This design comes from an exercise in tuning for a short achievable clock period and few clock cycles on the open sky130 flow, not from production work.
Only simulation tests tie the RTL to the original design; equivalence was not proved.
Not every run is shown, and edits may drop behaviour that the tests do not exercise.
Power is estimated from default activity; no workload was simulated.

## flow/design.v

```verilog
module core (
    input  logic CLK, RST_N,
    input  logic Empty, Full,
    input  logic [7:0] fifo_data_out,
    output logic RE_fifo, WE_fifo,
    output logic [7:0] fifo_data_in
);
    function automatic logic [31:0] rom(input logic [5:0] a);
        case (a)
            6'd0:  rom = 32'h3fc00493;
            6'd1:  rom = 32'h0004a183;
            6'd2:  rom = 32'h0004a203;
            6'd3:  rom = 32'h0004a283;
            6'd4:  rom = 32'h0004a303;
            6'd5:  rom = 32'h00821213;
            6'd6:  rom = 32'h004181b3;
            6'd7:  rom = 32'h01029293;
            6'd8:  rom = 32'h005181b3;
            6'd9:  rom = 32'h01831313;
            6'd10: rom = 32'h006181b3;
            6'd11: rom = 32'h00000413;
            6'd12: rom = 32'h0004a203;
            6'd13: rom = 32'h0004a283;
            6'd14: rom = 32'h0004a303;
            6'd15: rom = 32'h0004a383;
            6'd16: rom = 32'h00829293;
            6'd17: rom = 32'h00520233;
            6'd18: rom = 32'h01031313;
            6'd19: rom = 32'h00620233;
            6'd20: rom = 32'h01839393;
            6'd21: rom = 32'h00720233;
            6'd22: rom = 32'h10442023;
            6'd23: rom = 32'h00440413;
            6'd24: rom = 32'hfc8198e3;
            6'd25: rom = 32'h00000213;
            6'd26: rom = 32'h00000293;
            6'd27: rom = 32'h00000313;
            6'd28: rom = 32'h00000393;
            6'd29: rom = 32'h00000413;
            6'd30: rom = 32'h00000493;
            6'd31: rom = 32'h0840006f;
            default: rom = 32'h00000000;
        endcase
    endfunction
    logic [31:0] imem [0:63];    
    logic [31:0] dmem [0:31];    
    logic [31:0] rf   [1:31];    
    logic       lre_q;           
    logic       lgot_q;          
    logic [8:0] pcnt_q;          
    logic [8:0] rcnt_q;          
    logic [8:0] nlen_q;          
    logic       ldone;           
    logic       lpop;
    logic [8:0] pcnt_n;
    logic [9:0] lim;
    assign ldone  = ~lre_q & ~lgot_q;
    assign lpop   = lre_q & ~Empty;
    assign pcnt_n = pcnt_q + {8'd0, lpop};
    assign lim    = {1'b0, nlen_q} + 10'd4;
    always_ff @(posedge CLK or negedge RST_N) begin
        if (!RST_N) begin
            lre_q  <= 1'b1;
            lgot_q <= 1'b0;
            pcnt_q <= 9'd0;
            rcnt_q <= 9'd0;
            nlen_q <= 9'd0;
        end else begin
            lgot_q <= lpop;
            pcnt_q <= pcnt_n;
            if (lre_q)
                lre_q <= (pcnt_n < 9'd8) || ({1'b0, pcnt_n} < lim);
            if (lgot_q) begin
                rcnt_q <= rcnt_q + 9'd1;
                if (rcnt_q == 9'd0) nlen_q[7:0] <= fifo_data_out;
                if (rcnt_q == 9'd1) nlen_q[8]   <= fifo_data_out[0];
            end
        end
    end
    logic [6:0]  pc_q;           
    logic [31:0] iw;
    logic        fv;             
    assign iw = pc_q[6] ? imem[pc_q[5:0]] : rom(pc_q[5:0]);
    assign fv = ~pc_q[6] | ldone | ({2'b00, pc_q[5:0]} + 8'd1 < {1'b0, rcnt_q[8:2]});
    logic [4:0] opc;
    logic [2:0] f3;
    logic [4:0] rs1, rs2, rd;
    assign opc = iw[6:2];
    assign f3  = iw[14:12];
    assign rs1 = iw[19:15];
    assign rs2 = iw[24:20];
    assign rd  = iw[11:7];
    logic d_lui, d_auipc, d_jal, d_jalr, d_br, d_ld, d_st, d_opi, d_op;
    assign d_lui   = (opc == 5'b01101);
    assign d_auipc = (opc == 5'b00101);
    assign d_jal   = (opc == 5'b11011);
    assign d_jalr  = (opc == 5'b11001);
    assign d_br    = (opc == 5'b11000);
    assign d_ld    = (opc == 5'b00000);
    assign d_st    = (opc == 5'b01000);
    assign d_opi   = (opc == 5'b00100);
    assign d_op    = (opc == 5'b01100);
    logic [31:0] imm_i, imm_s, imm_u;
    assign imm_i = {{21{iw[31]}}, iw[30:20]};
    assign imm_s = {{21{iw[31]}}, iw[30:25], iw[11:7]};
    assign imm_u = {iw[31:12], 12'd0};
    logic        ex_fwd;
    logic [4:0]  ex_rd;
    logic [31:0] ex_res;
    logic [31:0] r1, r2;
    always_comb begin
        r1 = (rs1 == 5'd0) ? 32'd0 : rf[rs1];
        r2 = (rs2 == 5'd0) ? 32'd0 : rf[rs2];
        if (ex_fwd && ex_rd == rs1) r1 = ex_res;
        if (ex_fwd && ex_rd == rs2) r2 = ex_res;
    end
    logic       if_pred;
    logic [6:0] if_off, if_tgt, if_next;
    assign if_pred = d_br & iw[31];
    assign if_off  = d_jal ? iw[28:22] : {iw[28:25], iw[11:9]};
    assign if_tgt  = pc_q + if_off;
    assign if_next = (d_jal | if_pred) ? if_tgt : pc_q + 7'd1;
    logic c_sub, c_sra;
    logic s_add, s_slt, s_sltu, s_sll, s_sr, s_xor, s_or, s_and, s_link, s_ld;
    logic alu_rr;
    assign alu_rr = d_op | d_opi;
    always_comb begin
        s_add  = d_lui | d_auipc | (alu_rr & f3 == 3'b000);
        s_slt  = alu_rr & (f3 == 3'b010);
        s_sltu = alu_rr & (f3 == 3'b011);
        s_xor  = alu_rr & (f3 == 3'b100);
        s_or   = alu_rr & (f3 == 3'b110);
        s_and  = alu_rr & (f3 == 3'b111);
        s_sll  = alu_rr & (f3 == 3'b001);
        s_sr   = alu_rr & (f3 == 3'b101);
        s_link = d_jal | d_jalr;
        s_ld   = d_ld;
        c_sub  = d_br | s_slt | s_sltu | (d_op & f3 == 3'b000 & iw[30]);
        c_sra  = iw[30];
    end
    logic [31:0] a_n, b_n;
    assign a_n = d_lui ? 32'd0 : d_auipc ? {23'd0, pc_q, 2'b00} : r1;
    assign b_n = (d_op | d_br) ? r2 :
                 (d_lui | d_auipc) ? imm_u :
                 d_st ? imm_s : imm_i;
    logic        ex_v, ex_wen, ex_br, ex_pred, ex_jalr, ex_ld, ex_st, ex_sub, ex_sra;
    logic        ex_add, ex_slt, ex_sltu, ex_sll, ex_sr, ex_xor, ex_or, ex_and, ex_link;
    logic [2:0]  ex_f3;
    logic [6:0]  ex_tgt;
    logic [7:0]  ex_pcn;
    logic [31:0] ex_a, ex_b, ex_sd;
    logic        cgot_q;         
    logic [31:0] bx, sum, sll_r, sr_r;
    logic [32:0] sum33;
    logic        eq, lts, ltu, cond, taken;
    assign bx    = ex_sub ? ~ex_b : ex_b;
    assign sum33 = {1'b0, ex_a} + {1'b0, bx} + {32'd0, ex_sub};
    assign sum   = sum33[31:0];
    assign ltu   = ~sum33[32];
    assign lts   = (ex_a[31] ^ ex_b[31]) ? ex_a[31] : sum[31];
    assign eq    = (ex_a == ex_b);
    assign sll_r = ex_a << ex_b[4:0];
    assign sr_r  = 32'($signed({ex_sra & ex_a[31], ex_a}) >>> ex_b[4:0]);
    assign cond  = ex_f3[2] ? (ex_f3[1] ? ltu : lts) : eq;
    assign taken = cond ^ ex_f3[0];
    logic is_uart, is_dm, is_im;
    assign is_uart = (sum[9:2] == 8'hff);
    assign is_dm   = sum[9] & ~is_uart;
    assign is_im   = (sum[9:8] == 2'b01);
    logic [31:0] ld_val;
    assign ld_val = is_uart ? {24'd0, fifo_data_out} : dmem[sum[6:2]];
    always_comb begin
        ex_res = 32'd0;
        if (ex_add)  ex_res = ex_res | sum;
        if (ex_slt)  ex_res = ex_res | {31'd0, lts};
        if (ex_sltu) ex_res = ex_res | {31'd0, ltu};
        if (ex_sll)  ex_res = ex_res | sll_r;
        if (ex_sr)   ex_res = ex_res | sr_r;
        if (ex_xor)  ex_res = ex_res | (ex_a ^ ex_b);
        if (ex_or)   ex_res = ex_res | (ex_a | ex_b);
        if (ex_and)  ex_res = ex_res | (ex_a & ex_b);
        if (ex_link) ex_res = ex_res | {22'd0, ex_pcn, 2'b00};
        if (ex_ld)   ex_res = ex_res | ld_val;
    end
    localparam int QD = 8;
    logic [7:0] oq [0:QD-1];
    logic [3:0] oq_cnt;
    logic       oq_ne, oq_full, oq_pop, oq_push, wr_direct;
    logic u_rd, u_wr, ex_stall, adv, redirect;
    logic [6:0] rtgt;
    assign u_rd     = ex_v & ex_ld & is_uart;
    assign u_wr     = ex_v & ex_st & is_uart;
    assign oq_ne    = (oq_cnt != 4'd0);
    assign oq_full  = (oq_cnt == 4'(QD));
    assign oq_pop   = ldone & oq_ne & ~Full;
    assign wr_direct = u_wr & ldone & ~oq_ne & ~Full;
    assign oq_push  = u_wr & ~wr_direct & ~oq_full;
    assign ex_stall = (u_rd & ~cgot_q) | (u_wr & ~wr_direct & oq_full) | (ex_v & ex_st & is_im & ~ldone);
    assign adv      = ~ex_stall;
    assign ex_fwd   = ex_v & ex_wen;
    assign redirect = ex_v & (ex_jalr | (ex_br & (taken ^ ex_pred)));
    assign rtgt     = ex_jalr ? sum[8:2] : taken ? ex_tgt : ex_pcn[6:0];
    assign RE_fifo      = lre_q | (u_rd & ~cgot_q & ldone & ~oq_ne);
    assign WE_fifo      = oq_pop | wr_direct;
    assign fifo_data_in = oq_ne ? oq[0] : ex_sd[7:0];
    always_ff @(posedge CLK or negedge RST_N) begin
        if (!RST_N) begin
            cgot_q <= 1'b0;
            oq_cnt <= 4'd0;
        end else begin
            cgot_q <= u_rd & ~cgot_q & ldone & ~oq_ne & ~Empty;
            oq_cnt <= oq_cnt + {3'd0, oq_push} - {3'd0, oq_pop};
        end
    end
    always_ff @(posedge CLK) begin
        for (int i = 0; i < QD; i++) begin
            if (oq_push && 4'(i) == oq_cnt - {3'd0, oq_pop})
                oq[i] <= ex_sd[7:0];
            else if (oq_pop && i < QD - 1)
                oq[i] <= oq[i + 1];
        end
    end
    always_ff @(posedge CLK or negedge RST_N) begin
        if (!RST_N) begin
            pc_q    <= 7'h40;
            ex_v    <= 1'b0;
            ex_wen  <= 1'b0;
            ex_br   <= 1'b0;
            ex_pred <= 1'b0;
            ex_jalr <= 1'b0;
            ex_ld   <= 1'b0;
            ex_st   <= 1'b0;
            ex_sub  <= 1'b0;
            ex_sra  <= 1'b0;
            ex_add  <= 1'b0;
            ex_slt  <= 1'b0;
            ex_sltu <= 1'b0;
            ex_sll  <= 1'b0;
            ex_sr   <= 1'b0;
            ex_xor  <= 1'b0;
            ex_or   <= 1'b0;
            ex_and  <= 1'b0;
            ex_link <= 1'b0;
            ex_f3   <= 3'd0;
            ex_rd   <= 5'd0;
            ex_tgt  <= 7'd0;
            ex_pcn  <= 8'd0;
            ex_a    <= 32'd0;
            ex_b    <= 32'd0;
            ex_sd   <= 32'd0;
        end else if (adv) begin
            if (redirect) begin
                pc_q <= rtgt;
                ex_v <= 1'b0;
            end else if (fv) begin
                pc_q <= if_next;
                ex_v <= 1'b1;
            end else begin
                ex_v <= 1'b0;
            end
            ex_wen  <= (d_lui | d_auipc | d_jal | d_jalr | d_ld | d_opi | d_op) & (rd != 5'd0);
            ex_br   <= d_br;
            ex_pred <= if_pred;
            ex_jalr <= d_jalr;
            ex_ld   <= d_ld;
            ex_st   <= d_st;
            ex_sub  <= c_sub;
            ex_sra  <= c_sra;
            ex_add  <= s_add;
            ex_slt  <= s_slt;
            ex_sltu <= s_sltu;
            ex_sll  <= s_sll;
            ex_sr   <= s_sr;
            ex_xor  <= s_xor;
            ex_or   <= s_or;
            ex_and  <= s_and;
            ex_link <= s_link;
            ex_f3   <= f3;
            ex_rd   <= rd;
            ex_tgt  <= if_tgt;
            ex_pcn  <= {1'b0, pc_q} + 8'd1;
            ex_a    <= a_n;
            ex_b    <= b_n;
            ex_sd   <= r2;
        end
    end
    logic rf_we;
    assign rf_we = ex_fwd & adv;
    always_ff @(posedge CLK or negedge RST_N) begin
        if (!RST_N) begin
            for (int i = 1; i < 32; i++)
                rf[i] <= (i == 2) ? 32'd1016 : 32'd0;
        end else begin
            if (rf_we)
                rf[ex_rd] <= ex_res;
            if (lgot_q && rcnt_q[8:2] == 7'd0)
                rf[3][8*rcnt_q[1:0] +: 8] <= fifo_data_out;
        end
    end
    logic [5:0] lw_idx;
    assign lw_idx = rcnt_q[7:2] - 6'd1;
    always_ff @(posedge CLK) begin
        if (lgot_q && rcnt_q[8:2] != 7'd0)
            imem[lw_idx][8*rcnt_q[1:0] +: 8] <= fifo_data_out;
        else if (ex_v && ex_st && is_im && ldone)
            imem[sum[7:2]] <= ex_sd;
    end
    always_ff @(posedge CLK) begin
        if (ex_v && ex_st && is_dm)
            dmem[sum[6:2]] <= ex_sd;
    end
endmodule
```

## flow/run.sh

```bash
#!/bin/bash
# synth_recipe.tcl (not shown) runs the flow's synth.tcl, then flattens the netlist and writes it again
# the make line also repeats each setting of config.mk as NAME=value (left out here)
make -C /OpenROAD-flow-scripts/flow DESIGN_CONFIG=/design/flow/config.mk WORK_HOME=/design/flow/orfs CLKGATE_MAP_FILE= SYNTH_SCRIPT=/design/flow/synth_recipe.tcl finish
```

## flow/config.mk

```make
export PLATFORM = sky130hd
export DESIGN_NAME = core
export DESIGN_NICKNAME = core
export VERILOG_FILES = /design/flow/design.v
export SDC_FILE = /design/flow/constraint.sdc
export NUM_CORES = 4
export LEC_CHECK = 0
export CAP_MARGIN = 20
export CORE_MARGIN = 2
export CORE_UTILIZATION = 25
export PLACE_DENSITY = 0.4
export SLEW_MARGIN = 20
```

## flow/constraint.sdc

```tcl
create_clock -name core_clock -period 14.5 [get_ports {CLK}]
set_input_delay 2.9000 -clock core_clock [delete_from_list [all_inputs] [get_ports {CLK}]]
set_output_delay 2.9000 -clock core_clock [all_outputs]
set_load 0.01 [all_outputs]
```

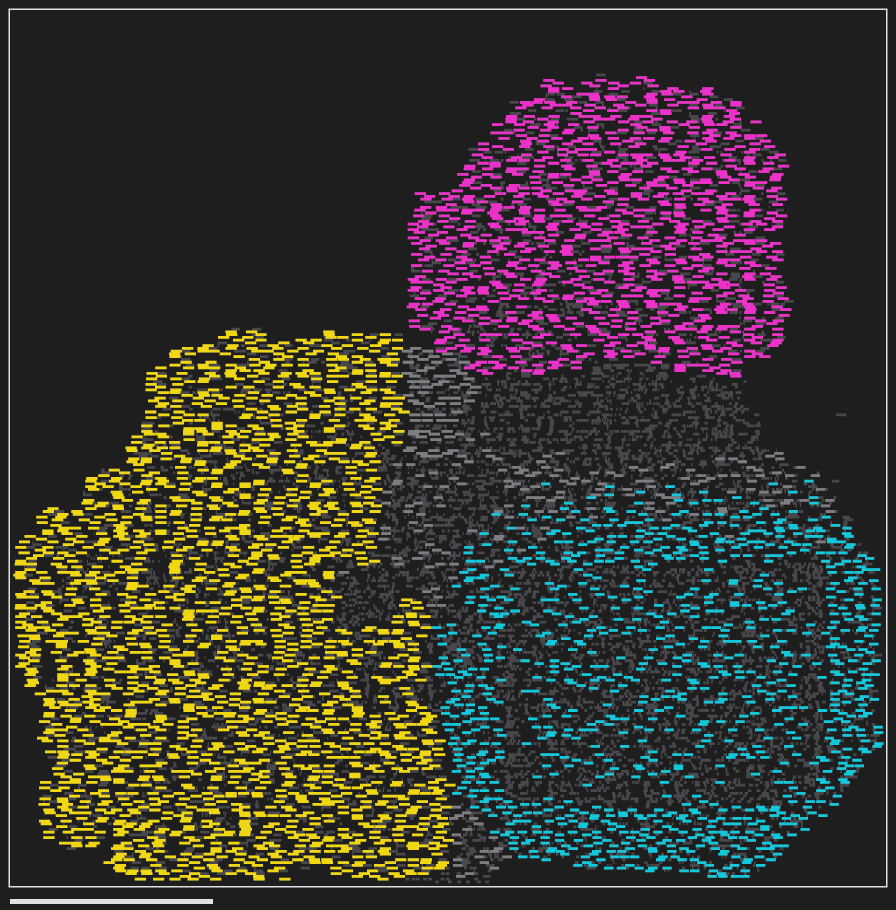
(run_1/flops_by_reg.png)
Bar = 200 um.
rf: shown in cyan, placed flops 992. imem: shown in yellow, placed flops 1,920. dmem: shown in magenta, placed flops 1,024.
sequential-cell power consumption: 16.5 mW
sequential share of cell area: 0.560
Storage cell area: 0.120 sq mm
final core utilization: 0.291

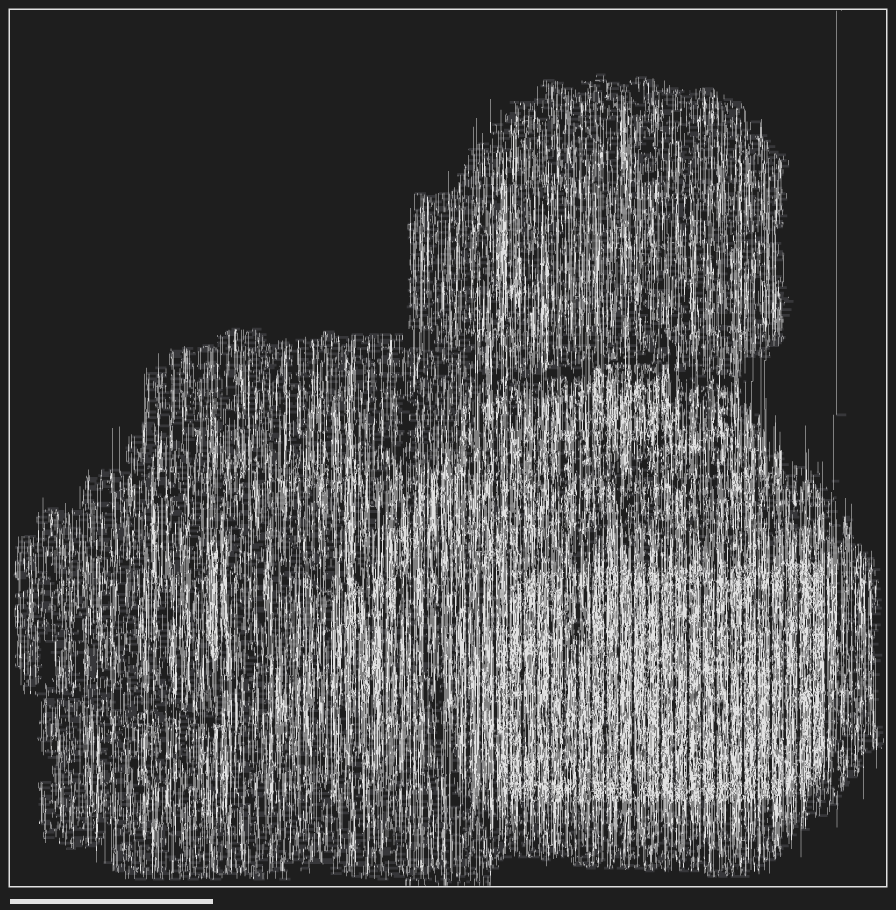
(run_1/layer_met2.png)
Bar = 200 um. Cells faint in the background.
The layer holds 43% of the routed length. The longest straight run is 398 um. The layer carries 358 mm of wire. The wires run mostly vertical.

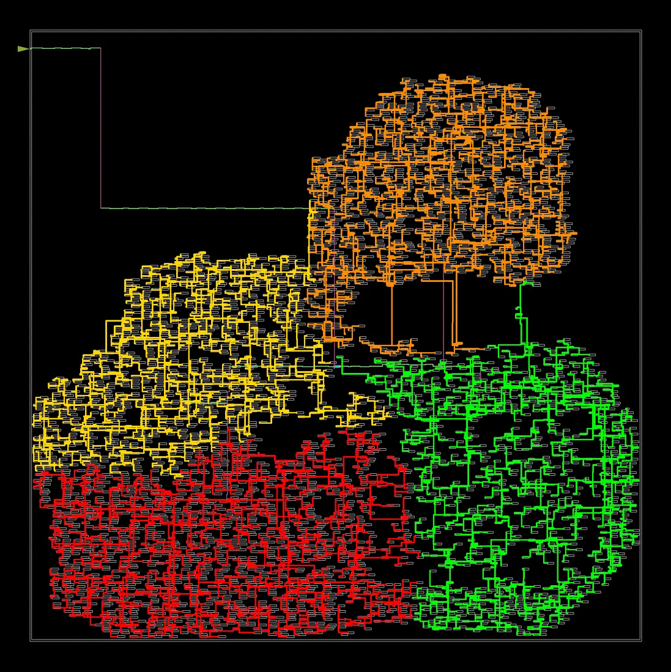
(run_1/clock_tree.png)
clk sink count: 4,178
clock tree root driver cell: sky130_fd_sc_hd__clkbuf_16
CTS Buf Count: 465
H-tree depth: 5

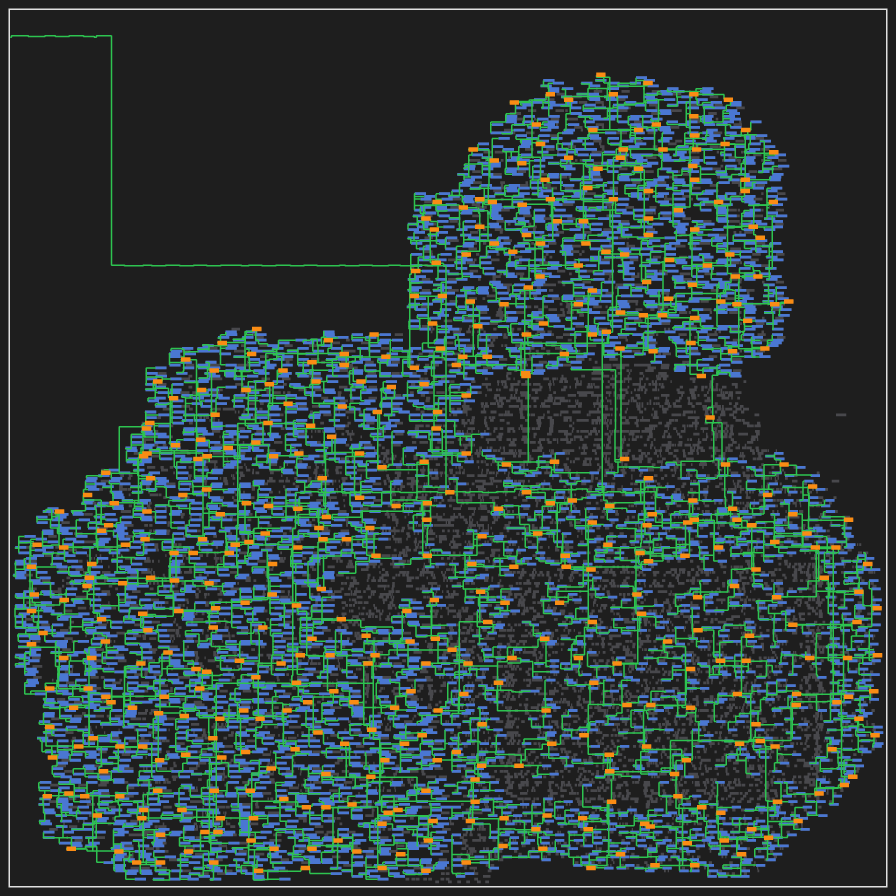
(run_1/clk_routes.png)
flip-flops: shown in blue, count 4,178. clock wires: shown in green, length 60.0 mm. clock drivers: shown in orange, count 465.
There are 466 routed clock nets.

==> impl_results.rst, run 1 <==
.. list-table::
   :header-rows: 1

   * - Metric
     - Value
   * - Status
     - complete, no violations
   * - Global-route usage over all layers
     - 0.216
   * - Wire length of the first global-routing pass
     - 1,120,000 um
   * - Max-slew headroom
     - 0.111
   * - Via count
     - 126,519
   * - Setup repair after global routing missed its margin
     - no
   * - Core box area
     - approximately 0.73 sq mm
   * - Reported leakage power
     - slightly below 80 nW
   * - Post-CTS setup-driven buffer insertion count
     - 0
   * - Area growth from synthesis to layout
     - 16.0%
   * - Basic-gate share of the synthesized area counting and, or, nand and nor cells
     - 0.0669
   * - Effective utilization at floorplan
     - 0.251
   * - Clock-pin slew on the worst setup and hold paths
     - around 0.06 ns
   * - Number of storage elements in the synthesis netlist
     - approximately 4,200
   * - Worst clock skew on the final layout
     - ~0.096 ns
   * - Hold path startpoint
     - ex_tgt[4]
   * - Transition time at the pin with the least slew margin
     - roughly 1.3 ns
   * - WHS Path Cells
     - 2
   * - Min cycle time layout
     - ~9.2 ns
   * - Hold Buf Count CTS
     - 0
   * - Initial antenna violation count
     - 64
   * - TritonCTS clock tree
     - yes
   * - Distinct cell type count of the synthesized netlist
     - 104
   * - Critical R2R Capture
     - ex_sd[2]
   * - Die X-Extent
     - roughly 860 um
   * - Number of rows in the core area
     - 315
   * - Max-slew violations
     - 0
   * - Cell area after synthesis
     - approximately 0.18 sq mm
   * - Number of hold-slack violations in the final timing report
     - 0
   * - Critical Path AT
     - about 6.3 ns
   * - Library cell with the largest summed area after synthesis
     - sky130_fd_sc_hd__edfxtp_1
   * - Dominant combinational cell family by area after synthesis
     - multiplexers
   * - Critical path capture point type
     - output pin
   * - Hold crit path type
     - flop to flop
   * - Violation count after the first detailed-routing iteration
     - 18,560
   * - Detailed Routing Iterations Pass 1
     - 9
   * - Cells after Synth
     - 12,767
   * - Sink of the worst hold path
     - ex_tgt[4]
   * - Number of global-route vias before repair
     - around 120k
   * - Launching point of the worst reg2reg path
     - pc_q[0]
   * - Final setup violation count
     - 0
   * - Total routed wirelength
     - a little over 800,000 um
   * - Total gr overflow
     - 0
   * - Warning count from the yosys run
     - 3
   * - Most frequent cells after synthesis
     - sky130_fd_sc_hd__edfxtp_1 (3,008), sky130_fd_sc_hd__nor2_1 (1,364), sky130_fd_sc_hd__dfrtp_1 (1,161)
   * - Clk latency of the worst-skew pair
     - ~1.1 ns
   * - Final worst-path cycle share
     - 0.635
   * - Fraction of synthesized cell area taken by the top area cell type
     - 0.491
   * - Crit path max fanout
     - 39
   * - Synth area leaders
     - sky130_fd_sc_hd__edfxtp_1 (49%), sky130_fd_sc_hd__dfrtp_1 (16%), sky130_fd_sc_hd__mux4_2 (8.8%)
   * - Required time reported for the critical path endpoint
     - approximately 12 ns
Testbench counts for the RTL of run 1, summed over its fixed seeds: cycles 35,766.
==> run 1: final cells by class <==
cell class / count / area, sq um / share of cell area
Inverter: 150 / 578 / 0.00271
Tap cell: 9827 / 12300 / 0.0576
Clock inverter: 235 / 2230 / 0.0105
Clock buffer: 619 / 12600 / 0.0591
Timing Repair Buffer: 583 / 4770 / 0.0223
Sequential cell: 4178 / 120000 / 0.560
Antenna cell: 28 / 70.1 / 0.000328
Multi-Input combinational cell: 7421 / 61300 / 0.287
==> run 1: cell usage in the layout, fill, tap and decap left out, drive strengths merged, types with 178 or more instances in the layout <==
| cell type | n |
|---|---|
| mux2i | 347 |
| a21oi | 999 |
| buf | 563 |
| a221oi | 209 |
| nand3 | 208 |
| dfrtp | 1161 |
| a22oi | 350 |
| nand2 | 566 |
| o22ai | 188 |
| mux2 | 362 |
| a22o | 178 |
| mux4 | 721 |
| nor2 | 1368 |
| clkinv | 189 |
| o21ai | 283 |
| edfxtp | 3008 |
| clkbuf | 619 |
==> run 1: routing by layer <==
metal,global-route usage,part of all wire,vias to the layer above
met3,0.0541,0.090,2092
met1,0.292,0.42,66808
li1,-,-,50358
met4,0.103,0.060,42
met2,0.324,0.43,7219
met5,0.000768,0.00049,-
==> run 1: through the flow <==
step                      setup WS (ns)  utilization  cells  cell area (sq um)  total power, mW
final                              5.30        0.291  23041             213000             53.8
after global routing               5.02        0.291  23021             213000             55.0
after CTS                          5.09        0.290  23012             213000             53.3
after detailed placement           5.83        0.270  22158             199000             41.5
after global placement             5.82        0.270  22154             198000             41.5
after floorplan                    6.67            -  12767             184000             28.7
==> run 1: state kept, by name, summed over array words and instances (netlist names), 3 cells and up <==
signal / count
rcnt_q: 9
ex_rd: 5
ex_f3: 3
oq_cnt: 4
ex_a: 32
ex_tgt: 7
rf: 992
ex_b: 32
dmem: 1024
oq: 64
imem: 1920
nlen_q: 9
pc_q: 7
ex_sd: 32
ex_pcn: 8
pcnt_q: 9
==> run 1: power breakdown <==
group / internal, mW / total, mW / switching (mW)
logic: 7.77 / 25.5 / 17.8
clock network: 6.57 / 11.8 / 5.20
registers: 14.5 / 16.5 / 2.06
total: 28.8 / 53.8 / 25.0
==> run 1: how the worst max path moves through the flow <==
stage | from | endpoint | depth (start not counted)
finish | ex_b[0] | WE_fifo | 15
global route | ex_b[0] | WE_fifo | 15
CTS | ex_b[0] | WE_fifo | 15
detailed placement | Full | WE_fifo | 4
global placement | Full | WE_fifo | 4
floorplan | ex_b[1] | imem[0][10] | 19
==> run 1: worst max-delay path, cell delays in order (launching register included) <==
cell	delay [ns]
sky130_fd_sc_hd__dfrtp_4	0.88
sky130_fd_sc_hd__mux2_2	0.46
sky130_fd_sc_hd__inv_1	0.08
sky130_fd_sc_hd__fa_1	0.35
sky130_fd_sc_hd__nor2b_1	0.13
sky130_fd_sc_hd__o2111a_1	0.26
sky130_fd_sc_hd__o21ai_1	0.37
sky130_fd_sc_hd__nand4_1	0.20
sky130_fd_sc_hd__nor2_1	0.13
sky130_fd_sc_hd__buf_4	0.24
sky130_fd_sc_hd__nand3_1	0.14
sky130_fd_sc_hd__nor3_1	0.17
sky130_fd_sc_hd__buf_4	0.20
sky130_fd_sc_hd__nand3_1	0.09
sky130_fd_sc_hd__a21boi_1	0.79
sky130_fd_sc_hd__clkdlybuf4s50_1	0.70
==> run 1: kinds of logic (layout without fill, tap and decap cells) <==
| kind of cell | after synthesis | after routing |
|---|---|---|
| DFF | 4178 | 4178 |
| AOI/OAI and AO/OA | 2975 | 2975 |
| and+or+nand+nor | 2759 | 2759 |
| muxes | 1430 | 1430 |
| buffers and inverters | 1168 | 1587 |
| adders and majority gates | 154 | 154 |
| xor gates and xnor gates | 103 | 103 |
| other | 0 | 28 |
==> run_1/cell_density.png <==
Bar = 200 um. 22 x 22 tiles, from black (low) to pale yellow (high), 0 to 100% covered.
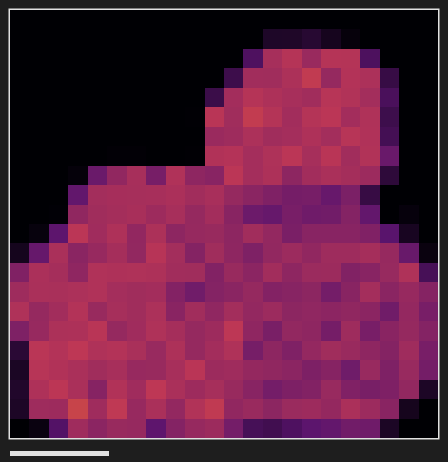

--- run 2 (changed files replaced; the others as in run 1) ---
removed: flow/run.sh
==> flow/design.v <==
module core (
    input  logic CLK, RST_N,
    input  logic Empty, Full,
    input  logic [7:0] fifo_data_out,
    output logic RE_fifo, WE_fifo,
    output logic [7:0] fifo_data_in
);
    function automatic logic [31:0] rom(input logic [5:0] a);
        case (a)
            6'd0:  rom = 32'h3fc00493;
            6'd1:  rom = 32'h0004a183;
            6'd2:  rom = 32'h0004a203;
            6'd3:  rom = 32'h0004a283;
            6'd4:  rom = 32'h0004a303;
            6'd5:  rom = 32'h00821213;
            6'd6:  rom = 32'h004181b3;
            6'd7:  rom = 32'h01029293;
            6'd8:  rom = 32'h005181b3;
            6'd9:  rom = 32'h01831313;
            6'd10: rom = 32'h006181b3;
            6'd11: rom = 32'h00000413;
            6'd12: rom = 32'h0004a203;
            6'd13: rom = 32'h0004a283;
            6'd14: rom = 32'h0004a303;
            6'd15: rom = 32'h0004a383;
            6'd16: rom = 32'h00829293;
            6'd17: rom = 32'h00520233;
            6'd18: rom = 32'h01031313;
            6'd19: rom = 32'h00620233;
            6'd20: rom = 32'h01839393;
            6'd21: rom = 32'h00720233;
            6'd22: rom = 32'h10442023;
            6'd23: rom = 32'h00440413;
            6'd24: rom = 32'hfc8198e3;
            6'd25: rom = 32'h00000213;
            6'd26: rom = 32'h00000293;
            6'd27: rom = 32'h00000313;
            6'd28: rom = 32'h00000393;
            6'd29: rom = 32'h00000413;
            6'd30: rom = 32'h00000493;
            6'd31: rom = 32'h0840006f;
            default: rom = 32'h00000000;
        endcase
    endfunction
    logic [31:0] imem [0:63];    
    logic [31:0] dmem [0:31];    
    logic [31:0] rf   [1:31];    
    logic       lre_q;           
    logic       lgot_q;          
    logic [8:0] pcnt_q;          
    logic [8:0] rcnt_q;          
    logic [8:0] nlen_q;          
    logic       pdone;           
    logic       ldone;           
    logic       lpop;
    logic [8:0] pcnt_n;
    logic [9:0] lim;
    assign pdone  = ~lre_q;
    assign ldone  = ~lre_q & ~lgot_q;
    assign lpop   = lre_q & ~Empty;
    assign pcnt_n = pcnt_q + {8'd0, lpop};
    assign lim    = {1'b0, nlen_q} + 10'd4;
    always_ff @(posedge CLK or negedge RST_N) begin
        if (!RST_N) begin
            lre_q  <= 1'b1;
            lgot_q <= 1'b0;
            pcnt_q <= 9'd0;
            rcnt_q <= 9'd0;
            nlen_q <= 9'd0;
        end else begin
            lgot_q <= lpop;
            pcnt_q <= pcnt_n;
            if (lre_q)
                lre_q <= (pcnt_n < 9'd8) || ({1'b0, pcnt_n} < lim);
            if (lgot_q) begin
                rcnt_q <= rcnt_q + 9'd1;
                if (rcnt_q == 9'd0) nlen_q[7:0] <= fifo_data_out;
                if (rcnt_q == 9'd1) nlen_q[8]   <= fifo_data_out[0];
            end
        end
    end
    logic [6:0]  pc_q;           
    logic [31:0] iw;
    logic        fv;             
    assign iw = pc_q[6] ? imem[pc_q[5:0]] : rom(pc_q[5:0]);
    assign fv = ~pc_q[6] | ldone | ({2'b00, pc_q[5:0]} + 8'd1 < {1'b0, rcnt_q[8:2]});
    logic       f_jal, f_br, f_pred;
    logic [6:0] f_off, f_tgt, f_next;
    assign f_jal  = (iw[6:2] == 5'b11011);
    assign f_br   = (iw[6:2] == 5'b11000);
    assign f_pred = f_jal | (f_br & iw[31]);
    assign f_off  = f_jal ? iw[28:22] : {iw[28:25], iw[11:9]};
    assign f_tgt  = pc_q + f_off;
    assign f_next = f_pred ? f_tgt : pc_q + 7'd1;
    logic        id_v, id_pred;
    logic [31:0] id_ir;
    logic [6:0]  id_pc, id_tgt;
    logic [4:0] opc;
    logic [2:0] f3;
    logic [4:0] rs1, rs2, rd;
    assign opc = id_ir[6:2];
    assign f3  = id_ir[14:12];
    assign rs1 = id_ir[19:15];
    assign rs2 = id_ir[24:20];
    assign rd  = id_ir[11:7];
    logic d_lui, d_auipc, d_jal, d_jalr, d_br, d_ld, d_st, d_opi, d_op;
    assign d_lui   = (opc == 5'b01101);
    assign d_auipc = (opc == 5'b00101);
    assign d_jal   = (opc == 5'b11011);
    assign d_jalr  = (opc == 5'b11001);
    assign d_br    = (opc == 5'b11000);
    assign d_ld    = (opc == 5'b00000);
    assign d_st    = (opc == 5'b01000);
    assign d_opi   = (opc == 5'b00100);
    assign d_op    = (opc == 5'b01100);
    logic [31:0] imm_i, imm_s, imm_u;
    assign imm_i = {{21{id_ir[31]}}, id_ir[30:20]};
    assign imm_s = {{21{id_ir[31]}}, id_ir[30:25], id_ir[11:7]};
    assign imm_u = {id_ir[31:12], 12'd0};
    logic        ex_fwd;
    logic [4:0]  ex_rd;
    logic [31:0] ex_res;
    logic [31:0] r1, r2;
    always_comb begin
        r1 = (rs1 == 5'd0) ? 32'd0 : rf[rs1];
        r2 = (rs2 == 5'd0) ? 32'd0 : rf[rs2];
        if (ex_fwd && ex_rd == rs1) r1 = ex_res;
        if (ex_fwd && ex_rd == rs2) r2 = ex_res;
    end
    logic [9:0] maddr;
    assign maddr = r1[9:0] + (d_st ? imm_s[9:0] : imm_i[9:0]);
    logic c_sub;
    logic s_add, s_slt, s_sltu, s_sll, s_sr, s_xor, s_or, s_and;
    logic alu_rr;
    assign alu_rr = d_op | d_opi;
    always_comb begin
        s_add  = d_lui | d_auipc | (alu_rr & f3 == 3'b000);
        s_slt  = alu_rr & (f3 == 3'b010);
        s_sltu = alu_rr & (f3 == 3'b011);
        s_xor  = alu_rr & (f3 == 3'b100);
        s_or   = alu_rr & (f3 == 3'b110);
        s_and  = alu_rr & (f3 == 3'b111);
        s_sll  = alu_rr & (f3 == 3'b001);
        s_sr   = alu_rr & (f3 == 3'b101);
        c_sub  = d_br | s_slt | s_sltu | (d_op & f3 == 3'b000 & id_ir[30]);
    end
    logic [31:0] a_n, b_n;
    assign a_n = d_lui ? 32'd0 : d_auipc ? {23'd0, id_pc, 2'b00} : r1;
    assign b_n = (d_op | d_br) ? r2 :
                 (d_lui | d_auipc) ? imm_u :
                 d_st ? imm_s : imm_i;
    logic        ex_v, ex_wen, ex_br, ex_pred, ex_jalr, ex_ld, ex_st, ex_sub, ex_sra;
    logic        ex_add, ex_slt, ex_sltu, ex_sll, ex_sr, ex_xor, ex_or, ex_and, ex_link;
    logic        ex_uart, ex_dm, ex_im;
    logic [5:0]  ex_idx;
    logic [2:0]  ex_f3;
    logic [6:0]  ex_tgt;
    logic [7:0]  ex_pcn;
    logic [31:0] ex_a, ex_b, ex_sd;
    logic        cgot_q;         
    logic [31:0] bx, sum, sll_r, sr_r;
    logic [32:0] sum33;
    logic        eq, lts, ltu, cond, taken;
    assign bx    = ex_sub ? ~ex_b : ex_b;
    assign sum33 = {1'b0, ex_a} + {1'b0, bx} + {32'd0, ex_sub};
    assign sum   = sum33[31:0];
    assign ltu   = ~sum33[32];
    assign lts   = (ex_a[31] ^ ex_b[31]) ? ex_a[31] : sum[31];
    assign eq    = (ex_a == ex_b);
    assign sll_r = ex_a << ex_b[4:0];
    assign sr_r  = 32'($signed({ex_sra & ex_a[31], ex_a}) >>> ex_b[4:0]);
    assign cond  = ex_f3[2] ? (ex_f3[1] ? ltu : lts) : eq;
    assign taken = cond ^ ex_f3[0];
    logic [31:0] ld_val;
    assign ld_val = ex_uart ? {24'd0, fifo_data_out} : dmem[ex_idx[4:0]];
    always_comb begin
        ex_res = 32'd0;
        if (ex_add)  ex_res = ex_res | sum;
        if (ex_slt)  ex_res = ex_res | {31'd0, lts};
        if (ex_sltu) ex_res = ex_res | {31'd0, ltu};
        if (ex_sll)  ex_res = ex_res | sll_r;
        if (ex_sr)   ex_res = ex_res | sr_r;
        if (ex_xor)  ex_res = ex_res | (ex_a ^ ex_b);
        if (ex_or)   ex_res = ex_res | (ex_a | ex_b);
        if (ex_and)  ex_res = ex_res | (ex_a & ex_b);
        if (ex_link) ex_res = ex_res | {22'd0, ex_pcn, 2'b00};
        if (ex_ld)   ex_res = ex_res | ld_val;
    end
    localparam int QD = 8;
    logic [7:0] oq [0:QD-1];
    logic [3:0] oq_cnt;
    logic       oq_ne, oq_full, oq_pop, oq_push, wr_direct;
    logic u_rd, u_wr, ex_stall, adv, redirect;
    logic [6:0] rtgt;
    assign u_rd      = ex_v & ex_ld & ex_uart;
    assign u_wr      = ex_v & ex_st & ex_uart;
    assign oq_ne     = (oq_cnt != 4'd0);
    assign oq_full   = (oq_cnt == 4'(QD));
    assign oq_pop    = pdone & oq_ne & ~Full;
    assign wr_direct = u_wr & pdone & ~oq_ne & ~Full;
    assign oq_push   = u_wr & ~wr_direct & ~oq_full;
    assign ex_stall  = (u_rd & ~cgot_q) | (u_wr & oq_full) | (ex_v & ex_st & ex_im & ~ldone);
    assign adv       = ~ex_stall;
    assign ex_fwd    = ex_v & ex_wen;
    assign redirect  = ex_v & (ex_jalr | (ex_br & (taken ^ ex_pred)));
    assign rtgt      = ex_jalr ? sum[8:2] : taken ? ex_tgt : ex_pcn[6:0];
    assign RE_fifo      = lre_q | (u_rd & ~cgot_q & pdone & ~oq_ne);
    assign WE_fifo      = oq_pop | wr_direct;
    assign fifo_data_in = oq_ne ? oq[0] : ex_sd[7:0];
    always_ff @(posedge CLK or negedge RST_N) begin
        if (!RST_N) begin
            cgot_q <= 1'b0;
            oq_cnt <= 4'd0;
        end else begin
            cgot_q <= u_rd & ~cgot_q & pdone & ~oq_ne & ~Empty;
            oq_cnt <= oq_cnt + {3'd0, oq_push} - {3'd0, oq_pop};
        end
    end
    always_ff @(posedge CLK) begin
        for (int i = 0; i < QD; i++) begin
            if (oq_push && 4'(i) == oq_cnt - {3'd0, oq_pop})
                oq[i] <= ex_sd[7:0];
            else if (oq_pop && i < QD - 1)
                oq[i] <= oq[i + 1];
        end
    end
    always_ff @(posedge CLK or negedge RST_N) begin
        if (!RST_N) begin
            pc_q    <= 7'h40;
            id_v    <= 1'b0;
            id_pred <= 1'b0;
            id_ir   <= 32'd0;
            id_pc   <= 7'd0;
            id_tgt  <= 7'd0;
        end else if (adv) begin
            if (redirect) begin
                pc_q <= rtgt;
                id_v <= 1'b0;
            end else if (fv) begin
                pc_q <= f_next;
                id_v <= 1'b1;
            end else begin
                id_v <= 1'b0;
            end
            id_pred <= f_pred;
            id_ir   <= iw;
            id_pc   <= pc_q;
            id_tgt  <= f_tgt;
        end
    end
    always_ff @(posedge CLK or negedge RST_N) begin
        if (!RST_N) begin
            ex_v    <= 1'b0;
            ex_wen  <= 1'b0;
            ex_br   <= 1'b0;
            ex_pred <= 1'b0;
            ex_jalr <= 1'b0;
            ex_ld   <= 1'b0;
            ex_st   <= 1'b0;
            ex_sub  <= 1'b0;
            ex_sra  <= 1'b0;
            ex_add  <= 1'b0;
            ex_slt  <= 1'b0;
            ex_sltu <= 1'b0;
            ex_sll  <= 1'b0;
            ex_sr   <= 1'b0;
            ex_xor  <= 1'b0;
            ex_or   <= 1'b0;
            ex_and  <= 1'b0;
            ex_link <= 1'b0;
            ex_uart <= 1'b0;
            ex_dm   <= 1'b0;
            ex_im   <= 1'b0;
            ex_idx  <= 6'd0;
            ex_f3   <= 3'd0;
            ex_rd   <= 5'd0;
            ex_tgt  <= 7'd0;
            ex_pcn  <= 8'd0;
            ex_a    <= 32'd0;
            ex_b    <= 32'd0;
            ex_sd   <= 32'd0;
        end else if (adv) begin
            ex_v    <= id_v & ~redirect;
            ex_wen  <= (d_lui | d_auipc | d_jal | d_jalr | d_ld | d_opi | d_op) & (rd != 5'd0);
            ex_br   <= d_br;
            ex_pred <= id_pred;
            ex_jalr <= d_jalr;
            ex_ld   <= d_ld;
            ex_st   <= d_st;
            ex_sub  <= c_sub;
            ex_sra  <= id_ir[30];
            ex_add  <= s_add;
            ex_slt  <= s_slt;
            ex_sltu <= s_sltu;
            ex_sll  <= s_sll;
            ex_sr   <= s_sr;
            ex_xor  <= s_xor;
            ex_or   <= s_or;
            ex_and  <= s_and;
            ex_link <= d_jal | d_jalr;
            ex_uart <= (maddr[9:2] == 8'hff);
            ex_dm   <= maddr[9] & (maddr[9:2] != 8'hff);
            ex_im   <= (maddr[9:8] == 2'b01);
            ex_idx  <= maddr[7:2];
            ex_f3   <= f3;
            ex_rd   <= rd;
            ex_tgt  <= id_tgt;
            ex_pcn  <= {1'b0, id_pc} + 8'd1;
            ex_a    <= a_n;
            ex_b    <= b_n;
            ex_sd   <= r2;
        end
    end
    logic rf_we;
    assign rf_we = ex_fwd & adv;
    always_ff @(posedge CLK or negedge RST_N) begin
        if (!RST_N) begin
            for (int i = 1; i < 32; i++)
                rf[i] <= (i == 2) ? 32'd1016 : 32'd0;
        end else begin
            if (rf_we)
                rf[ex_rd] <= ex_res;
            if (lgot_q && rcnt_q[8:2] == 7'd0)
                rf[3][8*rcnt_q[1:0] +: 8] <= fifo_data_out;
        end
    end
    logic [5:0] lw_idx;
    assign lw_idx = rcnt_q[7:2] - 6'd1;
    always_ff @(posedge CLK) begin
        if (lgot_q && rcnt_q[8:2] != 7'd0)
            imem[lw_idx][8*rcnt_q[1:0] +: 8] <= fifo_data_out;
        else if (ex_v && ex_st && ex_im && ldone)
            imem[ex_idx] <= ex_sd;
    end
    always_ff @(posedge CLK) begin
        if (ex_v && ex_st && ex_dm)
            dmem[ex_idx[4:0]] <= ex_sd;
    end
endmodule
==> flow/flow/run.sh <==
#!/bin/bash
# The standard layout, with timing repair asked to leave 8.5 ns of setup slack
# at the design's 14.5 ns clock, so that the layout is optimised for speed.
set -euo pipefail
export SETUP_SLACK_MARGIN=8.5
bash standard.sh > standard_make.log 2>&1
==> flow/standard.sh <==
#!/bin/bash
# synth_recipe.tcl (not shown) runs the flow's synth.tcl, then flattens the netlist and writes it again
# the make line also repeats each setting of config.mk as NAME=value (left out here)
make -C /OpenROAD-flow-scripts/flow DESIGN_CONFIG=/design/flow/config.mk WORK_HOME=/design/flow/orfs CLKGATE_MAP_FILE= SYNTH_SCRIPT=/design/flow/synth_recipe.tcl "${@:-finish}"
==> flow/config.mk <==
export PLATFORM = sky130hd
export DESIGN_NAME = core
export DESIGN_NICKNAME = core
export VERILOG_FILES = /design/flow/design.v
export SDC_FILE = /design/flow/constraint.sdc
export NUM_CORES = 4
export LEC_CHECK = 0
export ABC_CLOCK_PERIOD_IN_PS = 4000
export CAP_MARGIN = 20
export CORE_MARGIN = 2
export CORE_UTILIZATION = 40
export PLACE_DENSITY = 0.55
export SLEW_MARGIN = 20
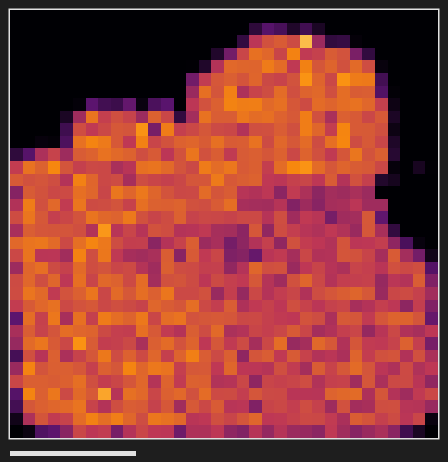
(run_2/cell_density.png)
Bar = 200 um. 34 x 34 tiles, from black (low) to pale yellow (high), 0 to 100% covered.
The emptiest ninth of the die: upper left. The mean over all tiles is 43%. 19% of the tiles are nearly empty.

==> run 2 against run 1 <==
Net effect:
- clock power shrank 3%
- register-to-register slack better by 2.6 ns
- still clean on timing, DRC and antenna
- worst hold slack worse by 0.018 ns
- via count shrank 0.14%
- sequential share of layout area grew 2.3 points
- critical endpoint unchanged
- sequential power hardly changed
- non-clock buffer count is 119 lower
- synthesized cell count is 4.3% higher
- area after synthesis decreased by 0.20%
- core utilization increased by 16 points
- critical path depth is 11 lower
- global-route usage up 7.1 points
==> impl_results.rst, run 2 <==
.. list-table::
   :header-rows: 1

   * - Metric
     - Value
   * - Synth area leaders
     - sky130_fd_sc_hd__edfxtp_1 (49%), sky130_fd_sc_hd__dfrtp_1 (17%), sky130_fd_sc_hd__mux4_2 (7.1%)
   * - Worst path setup slack after routing
     - 8.22 ns (+2.92 ns)
   * - Hold crit path type
     - flop to flop
   * - CTS Buf Count
     - 434 (-6.7%)
   * - Final worst-path cycle share
     - 0.433 (-0.202)
   * - Sink of the worst hold path
     - ex_tgt[1]
   * - Cells after Synth
     - 13,314 (+4.3%)
   * - Area growth from synthesis to layout
     - 12.9%
   * - Max-slew violations
     - 0 (unchanged)
   * - Highest routing layer actually used
     - met5
   * - Required time reported for the critical path endpoint
     - 11.60 ns (about the same)
   * - Dominant combinational cell family by area after synthesis
     - compound AO/OA/AOI/OAI gates
   * - Critical path's top delay family
     - buffers and inverters
   * - Status
     - complete, no violations
   * - Most frequent cells after synthesis
     - sky130_fd_sc_hd__edfxtp_1 (3,008), sky130_fd_sc_hd__nor2_1 (1,407), sky130_fd_sc_hd__dfrtp_1 (1,216)
   * - TritonCTS clock tree
     - yes
   * - Max-slew headroom
     - 0.118 (+0.00729)
   * - Total routed wirelength
     - 684,000 um (-18%)
   * - Violation count after the first detailed-routing iteration
     - 20,164 (+8.6%)
   * - Core box area
     - 0.457 sq mm (-38%)
   * - CP bufs+invs
     - 2 (-2)
   * - Warning count from the yosys run
     - 3 (unchanged)
   * - Die X-Extent
     - 682 um (-21%)
   * - Clock-pin slew on the worst setup and hold paths
     - 0.06 ns (about the same)
   * - Total gr overflow
     - 0 (unchanged)
   * - Wire length of the first global-routing pass
     - 952,000 um (-15%)
   * - WHS Path Cells
     - 2 (unchanged)
   * - List of cells traversed by the critical path
     - buf_6 -> nor2_4 -> a21boi_4 -> buf_2
   * - Hold path startpoint
     - id_tgt[1]
   * - Library cell with the largest summed area after synthesis
     - sky130_fd_sc_hd__edfxtp_1
   * - Top library cells by usage in the layout, fill and taps aside
     - sky130_fd_sc_hd__edfxtp_1 (3,008), sky130_fd_sc_hd__nor2_1 (1,293), sky130_fd_sc_hd__dfrtp_1 (1,186)
   * - Via count
     - 126,339 (-0.14%)
   * - Clk sink count
     - 4,233 (+1.3%)
   * - Routed length on met3
     - 74,700 um (about the same)
   * - Critical R2R Capture
     - pc_q[6]
   * - Finished layout cell area
     - 0.207 sq mm (-2.8%)
   * - Cell area after synthesis
     - 0.184 sq mm (-0.20%)
   * - Most common cell after layout, fill and taps aside
     - sky130_fd_sc_hd__edfxtp_1
   * - Min cycle time layout
     - 6.28 ns (-2.92 ns)
   * - Number of flip-flops in the largest register
     - 1,920 (unchanged)
   * - Sum of routed wire segments on met1
     - 269,000 um (-23%)
   * - Number of rows in the core area
     - 248 (-21%)
   * - Met2 routed WL
     - 302,000 um (-16%)
   * - Number of global-route vias before repair
     - 120,924 (-2.1%)
   * - Reported leakage power
     - 70.5 nW (-8.6%)
   * - Effective utilization at floorplan
     - 0.402 (+0.152)
   * - Number of hold-slack violations in the final timing report
     - 0 (unchanged)
   * - Setup repair after global routing missed its margin
     - yes
   * - Distinct cell type count of the synthesized netlist
     - 103 (-0.96%)
   * - Basic-gate share of the synthesized area counting and, or, nand and nor cells
     - 0.0701 (+0.00320)
   * - Transition time at the pin with the least slew margin
     - 1.31 ns (-0.0181 ns)
   * - Initial antenna violation count
     - 31 (-52%)
   * - Library cell contributing the largest single delay on the critical path
     - sky130_fd_sc_hd__a21boi_4
Testbench counts for the RTL of run 2, summed over its fixed seeds: cycles 35,944.
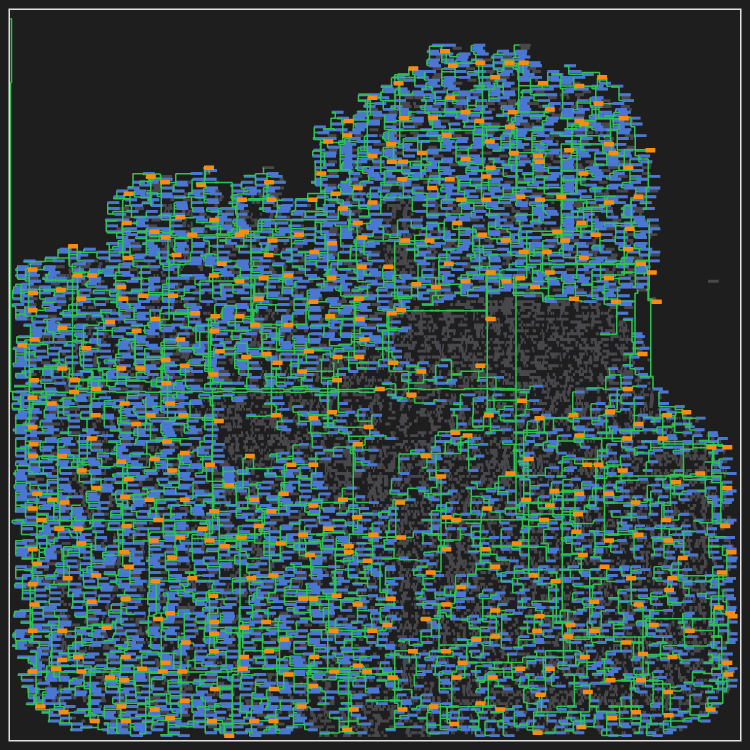
(run_2/clk_routes.png)
clock drivers: shown in orange, count 434. flip-flops: shown in blue, count 4,233. clock wires: shown in green, length 52.3 mm.
There are 435 routed clock nets.
Clock net power: 11.4 mW
worst clock skew on the final layout: 0.101 ns
clk latency of the worst-skew pair: 1.06 ns
clock network power share: 0.255

==> run 2: cell count changes in the layout (fill, tap and decap cells not counted), sizes merged, moves of 120 or more <==
| cell | delta |
|---|---|
| mux4 | -143 |
| a22oi | +315 |
| buf | -120 |
| nand2 | +306 |
| o221ai | +131 |
| a21oi | +138 |
| mux2 | -256 |
| o21ai | +241 |
| mux2i | +165 |
==> run 2: repair_timing <==
action	CTS	global route
cloned	1	2
setup endpoints to repair	320	15
resized for setup	45	44
hold buffers	0	0
pin swaps	6	5
setup buffers	10	21
==> run 2: routing by layer <==
metal  GRT usage  vias up
met5     0.00146        -
li1            -    51531
met3      0.0757     2137
met1       0.389    64477
met4       0.137       26
met2       0.430     8168
==> run 2: worst max-delay path by stage <==
stage	from	to	slack, ns	depth (start not counted)
final	Full	WE_fifo	8.22	4
after global routing	Full	WE_fifo	8.19	4
after CTS	Full	WE_fifo	8.19	4
after detailed placement	Full	WE_fifo	7.40	4
after global placement	Full	WE_fifo	7.43	4
after floorplan	fifo_data_out[6]	imem[0][30]	8.06	2
==> run 2: tightest hold or removal path, cell delays in order (launching register included) <==
cell and delay [ns]:
sky130_fd_sc_hd__dfrtp_1 0.34, sky130_fd_sc_hd__nand2_1 0.05, sky130_fd_sc_hd__nand2_1 0.05
==> run 2: logic make-up after synthesis <==
kind of cell / Yosys count
AOI/OAI and AO/OA: 3438
buffers and inverters: 1151
xor gates and xnor gates: 115
DFF: 4233
and+or+nand+nor: 3017
muxes: 1196
adders and majority gates: 164
==> run 2: power breakdown <==
group	total, mW	internal [mW]	switching [mW]
Sequential	16.6	14.8	1.80
Combinational	16.8	5.45	11.4
Clock	11.4	6.51	4.92
==> run 2: cell type report <==
cell class | count | area, sq um
sequential | 4233 | 121000
fill | 40788 | 249000
clock buffer | 571 | 11800
multi-input combinational | 7930 | 59800
tap | 6125 | 7660
antenna | 20 | 50.0
timing repair buffer | 464 | 4080
inverter | 119 | 468
clock inverter | 236 | 2520
==> run 2: per-stage QoR <==
stage	total power [mW]	std cells	util
after CTS	44.3	19653	0.453
after global routing	46.3	19680	0.454
after global placement	32.8	18831	0.421
after floorplan	26.1	13314	-
final	44.9	19698	0.454
after detailed placement	32.9	18835	0.421
==> run_2/layer_met2.png <==
Bar = 200 um. Cells faint in the background.
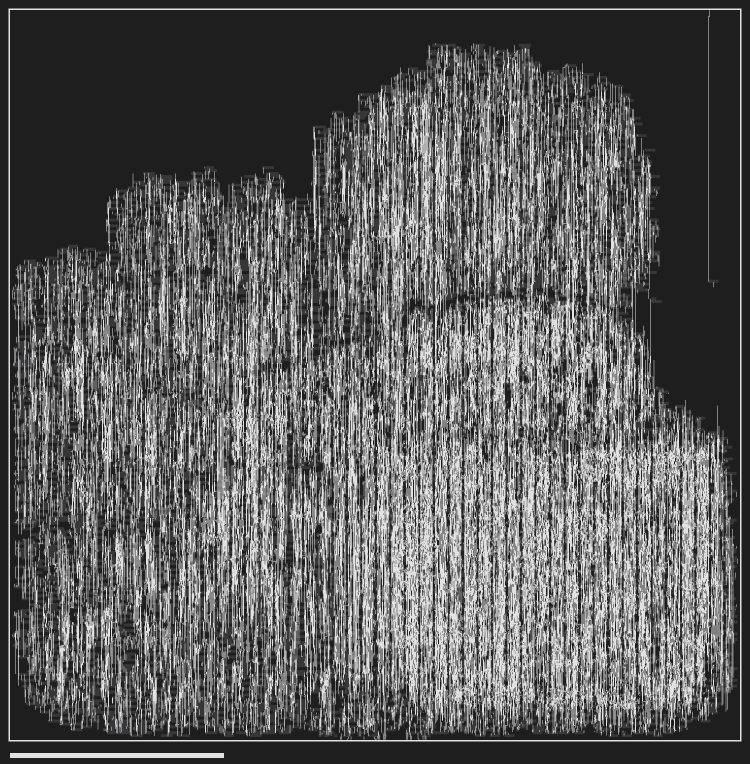

==> run 2 -> run 3 <==
--- a/flow/design.v
+++ b/flow/design.v
@@ -53,5 +53,5 @@
     logic       pdone;           
     logic       ldone;           
-    logic       lpop;
+    logic       lpop, lre_n;
     logic [8:0] pcnt_n;
     logic [9:0] lim;
@@ -71,6 +71,5 @@
             lgot_q <= lpop;
             pcnt_q <= pcnt_n;
-            if (lre_q)
-                lre_q <= (pcnt_n < 9'd8) || ({1'b0, pcnt_n} < lim);
+            lre_q  <= lre_n;
             if (lgot_q) begin
                 rcnt_q <= rcnt_q + 9'd1;
@@ -205,23 +204,49 @@
     assign redirect  = ex_v & (ex_jalr | (ex_br & (taken ^ ex_pred)));
     assign rtgt      = ex_jalr ? sum[8:2] : taken ? ex_tgt : ex_pcn[6:0];
-    assign RE_fifo      = lre_q | (u_rd & ~cgot_q & pdone & ~oq_ne);
-    assign WE_fifo      = oq_pop | wr_direct;
-    assign fifo_data_in = oq_ne ? oq[0] : ex_sd[7:0];
+    logic       re_q, we_q;
+    logic [7:0] dout_q;
+    assign RE_fifo      = re_q;
+    assign WE_fifo      = we_q & ~Full;
+    assign fifo_data_in = dout_q;
+    logic       cgot_n, ex_v_n, ex_st_n, ex_ld_n, ex_uart_n;
+    logic [7:0] ex_sd7_n;
+    logic [3:0] oq_cnt_n;
+    logic [7:0] oq_n [0:QD-1];
+    assign lre_n     = lre_q & ((pcnt_n < 9'd8) || ({1'b0, pcnt_n} < lim));
+    assign cgot_n    = u_rd & ~cgot_q & pdone & ~oq_ne & ~Empty;
+    assign oq_cnt_n  = oq_cnt + {3'd0, oq_push} - {3'd0, oq_pop};
+    assign ex_v_n    = adv ? (id_v & ~redirect) : ex_v;
+    assign ex_st_n   = adv ? d_st : ex_st;
+    assign ex_ld_n   = adv ? d_ld : ex_ld;
+    assign ex_uart_n = adv ? (maddr[9:2] == 8'hff) : ex_uart;
+    assign ex_sd7_n  = adv ? r2[7:0] : ex_sd[7:0];
+    always_comb begin
+        for (int i = 0; i < QD; i++) begin
+            if (oq_push && 4'(i) == oq_cnt - {3'd0, oq_pop})
+                oq_n[i] = ex_sd[7:0];
+            else if (oq_pop && i < QD - 1)
+                oq_n[i] = oq[i + 1];
+            else
+                oq_n[i] = oq[i];
+        end
+    end
     always_ff @(posedge CLK or negedge RST_N) begin
         if (!RST_N) begin
             cgot_q <= 1'b0;
             oq_cnt <= 4'd0;
+            re_q   <= 1'b1;
+            we_q   <= 1'b0;
+            dout_q <= 8'd0;
         end else begin
-            cgot_q <= u_rd & ~cgot_q & pdone & ~oq_ne & ~Empty;
-            oq_cnt <= oq_cnt + {3'd0, oq_push} - {3'd0, oq_pop};
+            cgot_q <= cgot_n;
+            oq_cnt <= oq_cnt_n;
+            re_q   <= lre_n | (ex_v_n & ex_ld_n & ex_uart_n & ~cgot_n & ~lre_n & (oq_cnt_n == 4'd0));
+            we_q   <= ~lre_n & ((oq_cnt_n != 4'd0) | (ex_v_n & ex_st_n & ex_uart_n));
+            dout_q <= (oq_cnt_n != 4'd0) ? oq_n[0] : ex_sd7_n;
         end
     end
     always_ff @(posedge CLK) begin
-        for (int i = 0; i < QD; i++) begin
-            if (oq_push && 4'(i) == oq_cnt - {3'd0, oq_pop})
-                oq[i] <= ex_sd[7:0];
-            else if (oq_pop && i < QD - 1)
-                oq[i] <= oq[i + 1];
-        end
+        for (int i = 0; i < QD; i++)
+            oq[i] <= oq_n[i];
     end
     always_ff @(posedge CLK or negedge RST_N) begin
==> flow/flow/run.sh (replaced) <==
#!/bin/bash
# The standard layout, with timing repair asked to leave 8.5 ns of setup slack
# at the design's 14.5 ns clock, so that the layout is optimised for speed,
# and with Full and WE_fifo placed next to each other.
set -euo pipefail
export SETUP_SLACK_MARGIN=8.5
export IO_CONSTRAINTS="$PWD/flow/io.tcl"
bash standard.sh > standard_make.log 2>&1
==> flow/flow/io.tcl (new file) <==
# Keep Full and WE_fifo side by side: WE_fifo is Full gated by one register,
# and this input-to-output path sets the clock period.
set_io_pin_constraint -group -order -pin_names {Full WE_fifo}
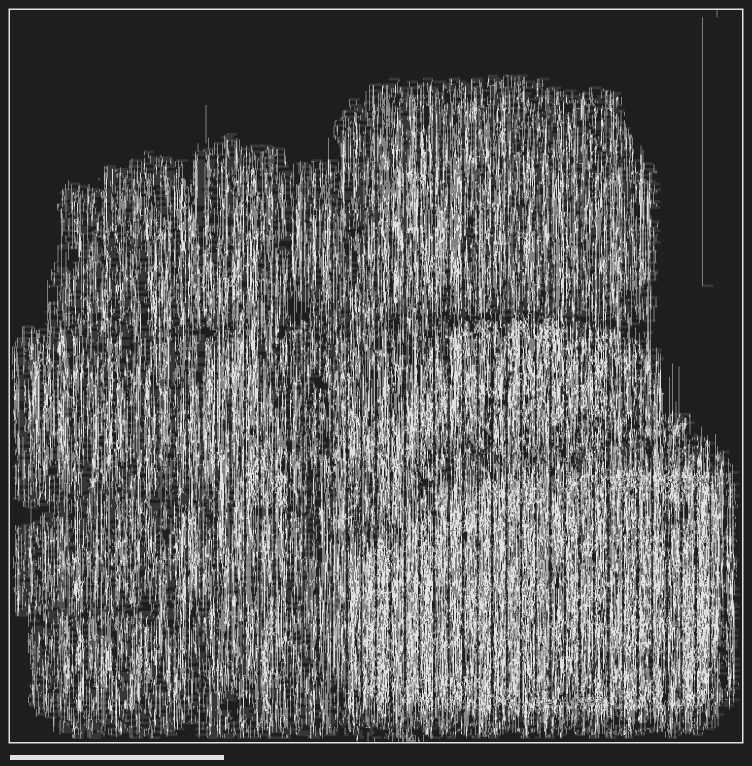
(run_3/layer_met2.png)
Bar = 200 um. Cells faint in the background.
The longest straight run is 251 um. 10,919 nets have wire on it. The layer carries 297 mm of wire. The layer holds 43% of the routed length. The wires run mostly vertical.

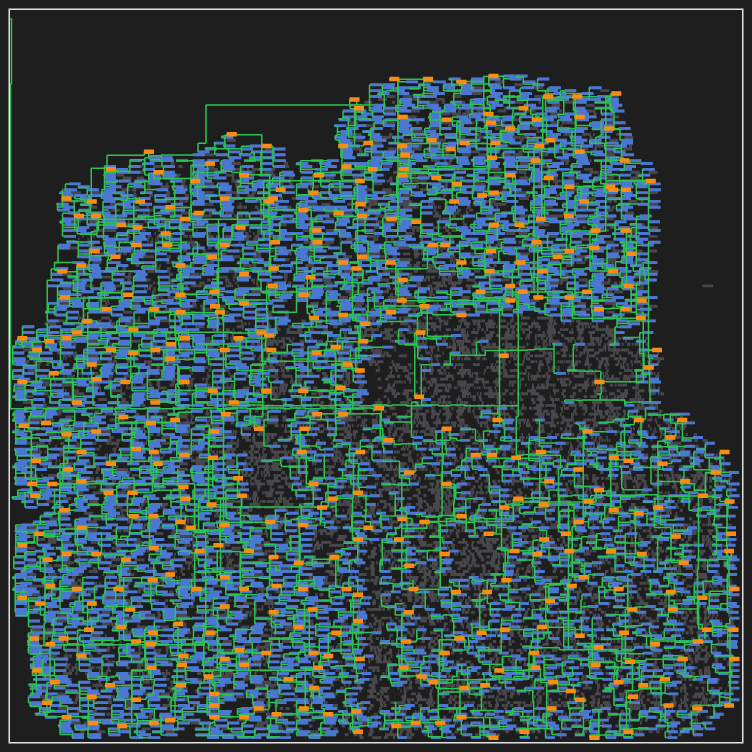
(run_3/clk_routes.png)
clock drivers: shown in orange, count 435. clock wires: shown in green, length 52.8 mm. flip-flops: shown in blue, count 4,243.
There are 436 routed clock nets. Position of the flops: widely spread.

==> run 3 against run 2 <==
Net effect:
- critical endpoint unchanged
- synthesized cell count increased by 1.5%
- worst hold slack got worse by 0.015 ns
- clock power about the same
- clock skew increased by 0.029 ns
- still clean
- die area increased by 0.44%
- via count increased by 0.96%
- largest cell class unchanged
- final area increased by 0.65%
- global-route usage about the same
- largest power group is now sequential cells
- highest routed layer unchanged
==> impl_results.rst, run 3 <==
.. list-table::
   :header-rows: 1

   * - Metric
     - Value
   * - Status
     - complete, no violations
   * - Storage cell area
     - 0.121 sq mm (+0.14%)
   * - Initial antenna violation count
     - 28 (-9.7%)
   * - Area growth from synthesis to layout
     - 13.2%
   * - Effective utilization at floorplan
     - 0.402 (-0.000657)
   * - Number of global-route vias before repair
     - 121,814 (+0.74%)
   * - Most frequent cells after synthesis
     - sky130_fd_sc_hd__edfxtp_1 (3,000), sky130_fd_sc_hd__nand2_1 (1,267), sky130_fd_sc_hd__dfrtp_1 (1,225)
   * - Sum of net half-perimeters after detailed placement
     - just over 400,000 um
   * - Worst clock skew on the final layout
     - 0.130 ns (+0.0286 ns)
   * - Most common cell after layout, fill and taps aside
     - sky130_fd_sc_hd__edfxtp_1
   * - Number of hold-slack violations in the final timing report
     - 0 (unchanged)
   * - Wire length of the first global-routing pass
     - 960,000 um (+0.77%)
   * - Max-slew headroom
     - 0.155 (+0.0373)
   * - Core box area
     - 0.460 sq mm (+0.61%)
   * - Min cycle time layout
     - 6.13 ns (-0.150 ns)
   * - Total routed wirelength
     - 689,000 um (+0.73%)
   * - Top library cells by usage in the layout, fill and taps aside
     - sky130_fd_sc_hd__edfxtp_1 (3,000), sky130_fd_sc_hd__nand2_1 (1,242), sky130_fd_sc_hd__dfrtp_1 (1,199)
   * - Warning count from the yosys run
     - 4 (+1)
   * - Die X-Extent
     - 683 um (+0.22%)
   * - Clk sink count
     - 4,243 (+0.24%)
   * - Clock-pin slew on the worst setup and hold paths
     - 0.06 ns (about the same)
   * - Residual DRC
     - 0
   * - Setup repair after global routing missed its margin
     - yes
   * - Cell area after synthesis
     - 0.185 sq mm (+0.44%)
   * - Distinct cell type count of the synthesized netlist
     - 99 (-3.9%)
   * - CTS Buf Count
     - 435 (+0.23%)
   * - Clk latency of the worst-skew pair
     - 1.09 ns (+0.03 ns)
   * - Synth area leaders
     - sky130_fd_sc_hd__edfxtp_1 (49%), sky130_fd_sc_hd__dfrtp_1 (17%), sky130_fd_sc_hd__mux4_2 (6.8%)
   * - Finished layout cell area
     - 0.209 sq mm (+0.65%)
   * - Number of rows in the core area
     - 249 (+0.40%)
   * - Reported leakage power
     - 70.9 nW (+0.57%)
   * - Required time reported for the critical path endpoint
     - 11.60 ns (about the same)
   * - Routed WL per cell
     - around 35 um
   * - Library cell with the largest summed area after synthesis
     - sky130_fd_sc_hd__edfxtp_1
   * - TritonCTS clock tree
     - yes
   * - Number of flip-flops in the largest register
     - 1,920 (unchanged)
   * - Via count
     - 127,552 (+0.96%)
   * - Critical Path Start
     - Full
   * - Worst Path Class, Setup
     - input port to output pin
   * - Hold path startpoint
     - id_tgt[6]
   * - Hold crit path type
     - flop to flop
   * - Violation count after the first detailed-routing iteration
     - 19,807 (-1.8%)
   * - Area of the multi-input gates
     - 0.0604 sq mm (+0.97%)
   * - Fin cells
     - 19,926 (+1.2%)
   * - Max-slew violations
     - 0 (unchanged)
   * - Final worst-path cycle share
     - 0.423 (-0.0104)
Testbench counts for the RTL of run 3, summed over its fixed seeds: cycles 35,944.
## run 3: cell count changes after synthesis, sizes merged, moves of 19 or more
cell | previous run | this run
mux4 | 578 | 559
buf | 243 | 266
nor3 | 172 | 146
a22oi | 665 | 604
a22o | 142 | 166
mux2i | 512 | 547
nor2 | 1407 | 1088
o211ai | 29 | 49
nand3 | 157 | 199
nand2 | 872 | 1267
a21oi | 1137 | 881
o221ai | 234 | 188
o21ai | 524 | 837
## run 3: worst paths after layout
| kind | end | slack [ns] | cells past startpoint |
|---|---|---|---|
| setup / recovery | WE_fifo | 8.37 | 3 |
| min in group asynchronous | ex_a[12] | 1.81 | 1 |
| setup reg to reg | we_q | 8.51 | 19 |
| max in group asynchronous | rf[29][2] | 9.55 | 4 |
| hold / removal | ex_tgt[6] | 0.46 | 2 |
| hold reg to reg | ex_tgt[6] | 0.46 | 2 |
## run 3: cell families (layout without fill, tap and decap cells)
| kind of cell | Yosys count | in the layout | synth area share |
|---|---|---|---|
| and+or+nand+nor | 3092 | 3093 | 0.0713 |
| AOI/OAI and AO/OA | 3488 | 3489 | 0.123 |
| other | 0 | 18 | 0 |
| xor gates and xnor gates | 106 | 106 | 0.00507 |
| DFF | 4243 | 4243 | 0.657 |
| adders and majority gates | 164 | 164 | 0.0112 |
| muxes | 1230 | 1230 | 0.106 |
| buffers and inverters | 1191 | 1434 | 0.0269 |
## run 3: layout make-up
cell class,instances,area share
Timing Repair Buffer,488,0.0212
Sequential cell,4243,0.581
Inverter,134,0.00247
Multi-Input combinational cell,8082,0.289
Clock buffer,580,0.0574
Clock inverter,232,0.0120
Tap cell,6149,0.0368
Antenna cell,18,0.000216
## run 3: metrics by stage
| step | power [mW] | hold WS (ns) | util |
|---|---|---|---|
| floorplan | 25.4 | 0.439 | - |
| global placement | 32.0 | 0.448 | 0.420 |
| detailed placement | 32.0 | 0.450 | 0.420 |
| CTS | 43.8 | 0.457 | 0.453 |
| global route | 45.8 | 0.478 | 0.454 |
| finish | 44.3 | 0.458 | 0.454 |
## run 3: routing by layer
layer	track usage	vias up	routed length, um
met2	0.422	8249	297000
li1	-	52060	-
met1	0.394	65128	274000
met3	0.0743	2093	75700
met5	0.000510	-	194
met4	0.145	22	42800
## run 3: worst max-delay path, cell delays in order
cell and delay, ns:
sky130_fd_sc_hd__buf_12 0.10, sky130_fd_sc_hd__nor2b_1 0.09, sky130_fd_sc_hd__buf_2 0.14
## run 3: report_power, final
group / total (mW) / leakage, nW / switching, mW / internal (mW)
registers: 16.5 / 40.1 / 1.73 / 14.7
logic: 16.3 / 23.7 / 11.1 / 5.23
clock network: 11.5 / 7.08 / 4.95 / 6.57
total: 44.3 / 70.9 / 17.8 / 26.5
## run 3: what timing repair did
action | CTS | global route
endpoints found under the setup margin | 425 | 24
gates cloned | 5 | 4
resized for setup | 88 | 57
hold buffers | 0 | 0
pin swaps | 1 | 5
setup buffers | 18 | 22
==> run_3/cell_density.png <==
Bar = 200 um. 34 x 34 tiles, from black (low) to pale yellow (high), 0 to 100% covered.
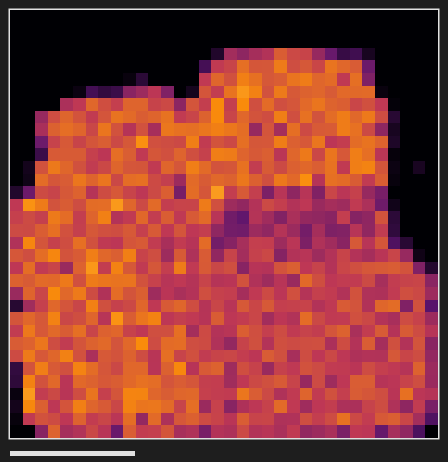

==> run 3 -> run 4 <==
--- a/flow/design.v
+++ b/flow/design.v
@@ -144,4 +144,12 @@
         c_sub  = d_br | s_slt | s_sltu | (d_op & f3 == 3'b000 & id_ir[30]);
     end
+    logic       hz, p_v;
+    logic [4:0] p_rd;
+    assign p_v  = pend_v | u_rd;
+    assign p_rd = pend_v ? pend_rd : ex_rd;
+    assign hz   = id_v & p_v & (p_rd != 5'd0) &
+                  ((~(d_lui | d_auipc | d_jal) & rs1 == p_rd) |
+                   ((d_op | d_st | d_br) & rs2 == p_rd) |
+                   ((d_lui | d_auipc | d_jal | d_jalr | d_ld | d_opi | d_op) & rd == p_rd));
     logic [31:0] a_n, b_n;
     assign a_n = d_lui ? 32'd0 : d_auipc ? {23'd0, id_pc, 2'b00} : r1;
@@ -158,4 +166,6 @@
     logic [31:0] ex_a, ex_b, ex_sd;
     logic        cgot_q;         
+    logic        pend_v;         
+    logic [4:0]  pend_rd;        
     logic [31:0] bx, sum, sll_r, sr_r;
     logic [32:0] sum33;
@@ -172,5 +182,5 @@
     assign taken = cond ^ ex_f3[0];
     logic [31:0] ld_val;
-    assign ld_val = ex_uart ? {24'd0, fifo_data_out} : dmem[ex_idx[4:0]];
+    assign ld_val = dmem[ex_idx[4:0]];
     always_comb begin
         ex_res = 32'd0;
@@ -197,9 +207,9 @@
     assign oq_full   = (oq_cnt == 4'(QD));
     assign oq_pop    = pdone & oq_ne & ~Full;
-    assign wr_direct = u_wr & pdone & ~oq_ne & ~Full;
-    assign oq_push   = u_wr & ~wr_direct & ~oq_full;
-    assign ex_stall  = (u_rd & ~cgot_q) | (u_wr & oq_full) | (ex_v & ex_st & ex_im & ~ldone);
+    assign wr_direct = u_wr & ~pend_v & pdone & ~oq_ne & ~Full;
+    assign oq_push   = u_wr & ~pend_v & ~wr_direct & ~oq_full;
+    assign ex_stall  = (u_rd & pend_v) | (u_wr & (pend_v | oq_full)) | (ex_v & ex_st & ex_im & ~ldone);
     assign adv       = ~ex_stall;
-    assign ex_fwd    = ex_v & ex_wen;
+    assign ex_fwd    = ex_v & ex_wen & ~(ex_ld & ex_uart);
     assign redirect  = ex_v & (ex_jalr | (ex_br & (taken ^ ex_pred)));
     assign rtgt      = ex_jalr ? sum[8:2] : taken ? ex_tgt : ex_pcn[6:0];
@@ -209,12 +219,13 @@
     assign WE_fifo      = we_q & ~Full;
     assign fifo_data_in = dout_q;
-    logic       cgot_n, ex_v_n, ex_st_n, ex_ld_n, ex_uart_n;
+    logic       cgot_n, pend_v_n, ex_v_n, ex_st_n, ex_ld_n, ex_uart_n;
     logic [7:0] ex_sd7_n;
     logic [3:0] oq_cnt_n;
     logic [7:0] oq_n [0:QD-1];
     assign lre_n     = lre_q & ((pcnt_n < 9'd8) || ({1'b0, pcnt_n} < lim));
-    assign cgot_n    = u_rd & ~cgot_q & pdone & ~oq_ne & ~Empty;
+    assign cgot_n    = re_q & ~lre_q & ~Empty;
+    assign pend_v_n  = (pend_v & ~cgot_q) | (u_rd & ~pend_v);
     assign oq_cnt_n  = oq_cnt + {3'd0, oq_push} - {3'd0, oq_pop};
-    assign ex_v_n    = adv ? (id_v & ~redirect) : ex_v;
+    assign ex_v_n    = adv ? (id_v & ~redirect & ~hz) : ex_v;
     assign ex_st_n   = adv ? d_st : ex_st;
     assign ex_ld_n   = adv ? d_ld : ex_ld;
@@ -234,4 +245,6 @@
         if (!RST_N) begin
             cgot_q <= 1'b0;
+            pend_v <= 1'b0;
+            pend_rd <= 5'd0;
             oq_cnt <= 4'd0;
             re_q   <= 1'b1;
@@ -240,7 +253,9 @@
         end else begin
             cgot_q <= cgot_n;
+            pend_v <= pend_v_n;
+            if (u_rd & ~pend_v) pend_rd <= ex_rd;
             oq_cnt <= oq_cnt_n;
-            re_q   <= lre_n | (ex_v_n & ex_ld_n & ex_uart_n & ~cgot_n & ~lre_n & (oq_cnt_n == 4'd0));
-            we_q   <= ~lre_n & ((oq_cnt_n != 4'd0) | (ex_v_n & ex_st_n & ex_uart_n));
+            re_q   <= lre_n | ((pend_v_n | (ex_v_n & ex_ld_n & ex_uart_n)) & ~cgot_n & ~lre_n & (oq_cnt_n == 4'd0));
+            we_q   <= ~lre_n & ((oq_cnt_n != 4'd0) | (ex_v_n & ex_st_n & ex_uart_n & ~pend_v_n));
             dout_q <= (oq_cnt_n != 4'd0) ? oq_n[0] : ex_sd7_n;
         end
@@ -262,14 +277,12 @@
                 pc_q <= rtgt;
                 id_v <= 1'b0;
-            end else if (fv) begin
-                pc_q <= f_next;
-                id_v <= 1'b1;
-            end else begin
-                id_v <= 1'b0;
+            end else if (!hz) begin
+                pc_q    <= fv ? f_next : pc_q;
+                id_v    <= fv;
+                id_pred <= f_pred;
+                id_ir   <= iw;
+                id_pc   <= pc_q;
+                id_tgt  <= f_tgt;
             end
-            id_pred <= f_pred;
-            id_ir   <= iw;
-            id_pc   <= pc_q;
-            id_tgt  <= f_tgt;
         end
     end
@@ -306,5 +319,5 @@
             ex_sd   <= 32'd0;
         end else if (adv) begin
-            ex_v    <= id_v & ~redirect;
+            ex_v    <= id_v & ~redirect & ~hz;
             ex_wen  <= (d_lui | d_auipc | d_jal | d_jalr | d_ld | d_opi | d_op) & (rd != 5'd0);
             ex_br   <= d_br;
@@ -346,4 +359,6 @@
             if (rf_we)
                 rf[ex_rd] <= ex_res;
+            if (cgot_q && pend_rd != 5'd0)
+                rf[pend_rd] <= {24'd0, fifo_data_out};
             if (lgot_q && rcnt_q[8:2] == 7'd0)
                 rf[3][8*rcnt_q[1:0] +: 8] <= fifo_data_out;
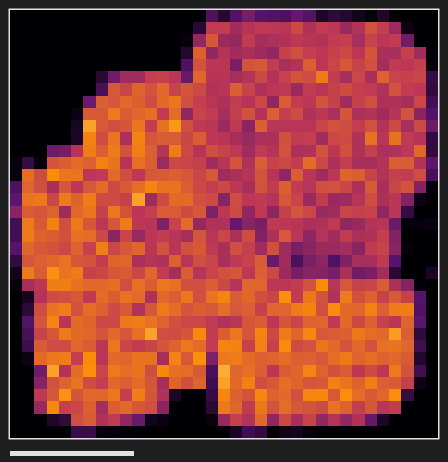
(run_4/cell_density.png)
Bar = 200 um. 35 x 35 tiles, from black (low) to pale yellow (high), 0 to 100% covered.
The mean over all tiles is 43%. The emptiest ninth of the die: upper left. 1.3% of the tiles are over 75% full. The fullest tile reaches 82%.

==> run 4 against run 3 <==
Net effect:
- synthesized cell count up 3.2%
- final cell count up 2.2%
- area after synthesis up 2.5%
- total power up 1.8%
- final area up 2.4%
- clock-buffer cell count up 6
- combinational power up 2%
- setup slack better by 0.029 ns
- core utilization about the same
- sequential cell count up 6
- clock skew up 0.0056 ns
==> impl_results.rst, run 4 <==
.. list-table::
   :header-rows: 1

   * - Metric
     - Value
   * - Status
     - complete, no violations
   * - Hold Buf Count CTS
     - 0 (unchanged)
   * - Critical R2R Capture
     - ex_dm
   * - Routed length on met3
     - 92,900 um (+23%)
   * - Hold crit path type
     - flop to flop
   * - Core box area
     - 0.471 sq mm (+2.5%)
   * - Routed WL per cell
     - 36.7 um (+6.1%)
   * - Synth area leaders
     - sky130_fd_sc_hd__edfxtp_1 (48%), sky130_fd_sc_hd__dfrtp_1 (16%), sky130_fd_sc_hd__mux4_2 (7.7%)
   * - Top library cells by usage in the layout, fill and taps aside
     - sky130_fd_sc_hd__edfxtp_1 (3,000), sky130_fd_sc_hd__nor2_1 (1,441), sky130_fd_sc_hd__dfrtp_1 (1,207)
   * - TritonCTS clock tree
     - yes
   * - Required time reported for the critical path endpoint
     - 11.60 ns (about the same)
   * - Warning count from the yosys run
     - 4 (unchanged)
   * - Clk sink count
     - 4,249 (+0.14%)
   * - Sum of net half-perimeters after detailed placement
     - 428,000 um (+4.9%)
   * - Sum of routed wire segments on met1
     - 292,000 um (+6.5%)
   * - Area growth from synthesis to layout
     - 13.1% (about the same)
   * - Finished layout cell area
     - 0.214 sq mm (+2.4%)
   * - Library cell with the largest summed area after synthesis
     - sky130_fd_sc_hd__edfxtp_1
   * - Met2 routed WL
     - 313,000 um (+5.5%)
   * - Number of hold-slack violations in the final timing report
     - 0 (unchanged)
   * - Cell depth of the worst flop-to-flop path
     - 19 (unchanged)
   * - Violation count after the first detailed-routing iteration
     - 23,928 (+21%)
   * - Die X-Extent
     - 692 um (+1.2%)
   * - Cell area after synthesis
     - 0.189 sq mm (+2.5%)
   * - Critical Path Start
     - Full
   * - Initial antenna violation count
     - 37 (+32%)
   * - Reported leakage power
     - 72.7 nW (+2.4%)
   * - Wire length of the first global-routing pass
     - 1,030,000 um (+7.6%)
Testbench counts for the RTL of run 4, summed over its fixed seeds: cycles 35,627.
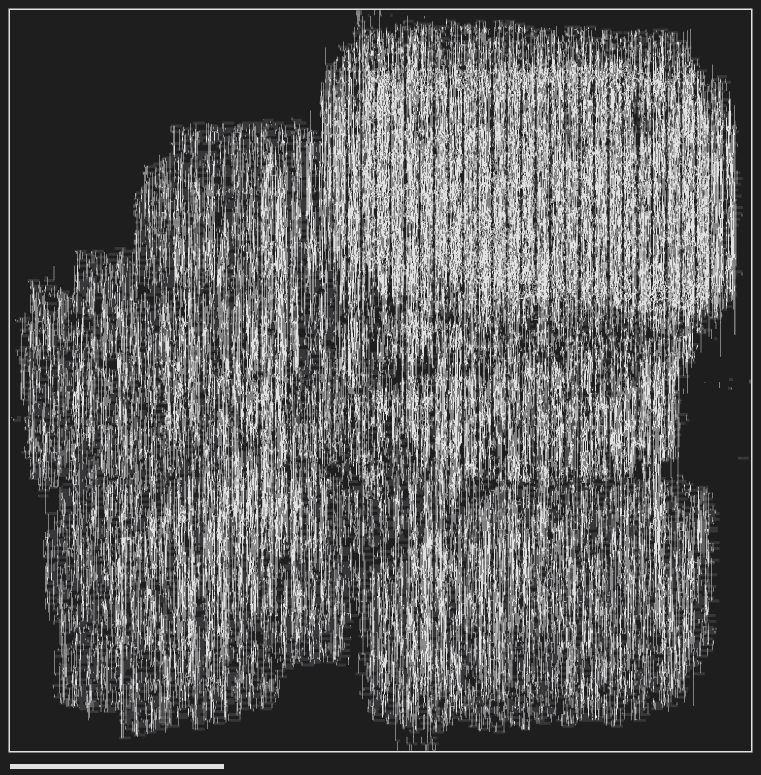
(run_4/layer_met2.png)
Bar = 200 um. Cells faint in the background.
10,976 nets have wire on it. The layer carries 313 mm of wire.
met2 usage: 0.429
total routed wirelength: 747,000 um

==> run 4: changes by cell type in the layout (fill, tap and decap cells not counted), moves of 78 or more <==
cell / change
sky130_fd_sc_hd__nand2_1: -237
sky130_fd_sc_hd__a221oi_1: +78
sky130_fd_sc_hd__nor2_1: +458
sky130_fd_sc_hd__mux4_2: +88
sky130_fd_sc_hd__a21oi_1: -367
sky130_fd_sc_hd__a22oi_1: -103
sky130_fd_sc_hd__nor3_1: +88
sky130_fd_sc_hd__o21ai_0: -232
sky130_fd_sc_hd__a211oi_1: +608
==> run 4: how the worst min path moves through the flow <==
stage | startpoint | end | depth (start not counted)
after global placement | ex_tgt[3] | ex_tgt[3] | 2
after global routing | ex_tgt[3] | ex_tgt[3] | 2
after detailed placement | id_tgt[4] | ex_tgt[4] | 2
final | ex_tgt[3] | ex_tgt[3] | 2
after CTS | id_tgt[0] | ex_tgt[0] | 2
after floorplan | id_tgt[1] | ex_tgt[1] | 2
==> run 4: kinds of logic (layout without fill, tap and decap cells) <==
| logic type | count (synthesis) | after routing | share of synthesized area |
|---|---|---|---|
| simple gates | 3420 | 3423 | 0.0765 |
| xor+xnor | 131 | 131 | 0.00610 |
| mux | 1297 | 1297 | 0.112 |
| compound gates | 3406 | 3406 | 0.126 |
| buf+inv | 1285 | 1436 | 0.0274 |
| other cells | 0 | 37 | 0 |
| fa+ha+maj | 161 | 161 | 0.0108 |
| flops | 4249 | 4249 | 0.641 |
==> run 4: repair_timing <==
action / CTS / global route
resized for setup: 46 / 45
gates cloned: 5 / 4
pin swaps: 0 / 4
endpoints found under the setup margin: 47 / 56
buffers inserted: 7 / 10
==> run 4: layer usage <==
metal  GRT usage  vias to the layer above
met5     0.00890                        -
met4       0.156                       24
met3       0.101                     2660
met2       0.429                     9886
met1       0.414                    68990
li1            -                    53861
==> run 4: worst max-delay path, cell delays in order <==
cell                      delay (ns)
sky130_fd_sc_hd__buf_12         0.10
sky130_fd_sc_hd__nor2b_4        0.10
sky130_fd_sc_hd__buf_6          0.10
==> run 4: cell type report <==
class                      count  area share
sequential                  4249       0.567
multi-input combinational   8418       0.303
clock buffer                 586      0.0578
tap                         6223      0.0364
timing repair buffer         481      0.0203
clock inverter               244      0.0121
inverter                     125     0.00224
antenna                       37    0.000433
==> run 4: stage by stage <==
step           worst slack, ns  power [mW]   util  hold slack [ns]  instances
2_1_floorplan             7.82        25.8      -            0.433      13949
3_3_place_gp              6.71        32.4  0.420            0.460      19456
3_5_place_dp              6.81        32.6  0.420            0.466      19463
4_1_cts                   8.36        44.4  0.453            0.478      20305
5_1_grt                   8.38        46.4  0.454            0.493      20329
6_report                  8.40        45.1  0.454            0.480      20363
==> run 4: power breakdown <==
| part | switching, mW | internal [mW] | leakage (nW) |
|---|---|---|---|
| Sequential | 1.86 | 14.8 | 42.7 |
| Clock | 5.03 | 6.76 | 7.34 |
| Combinational | 11.2 | 5.48 | 22.6 |
| Total | 18.1 | 27.0 | 72.7 |
==> run_4/flops_by_reg.png <==
Bar = 200 um.
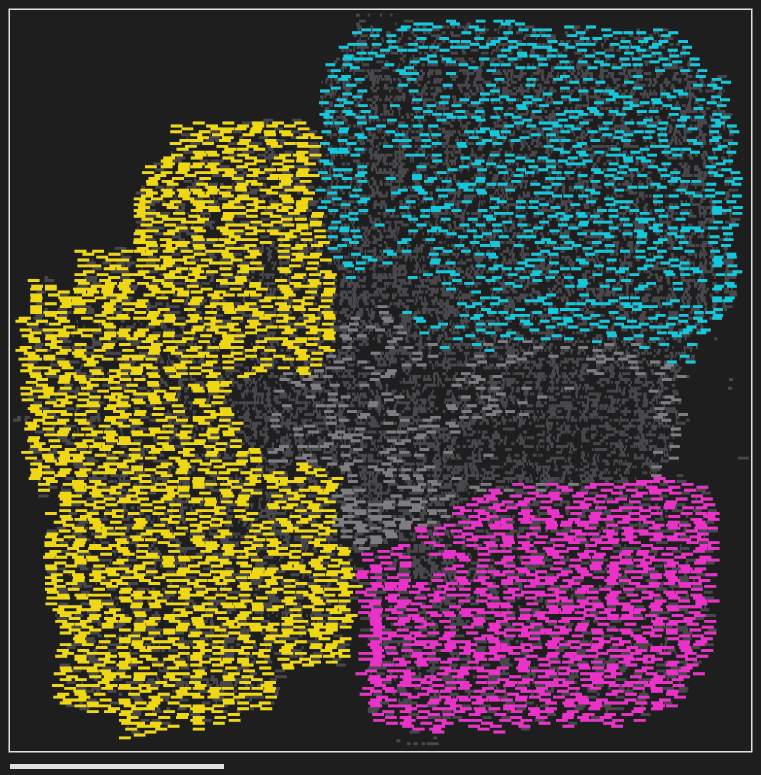

==> run 4 -> run 5 <==
--- a/flow/design.v
+++ b/flow/design.v
@@ -199,5 +199,6 @@
     logic [7:0] oq [0:QD-1];
     logic [3:0] oq_cnt;
-    logic       oq_ne, oq_full, oq_pop, oq_push, wr_direct;
+    logic       oq_ne, oq_full, oq_pop, oq_push, wr_direct, oq_blk;
+    logic [3:0] pre_cnt;
     logic u_rd, u_wr, ex_stall, adv, redirect;
     logic [6:0] rtgt;
@@ -206,8 +207,9 @@
     assign oq_ne     = (oq_cnt != 4'd0);
     assign oq_full   = (oq_cnt == 4'(QD));
-    assign oq_pop    = pdone & oq_ne & ~Full;
+    assign oq_blk    = pend_v & ~cgot_q & (pre_cnt == 4'd0);
+    assign oq_pop    = pdone & oq_ne & ~oq_blk & ~Full;
     assign wr_direct = u_wr & ~pend_v & pdone & ~oq_ne & ~Full;
-    assign oq_push   = u_wr & ~pend_v & ~wr_direct & ~oq_full;
-    assign ex_stall  = (u_rd & pend_v) | (u_wr & (pend_v | oq_full)) | (ex_v & ex_st & ex_im & ~ldone);
+    assign oq_push   = u_wr & ~wr_direct & ~oq_full;
+    assign ex_stall  = (u_rd & pend_v) | (u_wr & oq_full) | (ex_v & ex_st & ex_im & ~ldone);
     assign adv       = ~ex_stall;
     assign ex_fwd    = ex_v & ex_wen & ~(ex_ld & ex_uart);
@@ -219,11 +221,14 @@
     assign WE_fifo      = we_q & ~Full;
     assign fifo_data_in = dout_q;
-    logic       cgot_n, pend_v_n, ex_v_n, ex_st_n, ex_ld_n, ex_uart_n;
+    logic       cgot_n, pend_v_n, oq_blk_n, ex_v_n, ex_st_n, ex_ld_n, ex_uart_n;
     logic [7:0] ex_sd7_n;
-    logic [3:0] oq_cnt_n;
+    logic [3:0] oq_cnt_n, pre_cnt_n;
     logic [7:0] oq_n [0:QD-1];
     assign lre_n     = lre_q & ((pcnt_n < 9'd8) || ({1'b0, pcnt_n} < lim));
     assign cgot_n    = re_q & ~lre_q & ~Empty;
     assign pend_v_n  = (pend_v & ~cgot_q) | (u_rd & ~pend_v);
+    assign pre_cnt_n = (u_rd & ~pend_v) ? oq_cnt - {3'd0, oq_pop} :
+                       (pre_cnt != 4'd0) ? pre_cnt - {3'd0, oq_pop} : pre_cnt;
+    assign oq_blk_n  = pend_v_n & ~cgot_n & (pre_cnt_n == 4'd0);
     assign oq_cnt_n  = oq_cnt + {3'd0, oq_push} - {3'd0, oq_pop};
     assign ex_v_n    = adv ? (id_v & ~redirect & ~hz) : ex_v;
@@ -246,4 +251,5 @@
             cgot_q <= 1'b0;
             pend_v <= 1'b0;
+            pre_cnt <= 4'd0;
             pend_rd <= 5'd0;
             oq_cnt <= 4'd0;
@@ -254,8 +260,10 @@
             cgot_q <= cgot_n;
             pend_v <= pend_v_n;
+            pre_cnt <= pre_cnt_n;
             if (u_rd & ~pend_v) pend_rd <= ex_rd;
             oq_cnt <= oq_cnt_n;
-            re_q   <= lre_n | ((pend_v_n | (ex_v_n & ex_ld_n & ex_uart_n)) & ~cgot_n & ~lre_n & (oq_cnt_n == 4'd0));
-            we_q   <= ~lre_n & ((oq_cnt_n != 4'd0) | (ex_v_n & ex_st_n & ex_uart_n & ~pend_v_n));
+            re_q   <= lre_n | (((pend_v_n & (pre_cnt_n == 4'd0)) | (ex_v_n & ex_ld_n & ex_uart_n & (oq_cnt_n == 4'd0)))
+                               & ~cgot_n & ~lre_n);
+            we_q   <= ~lre_n & (((oq_cnt_n != 4'd0) & ~oq_blk_n) | (ex_v_n & ex_st_n & ex_uart_n & ~pend_v_n));
             dout_q <= (oq_cnt_n != 4'd0) ? oq_n[0] : ex_sd7_n;
         end
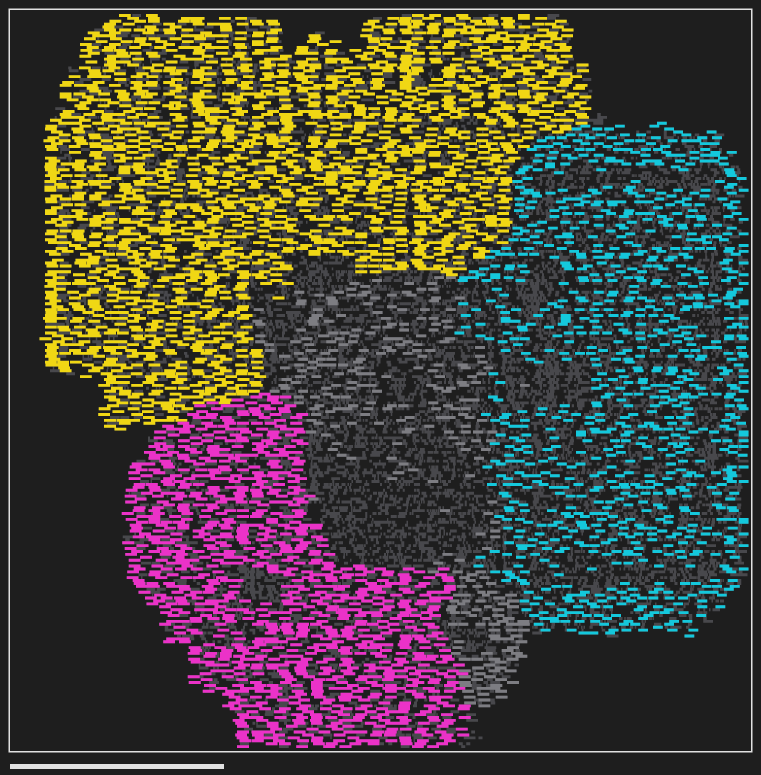
(run_5/flops_by_reg.png)
Bar = 200 um.
dmem: shown in magenta, placed flops 1,024. rf: shown in cyan, placed flops 992. imem: shown in yellow, placed flops 1,920.
Another 317 sequential cells are not colored.

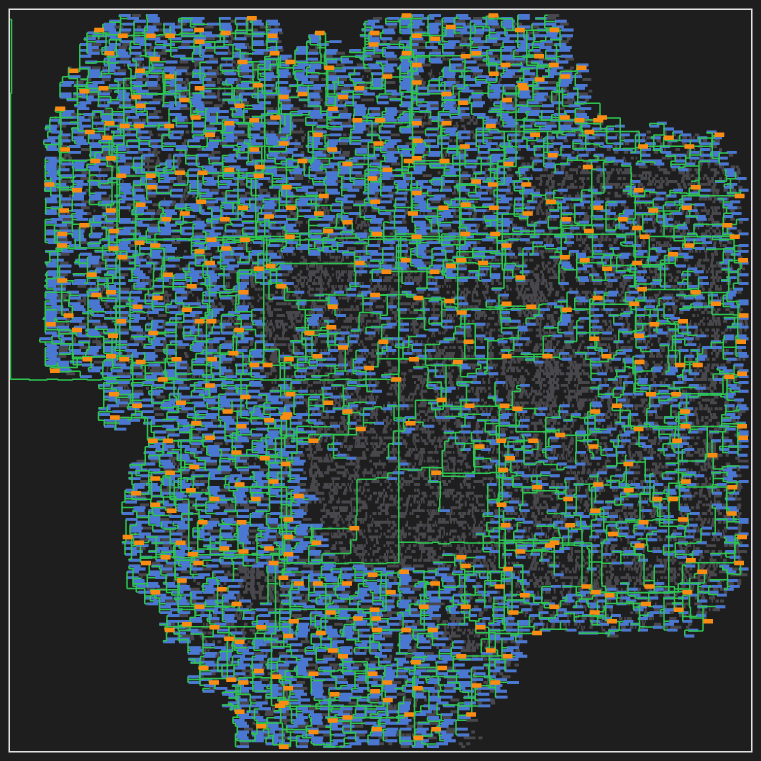
(run_5/clk_routes.png)
clock wires: shown in green, length 53.7 mm. clock drivers: shown in orange, count 448. flip-flops: shown in blue, count 4,253.
Position of the flops: widely spread. There are 449 routed clock nets.
clock network power share: 0.254
worst clock skew on the final layout: 0.148 ns

==> run 5 against run 4 <==
Net effect:
- still clean
- critical path depth is 5 higher
- worst hold slack worse by 0.0065 ns
- final area hardly changed
- first-iteration DRC count is 2.0% lower
- clock power hardly changed
- via count is 0.35% higher
- sequential cell count is 4 higher
- global-route usage is 0.29 points higher
- sequential share of layout area hardly changed
- critical endpoint is now imem[13][16]
- largest cell class unchanged
==> impl_results.rst, run 5 <==
.. list-table::
   :header-rows: 1

   * - Metric
     - Value
   * - Clk latency of the worst-skew pair
     - approximately 1.1 ns
   * - Final setup violation count
     - 0
   * - Library cell with the largest summed area after synthesis
     - sky130_fd_sc_hd__edfxtp_1
   * - Launching point of the worst reg2reg path
     - ex_v
   * - Clock tree root driver cell
     - sky130_fd_sc_hd__clkbuf_16
   * - Sum of net half-perimeters after detailed placement
     - 445,000 um (+3.8%)
   * - Core box area
     - 0.471 sq mm (unchanged)
   * - Crit path max fanout
     - 35
   * - Max-slew headroom
     - 0.0947
   * - Area growth from synthesis to layout
     - 13.1% (about the same)
   * - Cell area after synthesis
     - 0.189 sq mm (about the same)
   * - Post-synthesis area per instance
     - 13.6 sq um
   * - Via density
     - 6.69
   * - Number of global-route vias before repair
     - roughly 130k
   * - Distinct cell type count of the synthesized netlist
     - 95
   * - Required time reported for the critical path endpoint
     - 15.14 ns (+3.54 ns)
   * - Worst-case clock buffer depth
     - 4
   * - Hold path startpoint
     - ex_tgt[3]
   * - Cells after Synth
     - ~14,000
   * - Port Buffers
     - 21
   * - Critical path capture point type
     - flop
   * - Most common cell after layout, fill and taps aside
     - sky130_fd_sc_hd__edfxtp_1
   * - Portion of the post-synthesis area used by sequential elements
     - 0.642
   * - Detailed Routing Iterations Pass 1
     - 14
   * - Wire length of the first global-routing pass
     - 1,040,000 um (+0.53%)
   * - Number of rows in the core area
     - 252
   * - Warning count from the yosys run
     - 4 (unchanged)
   * - Largest voltage drop on the vdd net
     - around 0.00016 V
   * - Total power per unit cell area
     - roughly 210 mW/mm^2
   * - Status
     - complete, no violations
   * - Critical Path Start
     - ex_v
   * - Global-route usage over all layers
     - 0.306
   * - Hold Buf Count CTS
     - 0 (unchanged)
   * - Synth area leaders
     - sky130_fd_sc_hd__edfxtp_1 (48%), sky130_fd_sc_hd__dfrtp_1 (16%), sky130_fd_sc_hd__mux4_2 (7.3%)
   * - Number of synthesized flops with an enable pin
     - roughly 3,000
   * - Most instantiated library cell after synthesis
     - sky130_fd_sc_hd__edfxtp_1
   * - Residual DRC
     - 0
   * - Reported leakage power
     - 70.6 nW (-2.9%)
   * - TritonCTS clock tree
     - yes
   * - Worst Path Class, Setup
     - flop to flop
   * - Hold crit path type
     - flop to flop
   * - Total routed wirelength
     - 757,000 um (+1.3%)
   * - Clk sink count
     - 4,253 (+0.094%)
   * - Transition time at the pin with the least slew margin
     - ~1.3 ns
   * - Total Negative Setup Slacks
     - 0 ns
   * - Routed WL per cell
     - 37.2 um (+1.5%)
   * - Number of hold-slack violations in the final timing report
     - 0 (unchanged)
   * - Initial antenna violation count
     - 61 (+65%)
   * - Final worst-path cycle share
     - 0.423
   * - Die X-Extent
     - 692 um (about the same)
   * - Total power
     - 45.4 mW (+0.73%)
   * - Top library cells by usage in the layout, fill and taps aside
     - sky130_fd_sc_hd__edfxtp_1 (3,000), sky130_fd_sc_hd__nor2_1 (1,520), sky130_fd_sc_hd__dfrtp_1 (1,210)
   * - H-tree depth
     - 5
   * - Violation count after the first detailed-routing iteration
     - 23,440 (-2.0%)
   * - Fraction of synthesized cell area taken by the top area cell type
     - 0.476
   * - Net count of the finished layout
     - between 10,000 and 15,000
Testbench counts for the RTL of run 5, summed over its fixed seeds: cycles 35,171.
## run 5: final timing paths
| check | slack [ns] | depth (start not counted) | end |
|---|---|---|---|
| worst min register to register | 0.47 | 2 | ex_tgt[3] |
| min in group asynchronous | 1.85 | 1 | rf[20][12] |
| worst max-delay path | 8.36 | 8 | imem[13][16] |
| worst max register to register | 8.36 | 8 | imem[13][16] |
| max in group asynchronous | 9.68 | 4 | rf[15][8] |
| worst min-delay path | 0.47 | 2 | ex_tgt[3] |
## run 5: timing repair
action	4_1_cts	5_1_grt
endpoints found under the setup margin	117	130
pin swaps	1	6
cloned	3	5
buffers inserted	13	15
gates resized for setup	71	84
## run 5: layer usage
layer	track usage	share of wire
met3	0.108	0.12
met2	0.448	0.43
met1	0.394	0.38
met5	0.0135	0.0015
met4	0.173	0.072
## run 5: report_power, final
part | internal, mW | total [mW] | switching, mW
combinational | 5.58 | 17.1 | 11.5
clock | 6.51 | 11.6 | 5.05
sequential | 14.9 | 16.7 | 1.89
total | 26.9 | 45.4 | 18.5
## run 5: metrics by stage
stage          hold WS (ns)  cells  area [sq um]  setup slack, ns  utilization
5_1_grt               0.489  20287        214000             8.39        0.454
4_1_cts               0.469  20250        213000             8.37        0.453
3_3_place_gp          0.454  19417        198000             7.04        0.421
2_1_floorplan         0.438  13879        189000             7.84            -
6_report              0.474  20323        214000             8.36        0.454
3_5_place_dp          0.458  19418        198000             7.23        0.421
## run 5: critical path, cell delays in order, from the launching register on
cell                       delay [ns]
sky130_fd_sc_hd__dfrtp_1         0.92
sky130_fd_sc_hd__nand3_1         0.32
sky130_fd_sc_hd__nor3_2          0.88
sky130_fd_sc_hd__buf_4           0.59
sky130_fd_sc_hd__nand3b_1        0.23
sky130_fd_sc_hd__o21ai_0         0.16
sky130_fd_sc_hd__nor2b_1         0.81
sky130_fd_sc_hd__nand2_1         0.85
sky130_fd_sc_hd__nor2_1          0.90
## run 5: area by class of cell
cell class / count / area (sq um) / share of cell area
clock inverters: 216 / 2280 / 0.0106
flip-flops and latches: 4253 / 121000 / 0.567
diodes: 49 / 123 / 0.000573
clock buffers: 600 / 12300 / 0.0573
inverters: 128 / 492 / 0.00230
well taps: 6223 / 7790 / 0.0364
repair buffers: 524 / 4760 / 0.0222
multi-input cells: 8330 / 64900 / 0.303
## run 5: cells by family (layout without fill, tap and decap cells)
family | after synthesis | in the layout | synth area share
XOR/XNOR | 127 | 127 | 0.00599
AO/OA/AOI/OAI | 3412 | 3412 | 0.127
multiplexers | 1354 | 1354 | 0.113
AND/OR/NAND/NOR | 3274 | 3274 | 0.0739
adder cells (fa/ha/maj) | 163 | 163 | 0.0109
buffers and inverters | 1296 | 1468 | 0.0275
other | 0 | 49 | 0
flip-flops | 4253 | 4253 | 0.642
==> run_5/layer_met2.png <==
Bar = 200 um. Cells faint in the background.
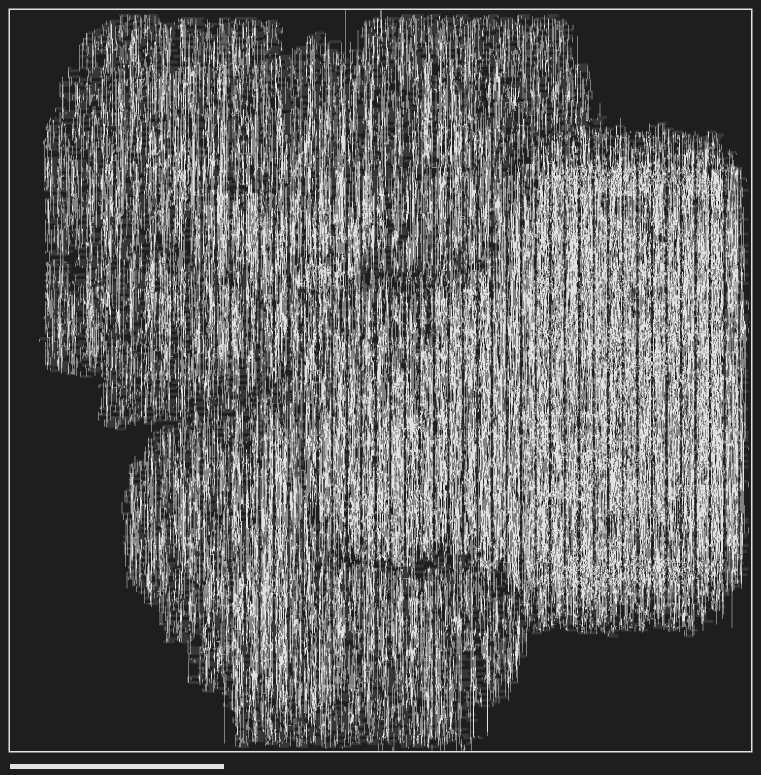

==> run 5 -> run 6 <==
--- a/flow/design.v
+++ b/flow/design.v
@@ -144,12 +144,15 @@
         c_sub  = d_br | s_slt | s_sltu | (d_op & f3 == 3'b000 & id_ir[30]);
     end
-    logic       hz, p_v;
-    logic [4:0] p_rd;
-    assign p_v  = pend_v | u_rd;
-    assign p_rd = pend_v ? pend_rd : ex_rd;
-    assign hz   = id_v & p_v & (p_rd != 5'd0) &
-                  ((~(d_lui | d_auipc | d_jal) & rs1 == p_rd) |
-                   ((d_op | d_st | d_br) & rs2 == p_rd) |
-                   ((d_lui | d_auipc | d_jal | d_jalr | d_ld | d_opi | d_op) & rd == p_rd));
+    logic        hz;
+    logic [31:0] rdp;            
+    always_comb begin
+        rdp = rpend;
+        if (u_rd) rdp[ex_rd] = 1'b1;
+        if (cgot_q) rdp[got_rd] = 1'b1;
+        rdp[0] = 1'b0;
+    end
+    assign hz = id_v & ((~(d_lui | d_auipc | d_jal) & rdp[rs1]) |
+                        ((d_op | d_st | d_br) & rdp[rs2]) |
+                        ((d_lui | d_auipc | d_jal | d_jalr | d_ld | d_opi | d_op) & rdp[rd]));
     logic [31:0] a_n, b_n;
     assign a_n = d_lui ? 32'd0 : d_auipc ? {23'd0, id_pc, 2'b00} : r1;
@@ -166,6 +169,6 @@
     logic [31:0] ex_a, ex_b, ex_sd;
     logic        cgot_q;         
-    logic        pend_v;         
-    logic [4:0]  pend_rd;        
+    logic [4:0]  got_rd;         
+    logic [31:0] rpend;          
     logic [31:0] bx, sum, sll_r, sr_r;
     logic [32:0] sum33;
@@ -196,20 +199,24 @@
         if (ex_ld)   ex_res = ex_res | ld_val;
     end
-    localparam int QD = 8;
-    logic [7:0] oq [0:QD-1];
-    logic [3:0] oq_cnt;
-    logic       oq_ne, oq_full, oq_pop, oq_push, wr_direct, oq_blk;
-    logic [3:0] pre_cnt;
+    localparam int QD = 16;
+    logic       uq_r [0:QD-1];   
+    logic [7:0] uq_d [0:QD-1];   
+    logic [4:0] uq_cnt;
+    logic       uq_ne, uq_full, h_wr, h_rd, wr_direct, rd_direct, deq, enq;
     logic u_rd, u_wr, ex_stall, adv, redirect;
     logic [6:0] rtgt;
+    logic       cpu_re;
     assign u_rd      = ex_v & ex_ld & ex_uart;
     assign u_wr      = ex_v & ex_st & ex_uart;
-    assign oq_ne     = (oq_cnt != 4'd0);
-    assign oq_full   = (oq_cnt == 4'(QD));
-    assign oq_blk    = pend_v & ~cgot_q & (pre_cnt == 4'd0);
-    assign oq_pop    = pdone & oq_ne & ~oq_blk & ~Full;
-    assign wr_direct = u_wr & ~pend_v & pdone & ~oq_ne & ~Full;
-    assign oq_push   = u_wr & ~wr_direct & ~oq_full;
-    assign ex_stall  = (u_rd & pend_v) | (u_wr & oq_full) | (ex_v & ex_st & ex_im & ~ldone);
+    assign uq_ne     = (uq_cnt != 5'd0);
+    assign uq_full   = (uq_cnt == 5'(QD));
+    assign cpu_re    = re_q & ~lre_q;                  
+    assign h_wr      = uq_ne & ~uq_r[0] & pdone & ~Full;
+    assign h_rd      = uq_ne & uq_r[0] & cpu_re & ~Empty;
+    assign wr_direct = u_wr & ~uq_ne & pdone & ~Full;
+    assign rd_direct = u_rd & ~uq_ne & cpu_re & ~Empty;
+    assign deq       = h_wr | h_rd;
+    assign enq       = ((u_wr & ~wr_direct) | (u_rd & ~rd_direct)) & ~uq_full;
+    assign ex_stall  = ((u_rd | u_wr) & uq_full) | (ex_v & ex_st & ex_im & ~ldone);
     assign adv       = ~ex_stall;
     assign ex_fwd    = ex_v & ex_wen & ~(ex_ld & ex_uart);
@@ -221,15 +228,13 @@
     assign WE_fifo      = we_q & ~Full;
     assign fifo_data_in = dout_q;
-    logic       cgot_n, pend_v_n, oq_blk_n, ex_v_n, ex_st_n, ex_ld_n, ex_uart_n;
+    logic       cgot_n, ex_v_n, ex_st_n, ex_ld_n, ex_uart_n;
     logic [7:0] ex_sd7_n;
-    logic [3:0] oq_cnt_n, pre_cnt_n;
-    logic [7:0] oq_n [0:QD-1];
+    logic [4:0] uq_cnt_n;
+    logic       uq_r_n [0:QD-1];
+    logic [7:0] uq_d_n [0:QD-1];
+    logic [7:0] enq_d;
     assign lre_n     = lre_q & ((pcnt_n < 9'd8) || ({1'b0, pcnt_n} < lim));
-    assign cgot_n    = re_q & ~lre_q & ~Empty;
-    assign pend_v_n  = (pend_v & ~cgot_q) | (u_rd & ~pend_v);
-    assign pre_cnt_n = (u_rd & ~pend_v) ? oq_cnt - {3'd0, oq_pop} :
-                       (pre_cnt != 4'd0) ? pre_cnt - {3'd0, oq_pop} : pre_cnt;
-    assign oq_blk_n  = pend_v_n & ~cgot_n & (pre_cnt_n == 4'd0);
-    assign oq_cnt_n  = oq_cnt + {3'd0, oq_push} - {3'd0, oq_pop};
+    assign cgot_n    = h_rd | rd_direct;
+    assign uq_cnt_n  = uq_cnt + {4'd0, enq} - {4'd0, deq};
     assign ex_v_n    = adv ? (id_v & ~redirect & ~hz) : ex_v;
     assign ex_st_n   = adv ? d_st : ex_st;
@@ -237,12 +242,17 @@
     assign ex_uart_n = adv ? (maddr[9:2] == 8'hff) : ex_uart;
     assign ex_sd7_n  = adv ? r2[7:0] : ex_sd[7:0];
+    assign enq_d     = u_rd ? {3'd0, ex_rd} : ex_sd[7:0];
     always_comb begin
         for (int i = 0; i < QD; i++) begin
-            if (oq_push && 4'(i) == oq_cnt - {3'd0, oq_pop})
-                oq_n[i] = ex_sd[7:0];
-            else if (oq_pop && i < QD - 1)
-                oq_n[i] = oq[i + 1];
-            else
-                oq_n[i] = oq[i];
+            if (enq && 5'(i) == uq_cnt - {4'd0, deq}) begin
+                uq_r_n[i] = u_rd;
+                uq_d_n[i] = enq_d;
+            end else if (deq && i < QD - 1) begin
+                uq_r_n[i] = uq_r[i + 1];
+                uq_d_n[i] = uq_d[i + 1];
+            end else begin
+                uq_r_n[i] = uq_r[i];
+                uq_d_n[i] = uq_d[i];
+            end
         end
     end
@@ -250,8 +260,7 @@
         if (!RST_N) begin
             cgot_q <= 1'b0;
-            pend_v <= 1'b0;
-            pre_cnt <= 4'd0;
-            pend_rd <= 5'd0;
-            oq_cnt <= 4'd0;
+            got_rd <= 5'd0;
+            rpend  <= 32'd0;
+            uq_cnt <= 5'd0;
             re_q   <= 1'b1;
             we_q   <= 1'b0;
@@ -259,17 +268,18 @@
         end else begin
             cgot_q <= cgot_n;
-            pend_v <= pend_v_n;
-            pre_cnt <= pre_cnt_n;
-            if (u_rd & ~pend_v) pend_rd <= ex_rd;
-            oq_cnt <= oq_cnt_n;
-            re_q   <= lre_n | (((pend_v_n & (pre_cnt_n == 4'd0)) | (ex_v_n & ex_ld_n & ex_uart_n & (oq_cnt_n == 4'd0)))
-                               & ~cgot_n & ~lre_n);
-            we_q   <= ~lre_n & (((oq_cnt_n != 4'd0) & ~oq_blk_n) | (ex_v_n & ex_st_n & ex_uart_n & ~pend_v_n));
-            dout_q <= (oq_cnt_n != 4'd0) ? oq_n[0] : ex_sd7_n;
+            got_rd <= rd_direct ? ex_rd : uq_d[0][4:0];
+            if (cgot_q) rpend[got_rd] <= 1'b0;
+            if (u_rd & ~rd_direct & ~uq_full) rpend[ex_rd] <= 1'b1;
+            uq_cnt <= uq_cnt_n;
+            re_q   <= lre_n | (~lre_n & ((uq_cnt_n != 5'd0) ? uq_r_n[0] : (ex_v_n & ex_ld_n & ex_uart_n)));
+            we_q   <= ~lre_n & ((uq_cnt_n != 5'd0) ? ~uq_r_n[0] : (ex_v_n & ex_st_n & ex_uart_n));
+            dout_q <= (uq_cnt_n != 5'd0) ? uq_d_n[0] : ex_sd7_n;
         end
     end
     always_ff @(posedge CLK) begin
-        for (int i = 0; i < QD; i++)
-            oq[i] <= oq_n[i];
+        for (int i = 0; i < QD; i++) begin
+            uq_r[i] <= uq_r_n[i];
+            uq_d[i] <= uq_d_n[i];
+        end
     end
     always_ff @(posedge CLK or negedge RST_N) begin
@@ -367,6 +377,6 @@
             if (rf_we)
                 rf[ex_rd] <= ex_res;
-            if (cgot_q && pend_rd != 5'd0)
-                rf[pend_rd] <= {24'd0, fifo_data_out};
+            if (cgot_q && got_rd != 5'd0)
+                rf[got_rd] <= {24'd0, fifo_data_out};
             if (lgot_q && rcnt_q[8:2] == 7'd0)
                 rf[3][8*rcnt_q[1:0] +: 8] <= fifo_data_out;
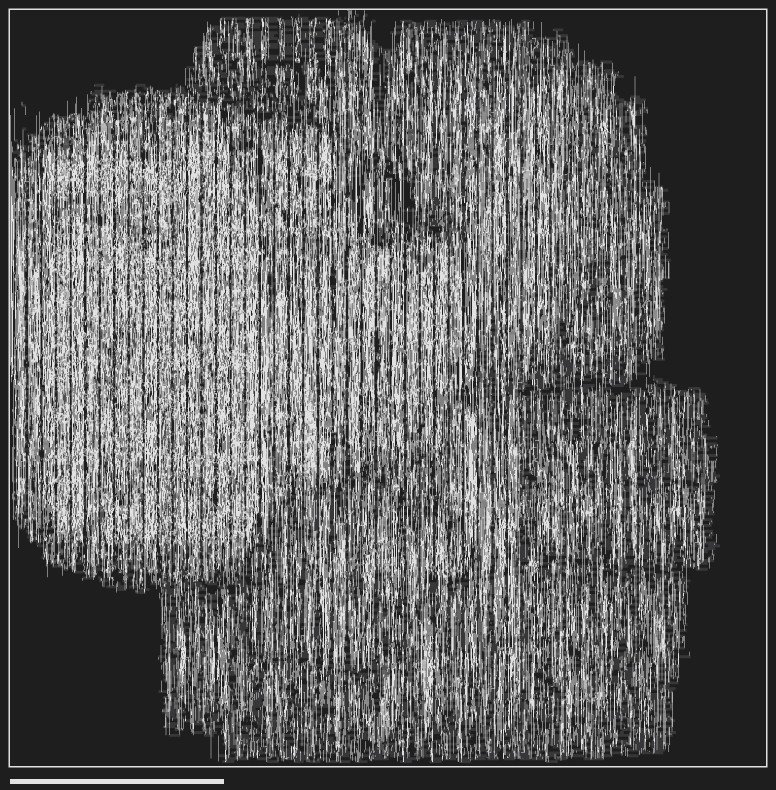
(run_6/layer_met2.png)
Bar = 200 um. Cells faint in the background.
The longest straight run is 238 um. 11,860 nets have wire on it. The layer holds 43% of the routed length. The layer carries 344 mm of wire.

==> run 6 against run 5 <==
Net effect:
- sequential power about the same
- clock skew fell by 0.025 ns
- sequential share of layout area decreased by 0.76 points
- sequential cell count increased by 107
- clock-buffer cell count rose by 11
- final area grew 3.9%
- final cell count up 5.4%
- total power shrank 0.53%
- still clean on timing, DRC and antenna
- via count is 4.7% higher
- worst hold slack better by 0.0031 ns
- first-iteration DRC count is 5.1% lower
==> impl_results.rst, run 6 <==
.. list-table::
   :header-rows: 1

   * - Metric
     - Value
   * - Status
     - complete, no violations
   * - Finished layout cell area
     - 0.222 sq mm (+3.9%)
   * - Portion of the post-synthesis area used by sequential elements
     - 0.633 (-0.00886)
   * - Final worst-path cycle share
     - 0.435 (+0.0117)
   * - Most common cell after layout, fill and taps aside
     - sky130_fd_sc_hd__edfxtp_1
   * - Initial antenna violation count
     - 64 (+4.9%)
   * - Reported leakage power
     - 72.6 nW (+2.8%)
   * - Critical path's top delay family
     - simple AND/OR/NAND/NOR gates
   * - CP bufs+invs
     - 3 (+2)
   * - List of cells traversed by the critical path
     - buf_6 -> or3b_2 -> nor2_4 -> buf_4 -> buf_4 -> a22o_1 -> a221oi_1 -> nand4_1 -> nor3_2 -> or3_1 -> o21ai_1 -> ha_1 -> nand2b_1 -> o221a_2 -> o41ai_2 -> a41oi_1 -> and2_1 -> or4_1 -> a31o_1
   * - Net count of the finished layout
     - 14,671 (+5.9%)
   * - Clk latency of the worst-skew pair
     - 1.13 ns (about the same)
   * - Critical path capture point type
     - flop
   * - Global-route usage over all layers
     - 0.311 (+0.00504)
   * - Cell repeated most along the worst path
     - sky130_fd_sc_hd__buf_4
   * - Worst-case clock buffer depth
     - 4 (unchanged)
   * - Fraction of synthesized cell area taken by the top area cell type
     - 0.470 (-0.00609)
   * - Worst hold slack across all endpoints
     - 0.477 ns (+0.00314 ns)
   * - TritonCTS clock tree
     - yes
   * - Crit path max fanout
     - 43 (+23%)
   * - Distinct cell type count of the synthesized netlist
     - 105 (+11%)
   * - Top library cells by usage in the layout, fill and taps aside
     - sky130_fd_sc_hd__edfxtp_1 (3,079), sky130_fd_sc_hd__nor2_1 (1,423), sky130_fd_sc_hd__dfrtp_1 (1,231)
   * - Number of synthesized flops with an enable pin
     - 3,079 (+2.6%)
   * - Library cell with the largest summed area after synthesis
     - sky130_fd_sc_hd__edfxtp_1
   * - Synth area leaders
     - sky130_fd_sc_hd__edfxtp_1 (47%), sky130_fd_sc_hd__dfrtp_1 (16%), sky130_fd_sc_hd__mux4_2 (8.0%)
   * - Total power per unit cell area
     - 203 mW/mm^2 (-4.3%)
   * - Violation count after the first detailed-routing iteration
     - 22,244 (-5.1%)
   * - Number of global-route vias before repair
     - 134,379 (+4.7%)
   * - Most instantiated library cell after synthesis
     - sky130_fd_sc_hd__edfxtp_1
   * - Post-synthesis area per instance
     - 13.4 sq um (-2.0%)
   * - Worst clock skew on the final layout
     - 0.123 ns (-0.0252 ns)
   * - Final core utilization
     - 0.454 (about the same)
   * - Largest voltage drop on the vdd net
     - 0.000231 V (+48%)
   * - Cell area after synthesis
     - 0.197 sq mm (+4.0%)
Testbench counts for the RTL of run 6, summed over its fixed seeds: cycles 35,008.
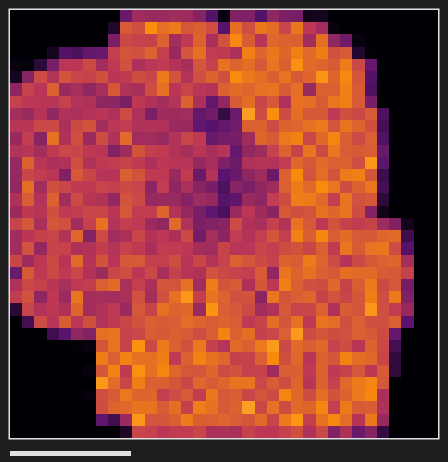
(run_6/cell_density.png)
Bar = 200 um. 35 x 35 tiles, from black (low) to pale yellow (high), 0 to 100% covered.
The densest ninth of the die: bottom center. 18% of the tiles are nearly empty. The fullest tile reaches 79%. The mean over all tiles is 43%.
core box area: 0.490 sq mm
effective utilization at floorplan: 0.402

run 6: changes by cell type after synthesis, sizes merged, moves of 79 or more:
cell / change
clkbuf: +128
a21oi: +87
o21ai: +256
a22o: -89
a22oi: +80
edfxtp: +79
nor3: -97
mux4: +85
nor2: -162
nand2: +370
run 6: power breakdown:
group / switching, mW / total, mW / internal, mW / leakage [nW]
combinational: 11.5 / 16.9 / 5.39 / 24.4
clock: 5.15 / 11.8 / 6.63 / 7.23
sequential: 1.63 / 16.5 / 14.9 / 40.9
run 6: routing by layer:
metal | global-route usage | vias up | routed length [um]
li1 | - | 56772 | -
met5 | 0.00634 | - | 703
met1 | 0.405 | 72479 | 304000
met4 | 0.169 | 38 | 55000
met3 | 0.105 | 2925 | 96500
met2 | 0.458 | 10113 | 344000
run 6: cell families (layout without fill, tap and decap cells):
kind of cell / count (synthesis) / after routing / synth area share
other: 0 / 64 / 0
buffers and inverters: 1423 / 1574 / 0.0286
flip-flops: 4360 / 4360 / 0.633
AND/OR/NAND/NOR: 3519 / 3521 / 0.0774
XOR/XNOR: 115 / 115 / 0.00512
multiplexers: 1387 / 1387 / 0.116
adder cells (fa/ha/maj): 173 / 173 / 0.0111
AO/OA/AOI/OAI: 3746 / 3747 / 0.129
run 6: per-stage QoR:
step | std cells | setup slack [ns]
final | 21416 | 8.19
after global placement | 20444 | 6.42
after global routing | 21372 | 8.30
after CTS | 21330 | 8.35
after floorplan | 14723 | 7.83
after detailed placement | 20446 | 6.38
run 6: worst min-delay path: cells and delay by family (launching register included):
kind | cells | cell delay [ns]
and+or+nand+nor | 2 | 0.10
DFF | 1 | 0.34
run 6: layout make-up:
type / count / area [sq um]
Antenna cell: 64 / 160
Tap cell: 6475 / 8100
Clock buffer: 611 / 12500
Inverter: 168 / 674
Clock inverter: 235 / 2330
Sequential cell: 4360 / 125000
Timing Repair Buffer: 560 / 5270
Multi-Input combinational cell: 8943 / 68900
Fill cell: 43674 / 268000
run 6: worst paths after layout:
check                               start    endpoint  slack, ns  cells past startpoint
worst max-delay path            id_ir[15]       ex_dm       8.19                     19
worst max register to register  id_ir[15]       ex_dm       8.19                     19
worst min-delay path            ex_tgt[3]   ex_tgt[3]       0.48                      2
min in group asynchronous           RST_N   id_tgt[5]       1.80                      1
max in group asynchronous           RST_N  rf[18][28]       9.34                      4
worst min register to register  ex_tgt[3]   ex_tgt[3]       0.48                      2
run 6: timing repair:
action / CTS / global route
pin swaps: 6 / 6
setup buffers: 27 / 12
endpoints found under the setup margin: 311 / 104
resized for setup: 110 / 56
cloned: 11 / 7
==> run_6/clock_tree.png <==
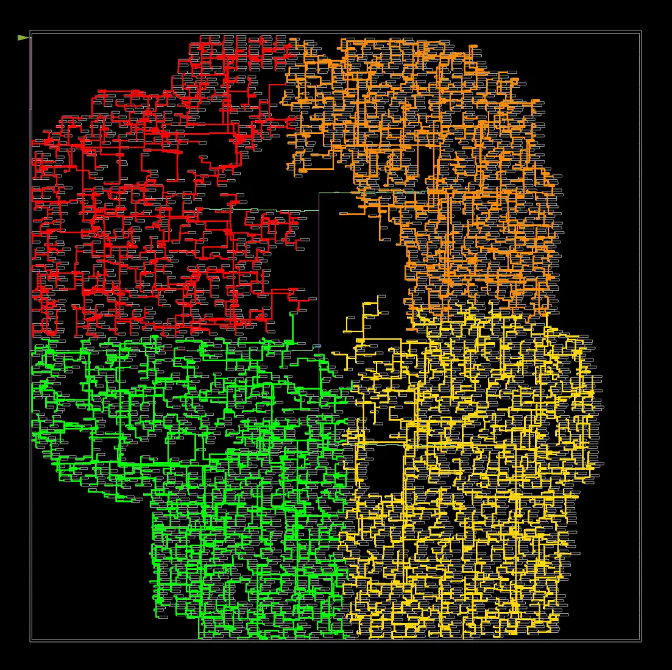

==> run 6 -> run 7 <==
--- a/flow/design.v
+++ b/flow/design.v
@@ -127,6 +127,12 @@
         if (ex_fwd && ex_rd == rs2) r2 = ex_res;
     end
-    logic [9:0] maddr;
-    assign maddr = r1[9:0] + (d_st ? imm_s[9:0] : imm_i[9:0]);
+    logic [9:0] maddr, ma, mb, mz, mc;
+    logic       m_uart;
+    assign ma    = r1[9:0];
+    assign mb    = d_st ? imm_s[9:0] : imm_i[9:0];
+    assign maddr = ma + mb;
+    assign mz     = ma ^ mb ^ 10'h3fc;
+    assign mc     = {(ma[8:0] & mb[8:0]) | ((ma[8:0] ^ mb[8:0]) & ~9'h1fc), 1'b0};
+    assign m_uart = (mz == mc);
     logic c_sub;
     logic s_add, s_slt, s_sltu, s_sll, s_sr, s_xor, s_or, s_and;
@@ -240,5 +246,5 @@
     assign ex_st_n   = adv ? d_st : ex_st;
     assign ex_ld_n   = adv ? d_ld : ex_ld;
-    assign ex_uart_n = adv ? (maddr[9:2] == 8'hff) : ex_uart;
+    assign ex_uart_n = adv ? m_uart : ex_uart;
     assign ex_sd7_n  = adv ? r2[7:0] : ex_sd[7:0];
     assign enq_d     = u_rd ? {3'd0, ex_rd} : ex_sd[7:0];
@@ -355,6 +361,6 @@
             ex_and  <= s_and;
             ex_link <= d_jal | d_jalr;
-            ex_uart <= (maddr[9:2] == 8'hff);
-            ex_dm   <= maddr[9] & (maddr[9:2] != 8'hff);
+            ex_uart <= m_uart;
+            ex_dm   <= maddr[9];
             ex_im   <= (maddr[9:8] == 2'b01);
             ex_idx  <= maddr[7:2];
@@ -392,5 +398,5 @@
     end
     always_ff @(posedge CLK) begin
-        if (ex_v && ex_st && ex_dm)
+        if (ex_v && ex_st && ex_dm && !ex_uart)
             dmem[ex_idx[4:0]] <= ex_sd;
     end
--- a/flow/config.mk
+++ b/flow/config.mk
@@ -9,5 +9,5 @@
 export CAP_MARGIN = 20
 export CORE_MARGIN = 2
-export CORE_UTILIZATION = 40
-export PLACE_DENSITY = 0.55
+export CORE_UTILIZATION = 35
+export PLACE_DENSITY = 0.5
 export SLEW_MARGIN = 20
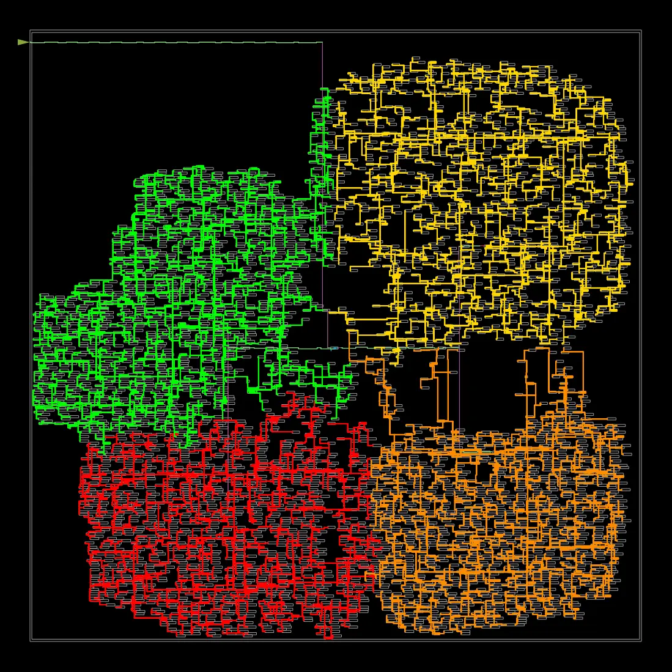
(run_7/clock_tree.png)
sequential cells: 4,360
CTS Buf Count: 468
clk sink count: 4,360

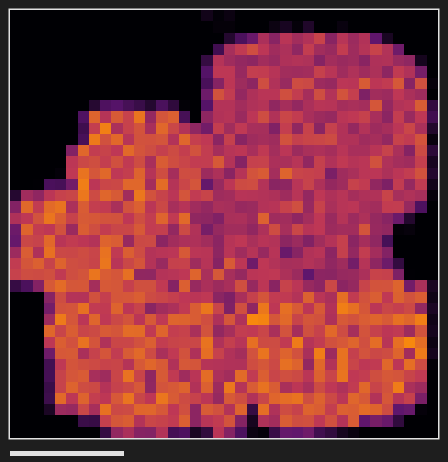
(run_7/cell_density.png)
Bar = 200 um. 38 x 38 tiles, from black (low) to pale yellow (high), 0 to 100% covered.
The fullest tile reaches 74%. The emptiest ninth of the die: upper left. 22% of the tiles are nearly empty. The mean over all tiles is 38%.

==> run 7 against run 6 <==
Net effect:
- fmax grew 3.4%
- area after synthesis shrank 0.71%
- worst hold slack improved by 0.00083 ns
- setup slack better by 0.21 ns
- critical path depth shrank 16
- clock skew fell by 0.023 ns
- global-route usage down 3.5 points
- combinational power down 14%
- sequential power about the same
- via count shrank 2.5%
- critical path type is now input port to output pin
- largest cell class unchanged
- largest power group is now sequential cells
- highest routed layer unchanged
==> impl_results.rst, run 7 <==
.. list-table::
   :header-rows: 1

   * - Metric
     - Value
   * - Final worst-path cycle share
     - 0.421 (-0.0142)
   * - Cell depth of the worst flop-to-flop path
     - 12 (-7)
   * - Effective utilization at floorplan
     - 0.351 (-0.0504)
   * - Core box area
     - 0.556 sq mm (+14%)
   * - Portion of the post-synthesis area used by sequential elements
     - 0.637 (+0.00455)
   * - WHS Path Cells
     - 2 (unchanged)
   * - Worst-case clock buffer depth
     - 4 (unchanged)
   * - Launching point of the worst reg2reg path
     - id_ir[20]
   * - Most instantiated library cell after synthesis
     - sky130_fd_sc_hd__edfxtp_1
   * - Initial antenna violation count
     - 41 (-36%)
   * - Critical path's top delay family
     - buffers and inverters
   * - Critical path capture point type
     - output pin
   * - Finished layout cell area
     - 0.222 sq mm (-0.33%)
   * - Cell area after synthesis
     - 0.195 sq mm (-0.71%)
   * - Number of global-route vias before repair
     - 132,461 (-1.4%)
   * - Fraction of synthesized cell area taken by the top area cell type
     - 0.473 (+0.00338)
   * - Worst clock skew on the final layout
     - 0.0998 ns (-0.0232 ns)
   * - Post-synthesis area per instance
     - 13.6 sq um (+2.1%)
   * - Most common cell after layout, fill and taps aside
     - sky130_fd_sc_hd__edfxtp_1
   * - Clk latency of the worst-skew pair
     - 1.10 ns (-0.03 ns)
   * - Net count of the finished layout
     - 14,280 (-2.7%)
   * - Synth area leaders
     - sky130_fd_sc_hd__edfxtp_1 (47%), sky130_fd_sc_hd__dfrtp_1 (16%), sky130_fd_sc_hd__mux4_2 (8.3%)
   * - Filler Cell Count
     - 51,756 (+19%)
   * - Number of synthesized flops with an enable pin
     - 3,079 (unchanged)
   * - Top library cells by usage in the layout, fill and taps aside
     - sky130_fd_sc_hd__edfxtp_1 (3,079), sky130_fd_sc_hd__nor2_1 (1,275), sky130_fd_sc_hd__dfrtp_1 (1,232)
   * - Highest routing layer actually used
     - met5
   * - CP bufs+invs
     - 2 (-1)
   * - Internal reg-to-reg setup slack
     - 8.41 ns (+0.22 ns)
   * - Fin cells
     - 21,965 (+2.6%)
   * - Library cell with the largest summed area after synthesis
     - sky130_fd_sc_hd__edfxtp_1
   * - TritonCTS clock tree
     - yes
   * - Final core utilization
     - 0.399 (-0.0555)
   * - Status
     - complete, no violations
   * - Routed length on met3
     - 88,900 um (-7.9%)
   * - Reported leakage power
     - 75.9 nW (+4.6%)
   * - Hold path startpoint
     - id_pred
Testbench counts for the RTL of run 7, summed over its fixed seeds: cycles 35,008.
[run 7: cell types whose count changed in the layout (fill, tap and decap cells not counted), moves of 29 or more]
cell                       previous run  this run
sky130_fd_sc_hd__a21oi_1            627       428
sky130_fd_sc_hd__nor2_1            1423      1275
sky130_fd_sc_hd__nand2_1           1066      1151
sky130_fd_sc_hd__o21ai_0            790       708
sky130_fd_sc_hd__a22oi_1            593       671
sky130_fd_sc_hd__a211oi_1           686       733
sky130_fd_sc_hd__nor3_1             191       148
sky130_fd_sc_hd__mux2_1              35         0
sky130_fd_sc_hd__buf_4              454       423
sky130_fd_sc_hd__diode_2             64        35
sky130_fd_sc_hd__nand4_1            148       119
[run 7: per-layer routing]
| layer | global-route usage | up-vias |
|---|---|---|
| li1 | - | 55455 |
| met3 | 0.0813 | 2650 |
| met5 | 0.00429 | - |
| met4 | 0.149 | 18 |
| met2 | 0.403 | 9312 |
| met1 | 0.371 | 71320 |
[run 7: power by group]
group / switching, mW / total [mW] / internal, mW / leakage, nW
logic: 9.57 / 14.5 / 4.90 / 23.2
registers: 1.83 / 16.8 / 15.0 / 45.4
clock network: 5.22 / 12.0 / 6.77 / 7.30
total: 16.6 / 43.3 / 26.7 / 75.9
[run 7: worst max path at each step]
stage,from,to,cells past startpoint
CTS,Full,WE_fifo,3
global placement,Empty,we_q,19
detailed placement,Empty,re_q,20
finish,Full,WE_fifo,3
floorplan,fifo_data_out[0],imem[0][24],3
global route,Full,WE_fifo,3
[run 7: what timing repair did]
item	4_1_cts	5_1_grt
cloned	7	4
setup endpoints to repair	91	164
pin swaps	6	7
resized for setup	62	63
buffers inserted	20	22
[run 7: worst min-delay path, stage by stage (launching register included)]
cell and delay [ns]:
sky130_fd_sc_hd__dfrtp_1 0.35, sky130_fd_sc_hd__nand2_1 0.05, sky130_fd_sc_hd__nand2_1 0.05
[run 7: cell families after synthesis]
family,after synthesis,share of synthesized area
AOI/OAI and AO/OA,3617,0.129
xor gates and xnor gates,124,0.00556
adders and majority gates,182,0.0120
buffers and inverters,1395,0.0287
DFF,4360,0.637
muxes,1350,0.116
and+or+nand+nor,3294,0.0717
[run 7: cell type report]
class / count / area (sq um) / area share
Sequential cell: 4360 / 125000 / 0.562
Multi-Input combinational cell: 8571 / 67400 / 0.304
Clock buffer: 619 / 12600 / 0.0570
Tap cell: 7452 / 9320 / 0.0420
Timing Repair Buffer: 511 / 4670 / 0.0211
Clock inverter: 243 / 2400 / 0.0108
Inverter: 174 / 681 / 0.00307
Antenna cell: 35 / 87.6 / 0.000395

[re-timing with driven ports]
The results above use ideal ports. As a check the final layouts listed here were re-extracted and re-timed, cells and wires unchanged.
Step 1 assumes that a clkbuf_16 drives the clock port and a buf_2 every other input.
Step 2 moves the port delays by t, midway between the first and last clock arrival at a register: inputs arrive t later, outputs are due t later. That takes back most of the time a late clock gives input paths.
Slacks: no drivers / after step 1 / after step 2; pairs: no drivers / after step 1.
run | t, ns | slack for setup (ns) | latest minus earliest clock arrival (ns) | slew at the worst register clock pin (ns)
run 1 | 1.183 | 5.298 / 5.159 / 5.876 | 0.108 / 0.108 | 0.08 / 0.08
run 2 | 1.126 | 8.222 / 8.190 / 7.578 | 0.116 / 0.116 | 0.07 / 0.07
run 3 | 1.141 | 8.372 / 8.321 / 7.566 | 0.130 / 0.130 | 0.07 / 0.07
run 4 | 1.138 | 8.400 / 8.355 / 7.626 | 0.139 / 0.139 | 0.07 / 0.07
run 5 | 1.163 | 8.363 / 8.350 / 7.588 | 0.157 / 0.157 | 0.07 / 0.07
run 6 | 1.200 | 8.194 / 8.194 / 7.787 | 0.125 / 0.125 | 0.07 / 0.07
run 7 | 1.185 | 8.399 / 8.352 / 7.781 | 0.109 / 0.108 | 0.07 / 0.07
After both steps every run listed still meets setup and hold. For run 3, which loses most, drivers alone change the setup slack by -0.051 ns; drivers and shift together by -0.806 ns.
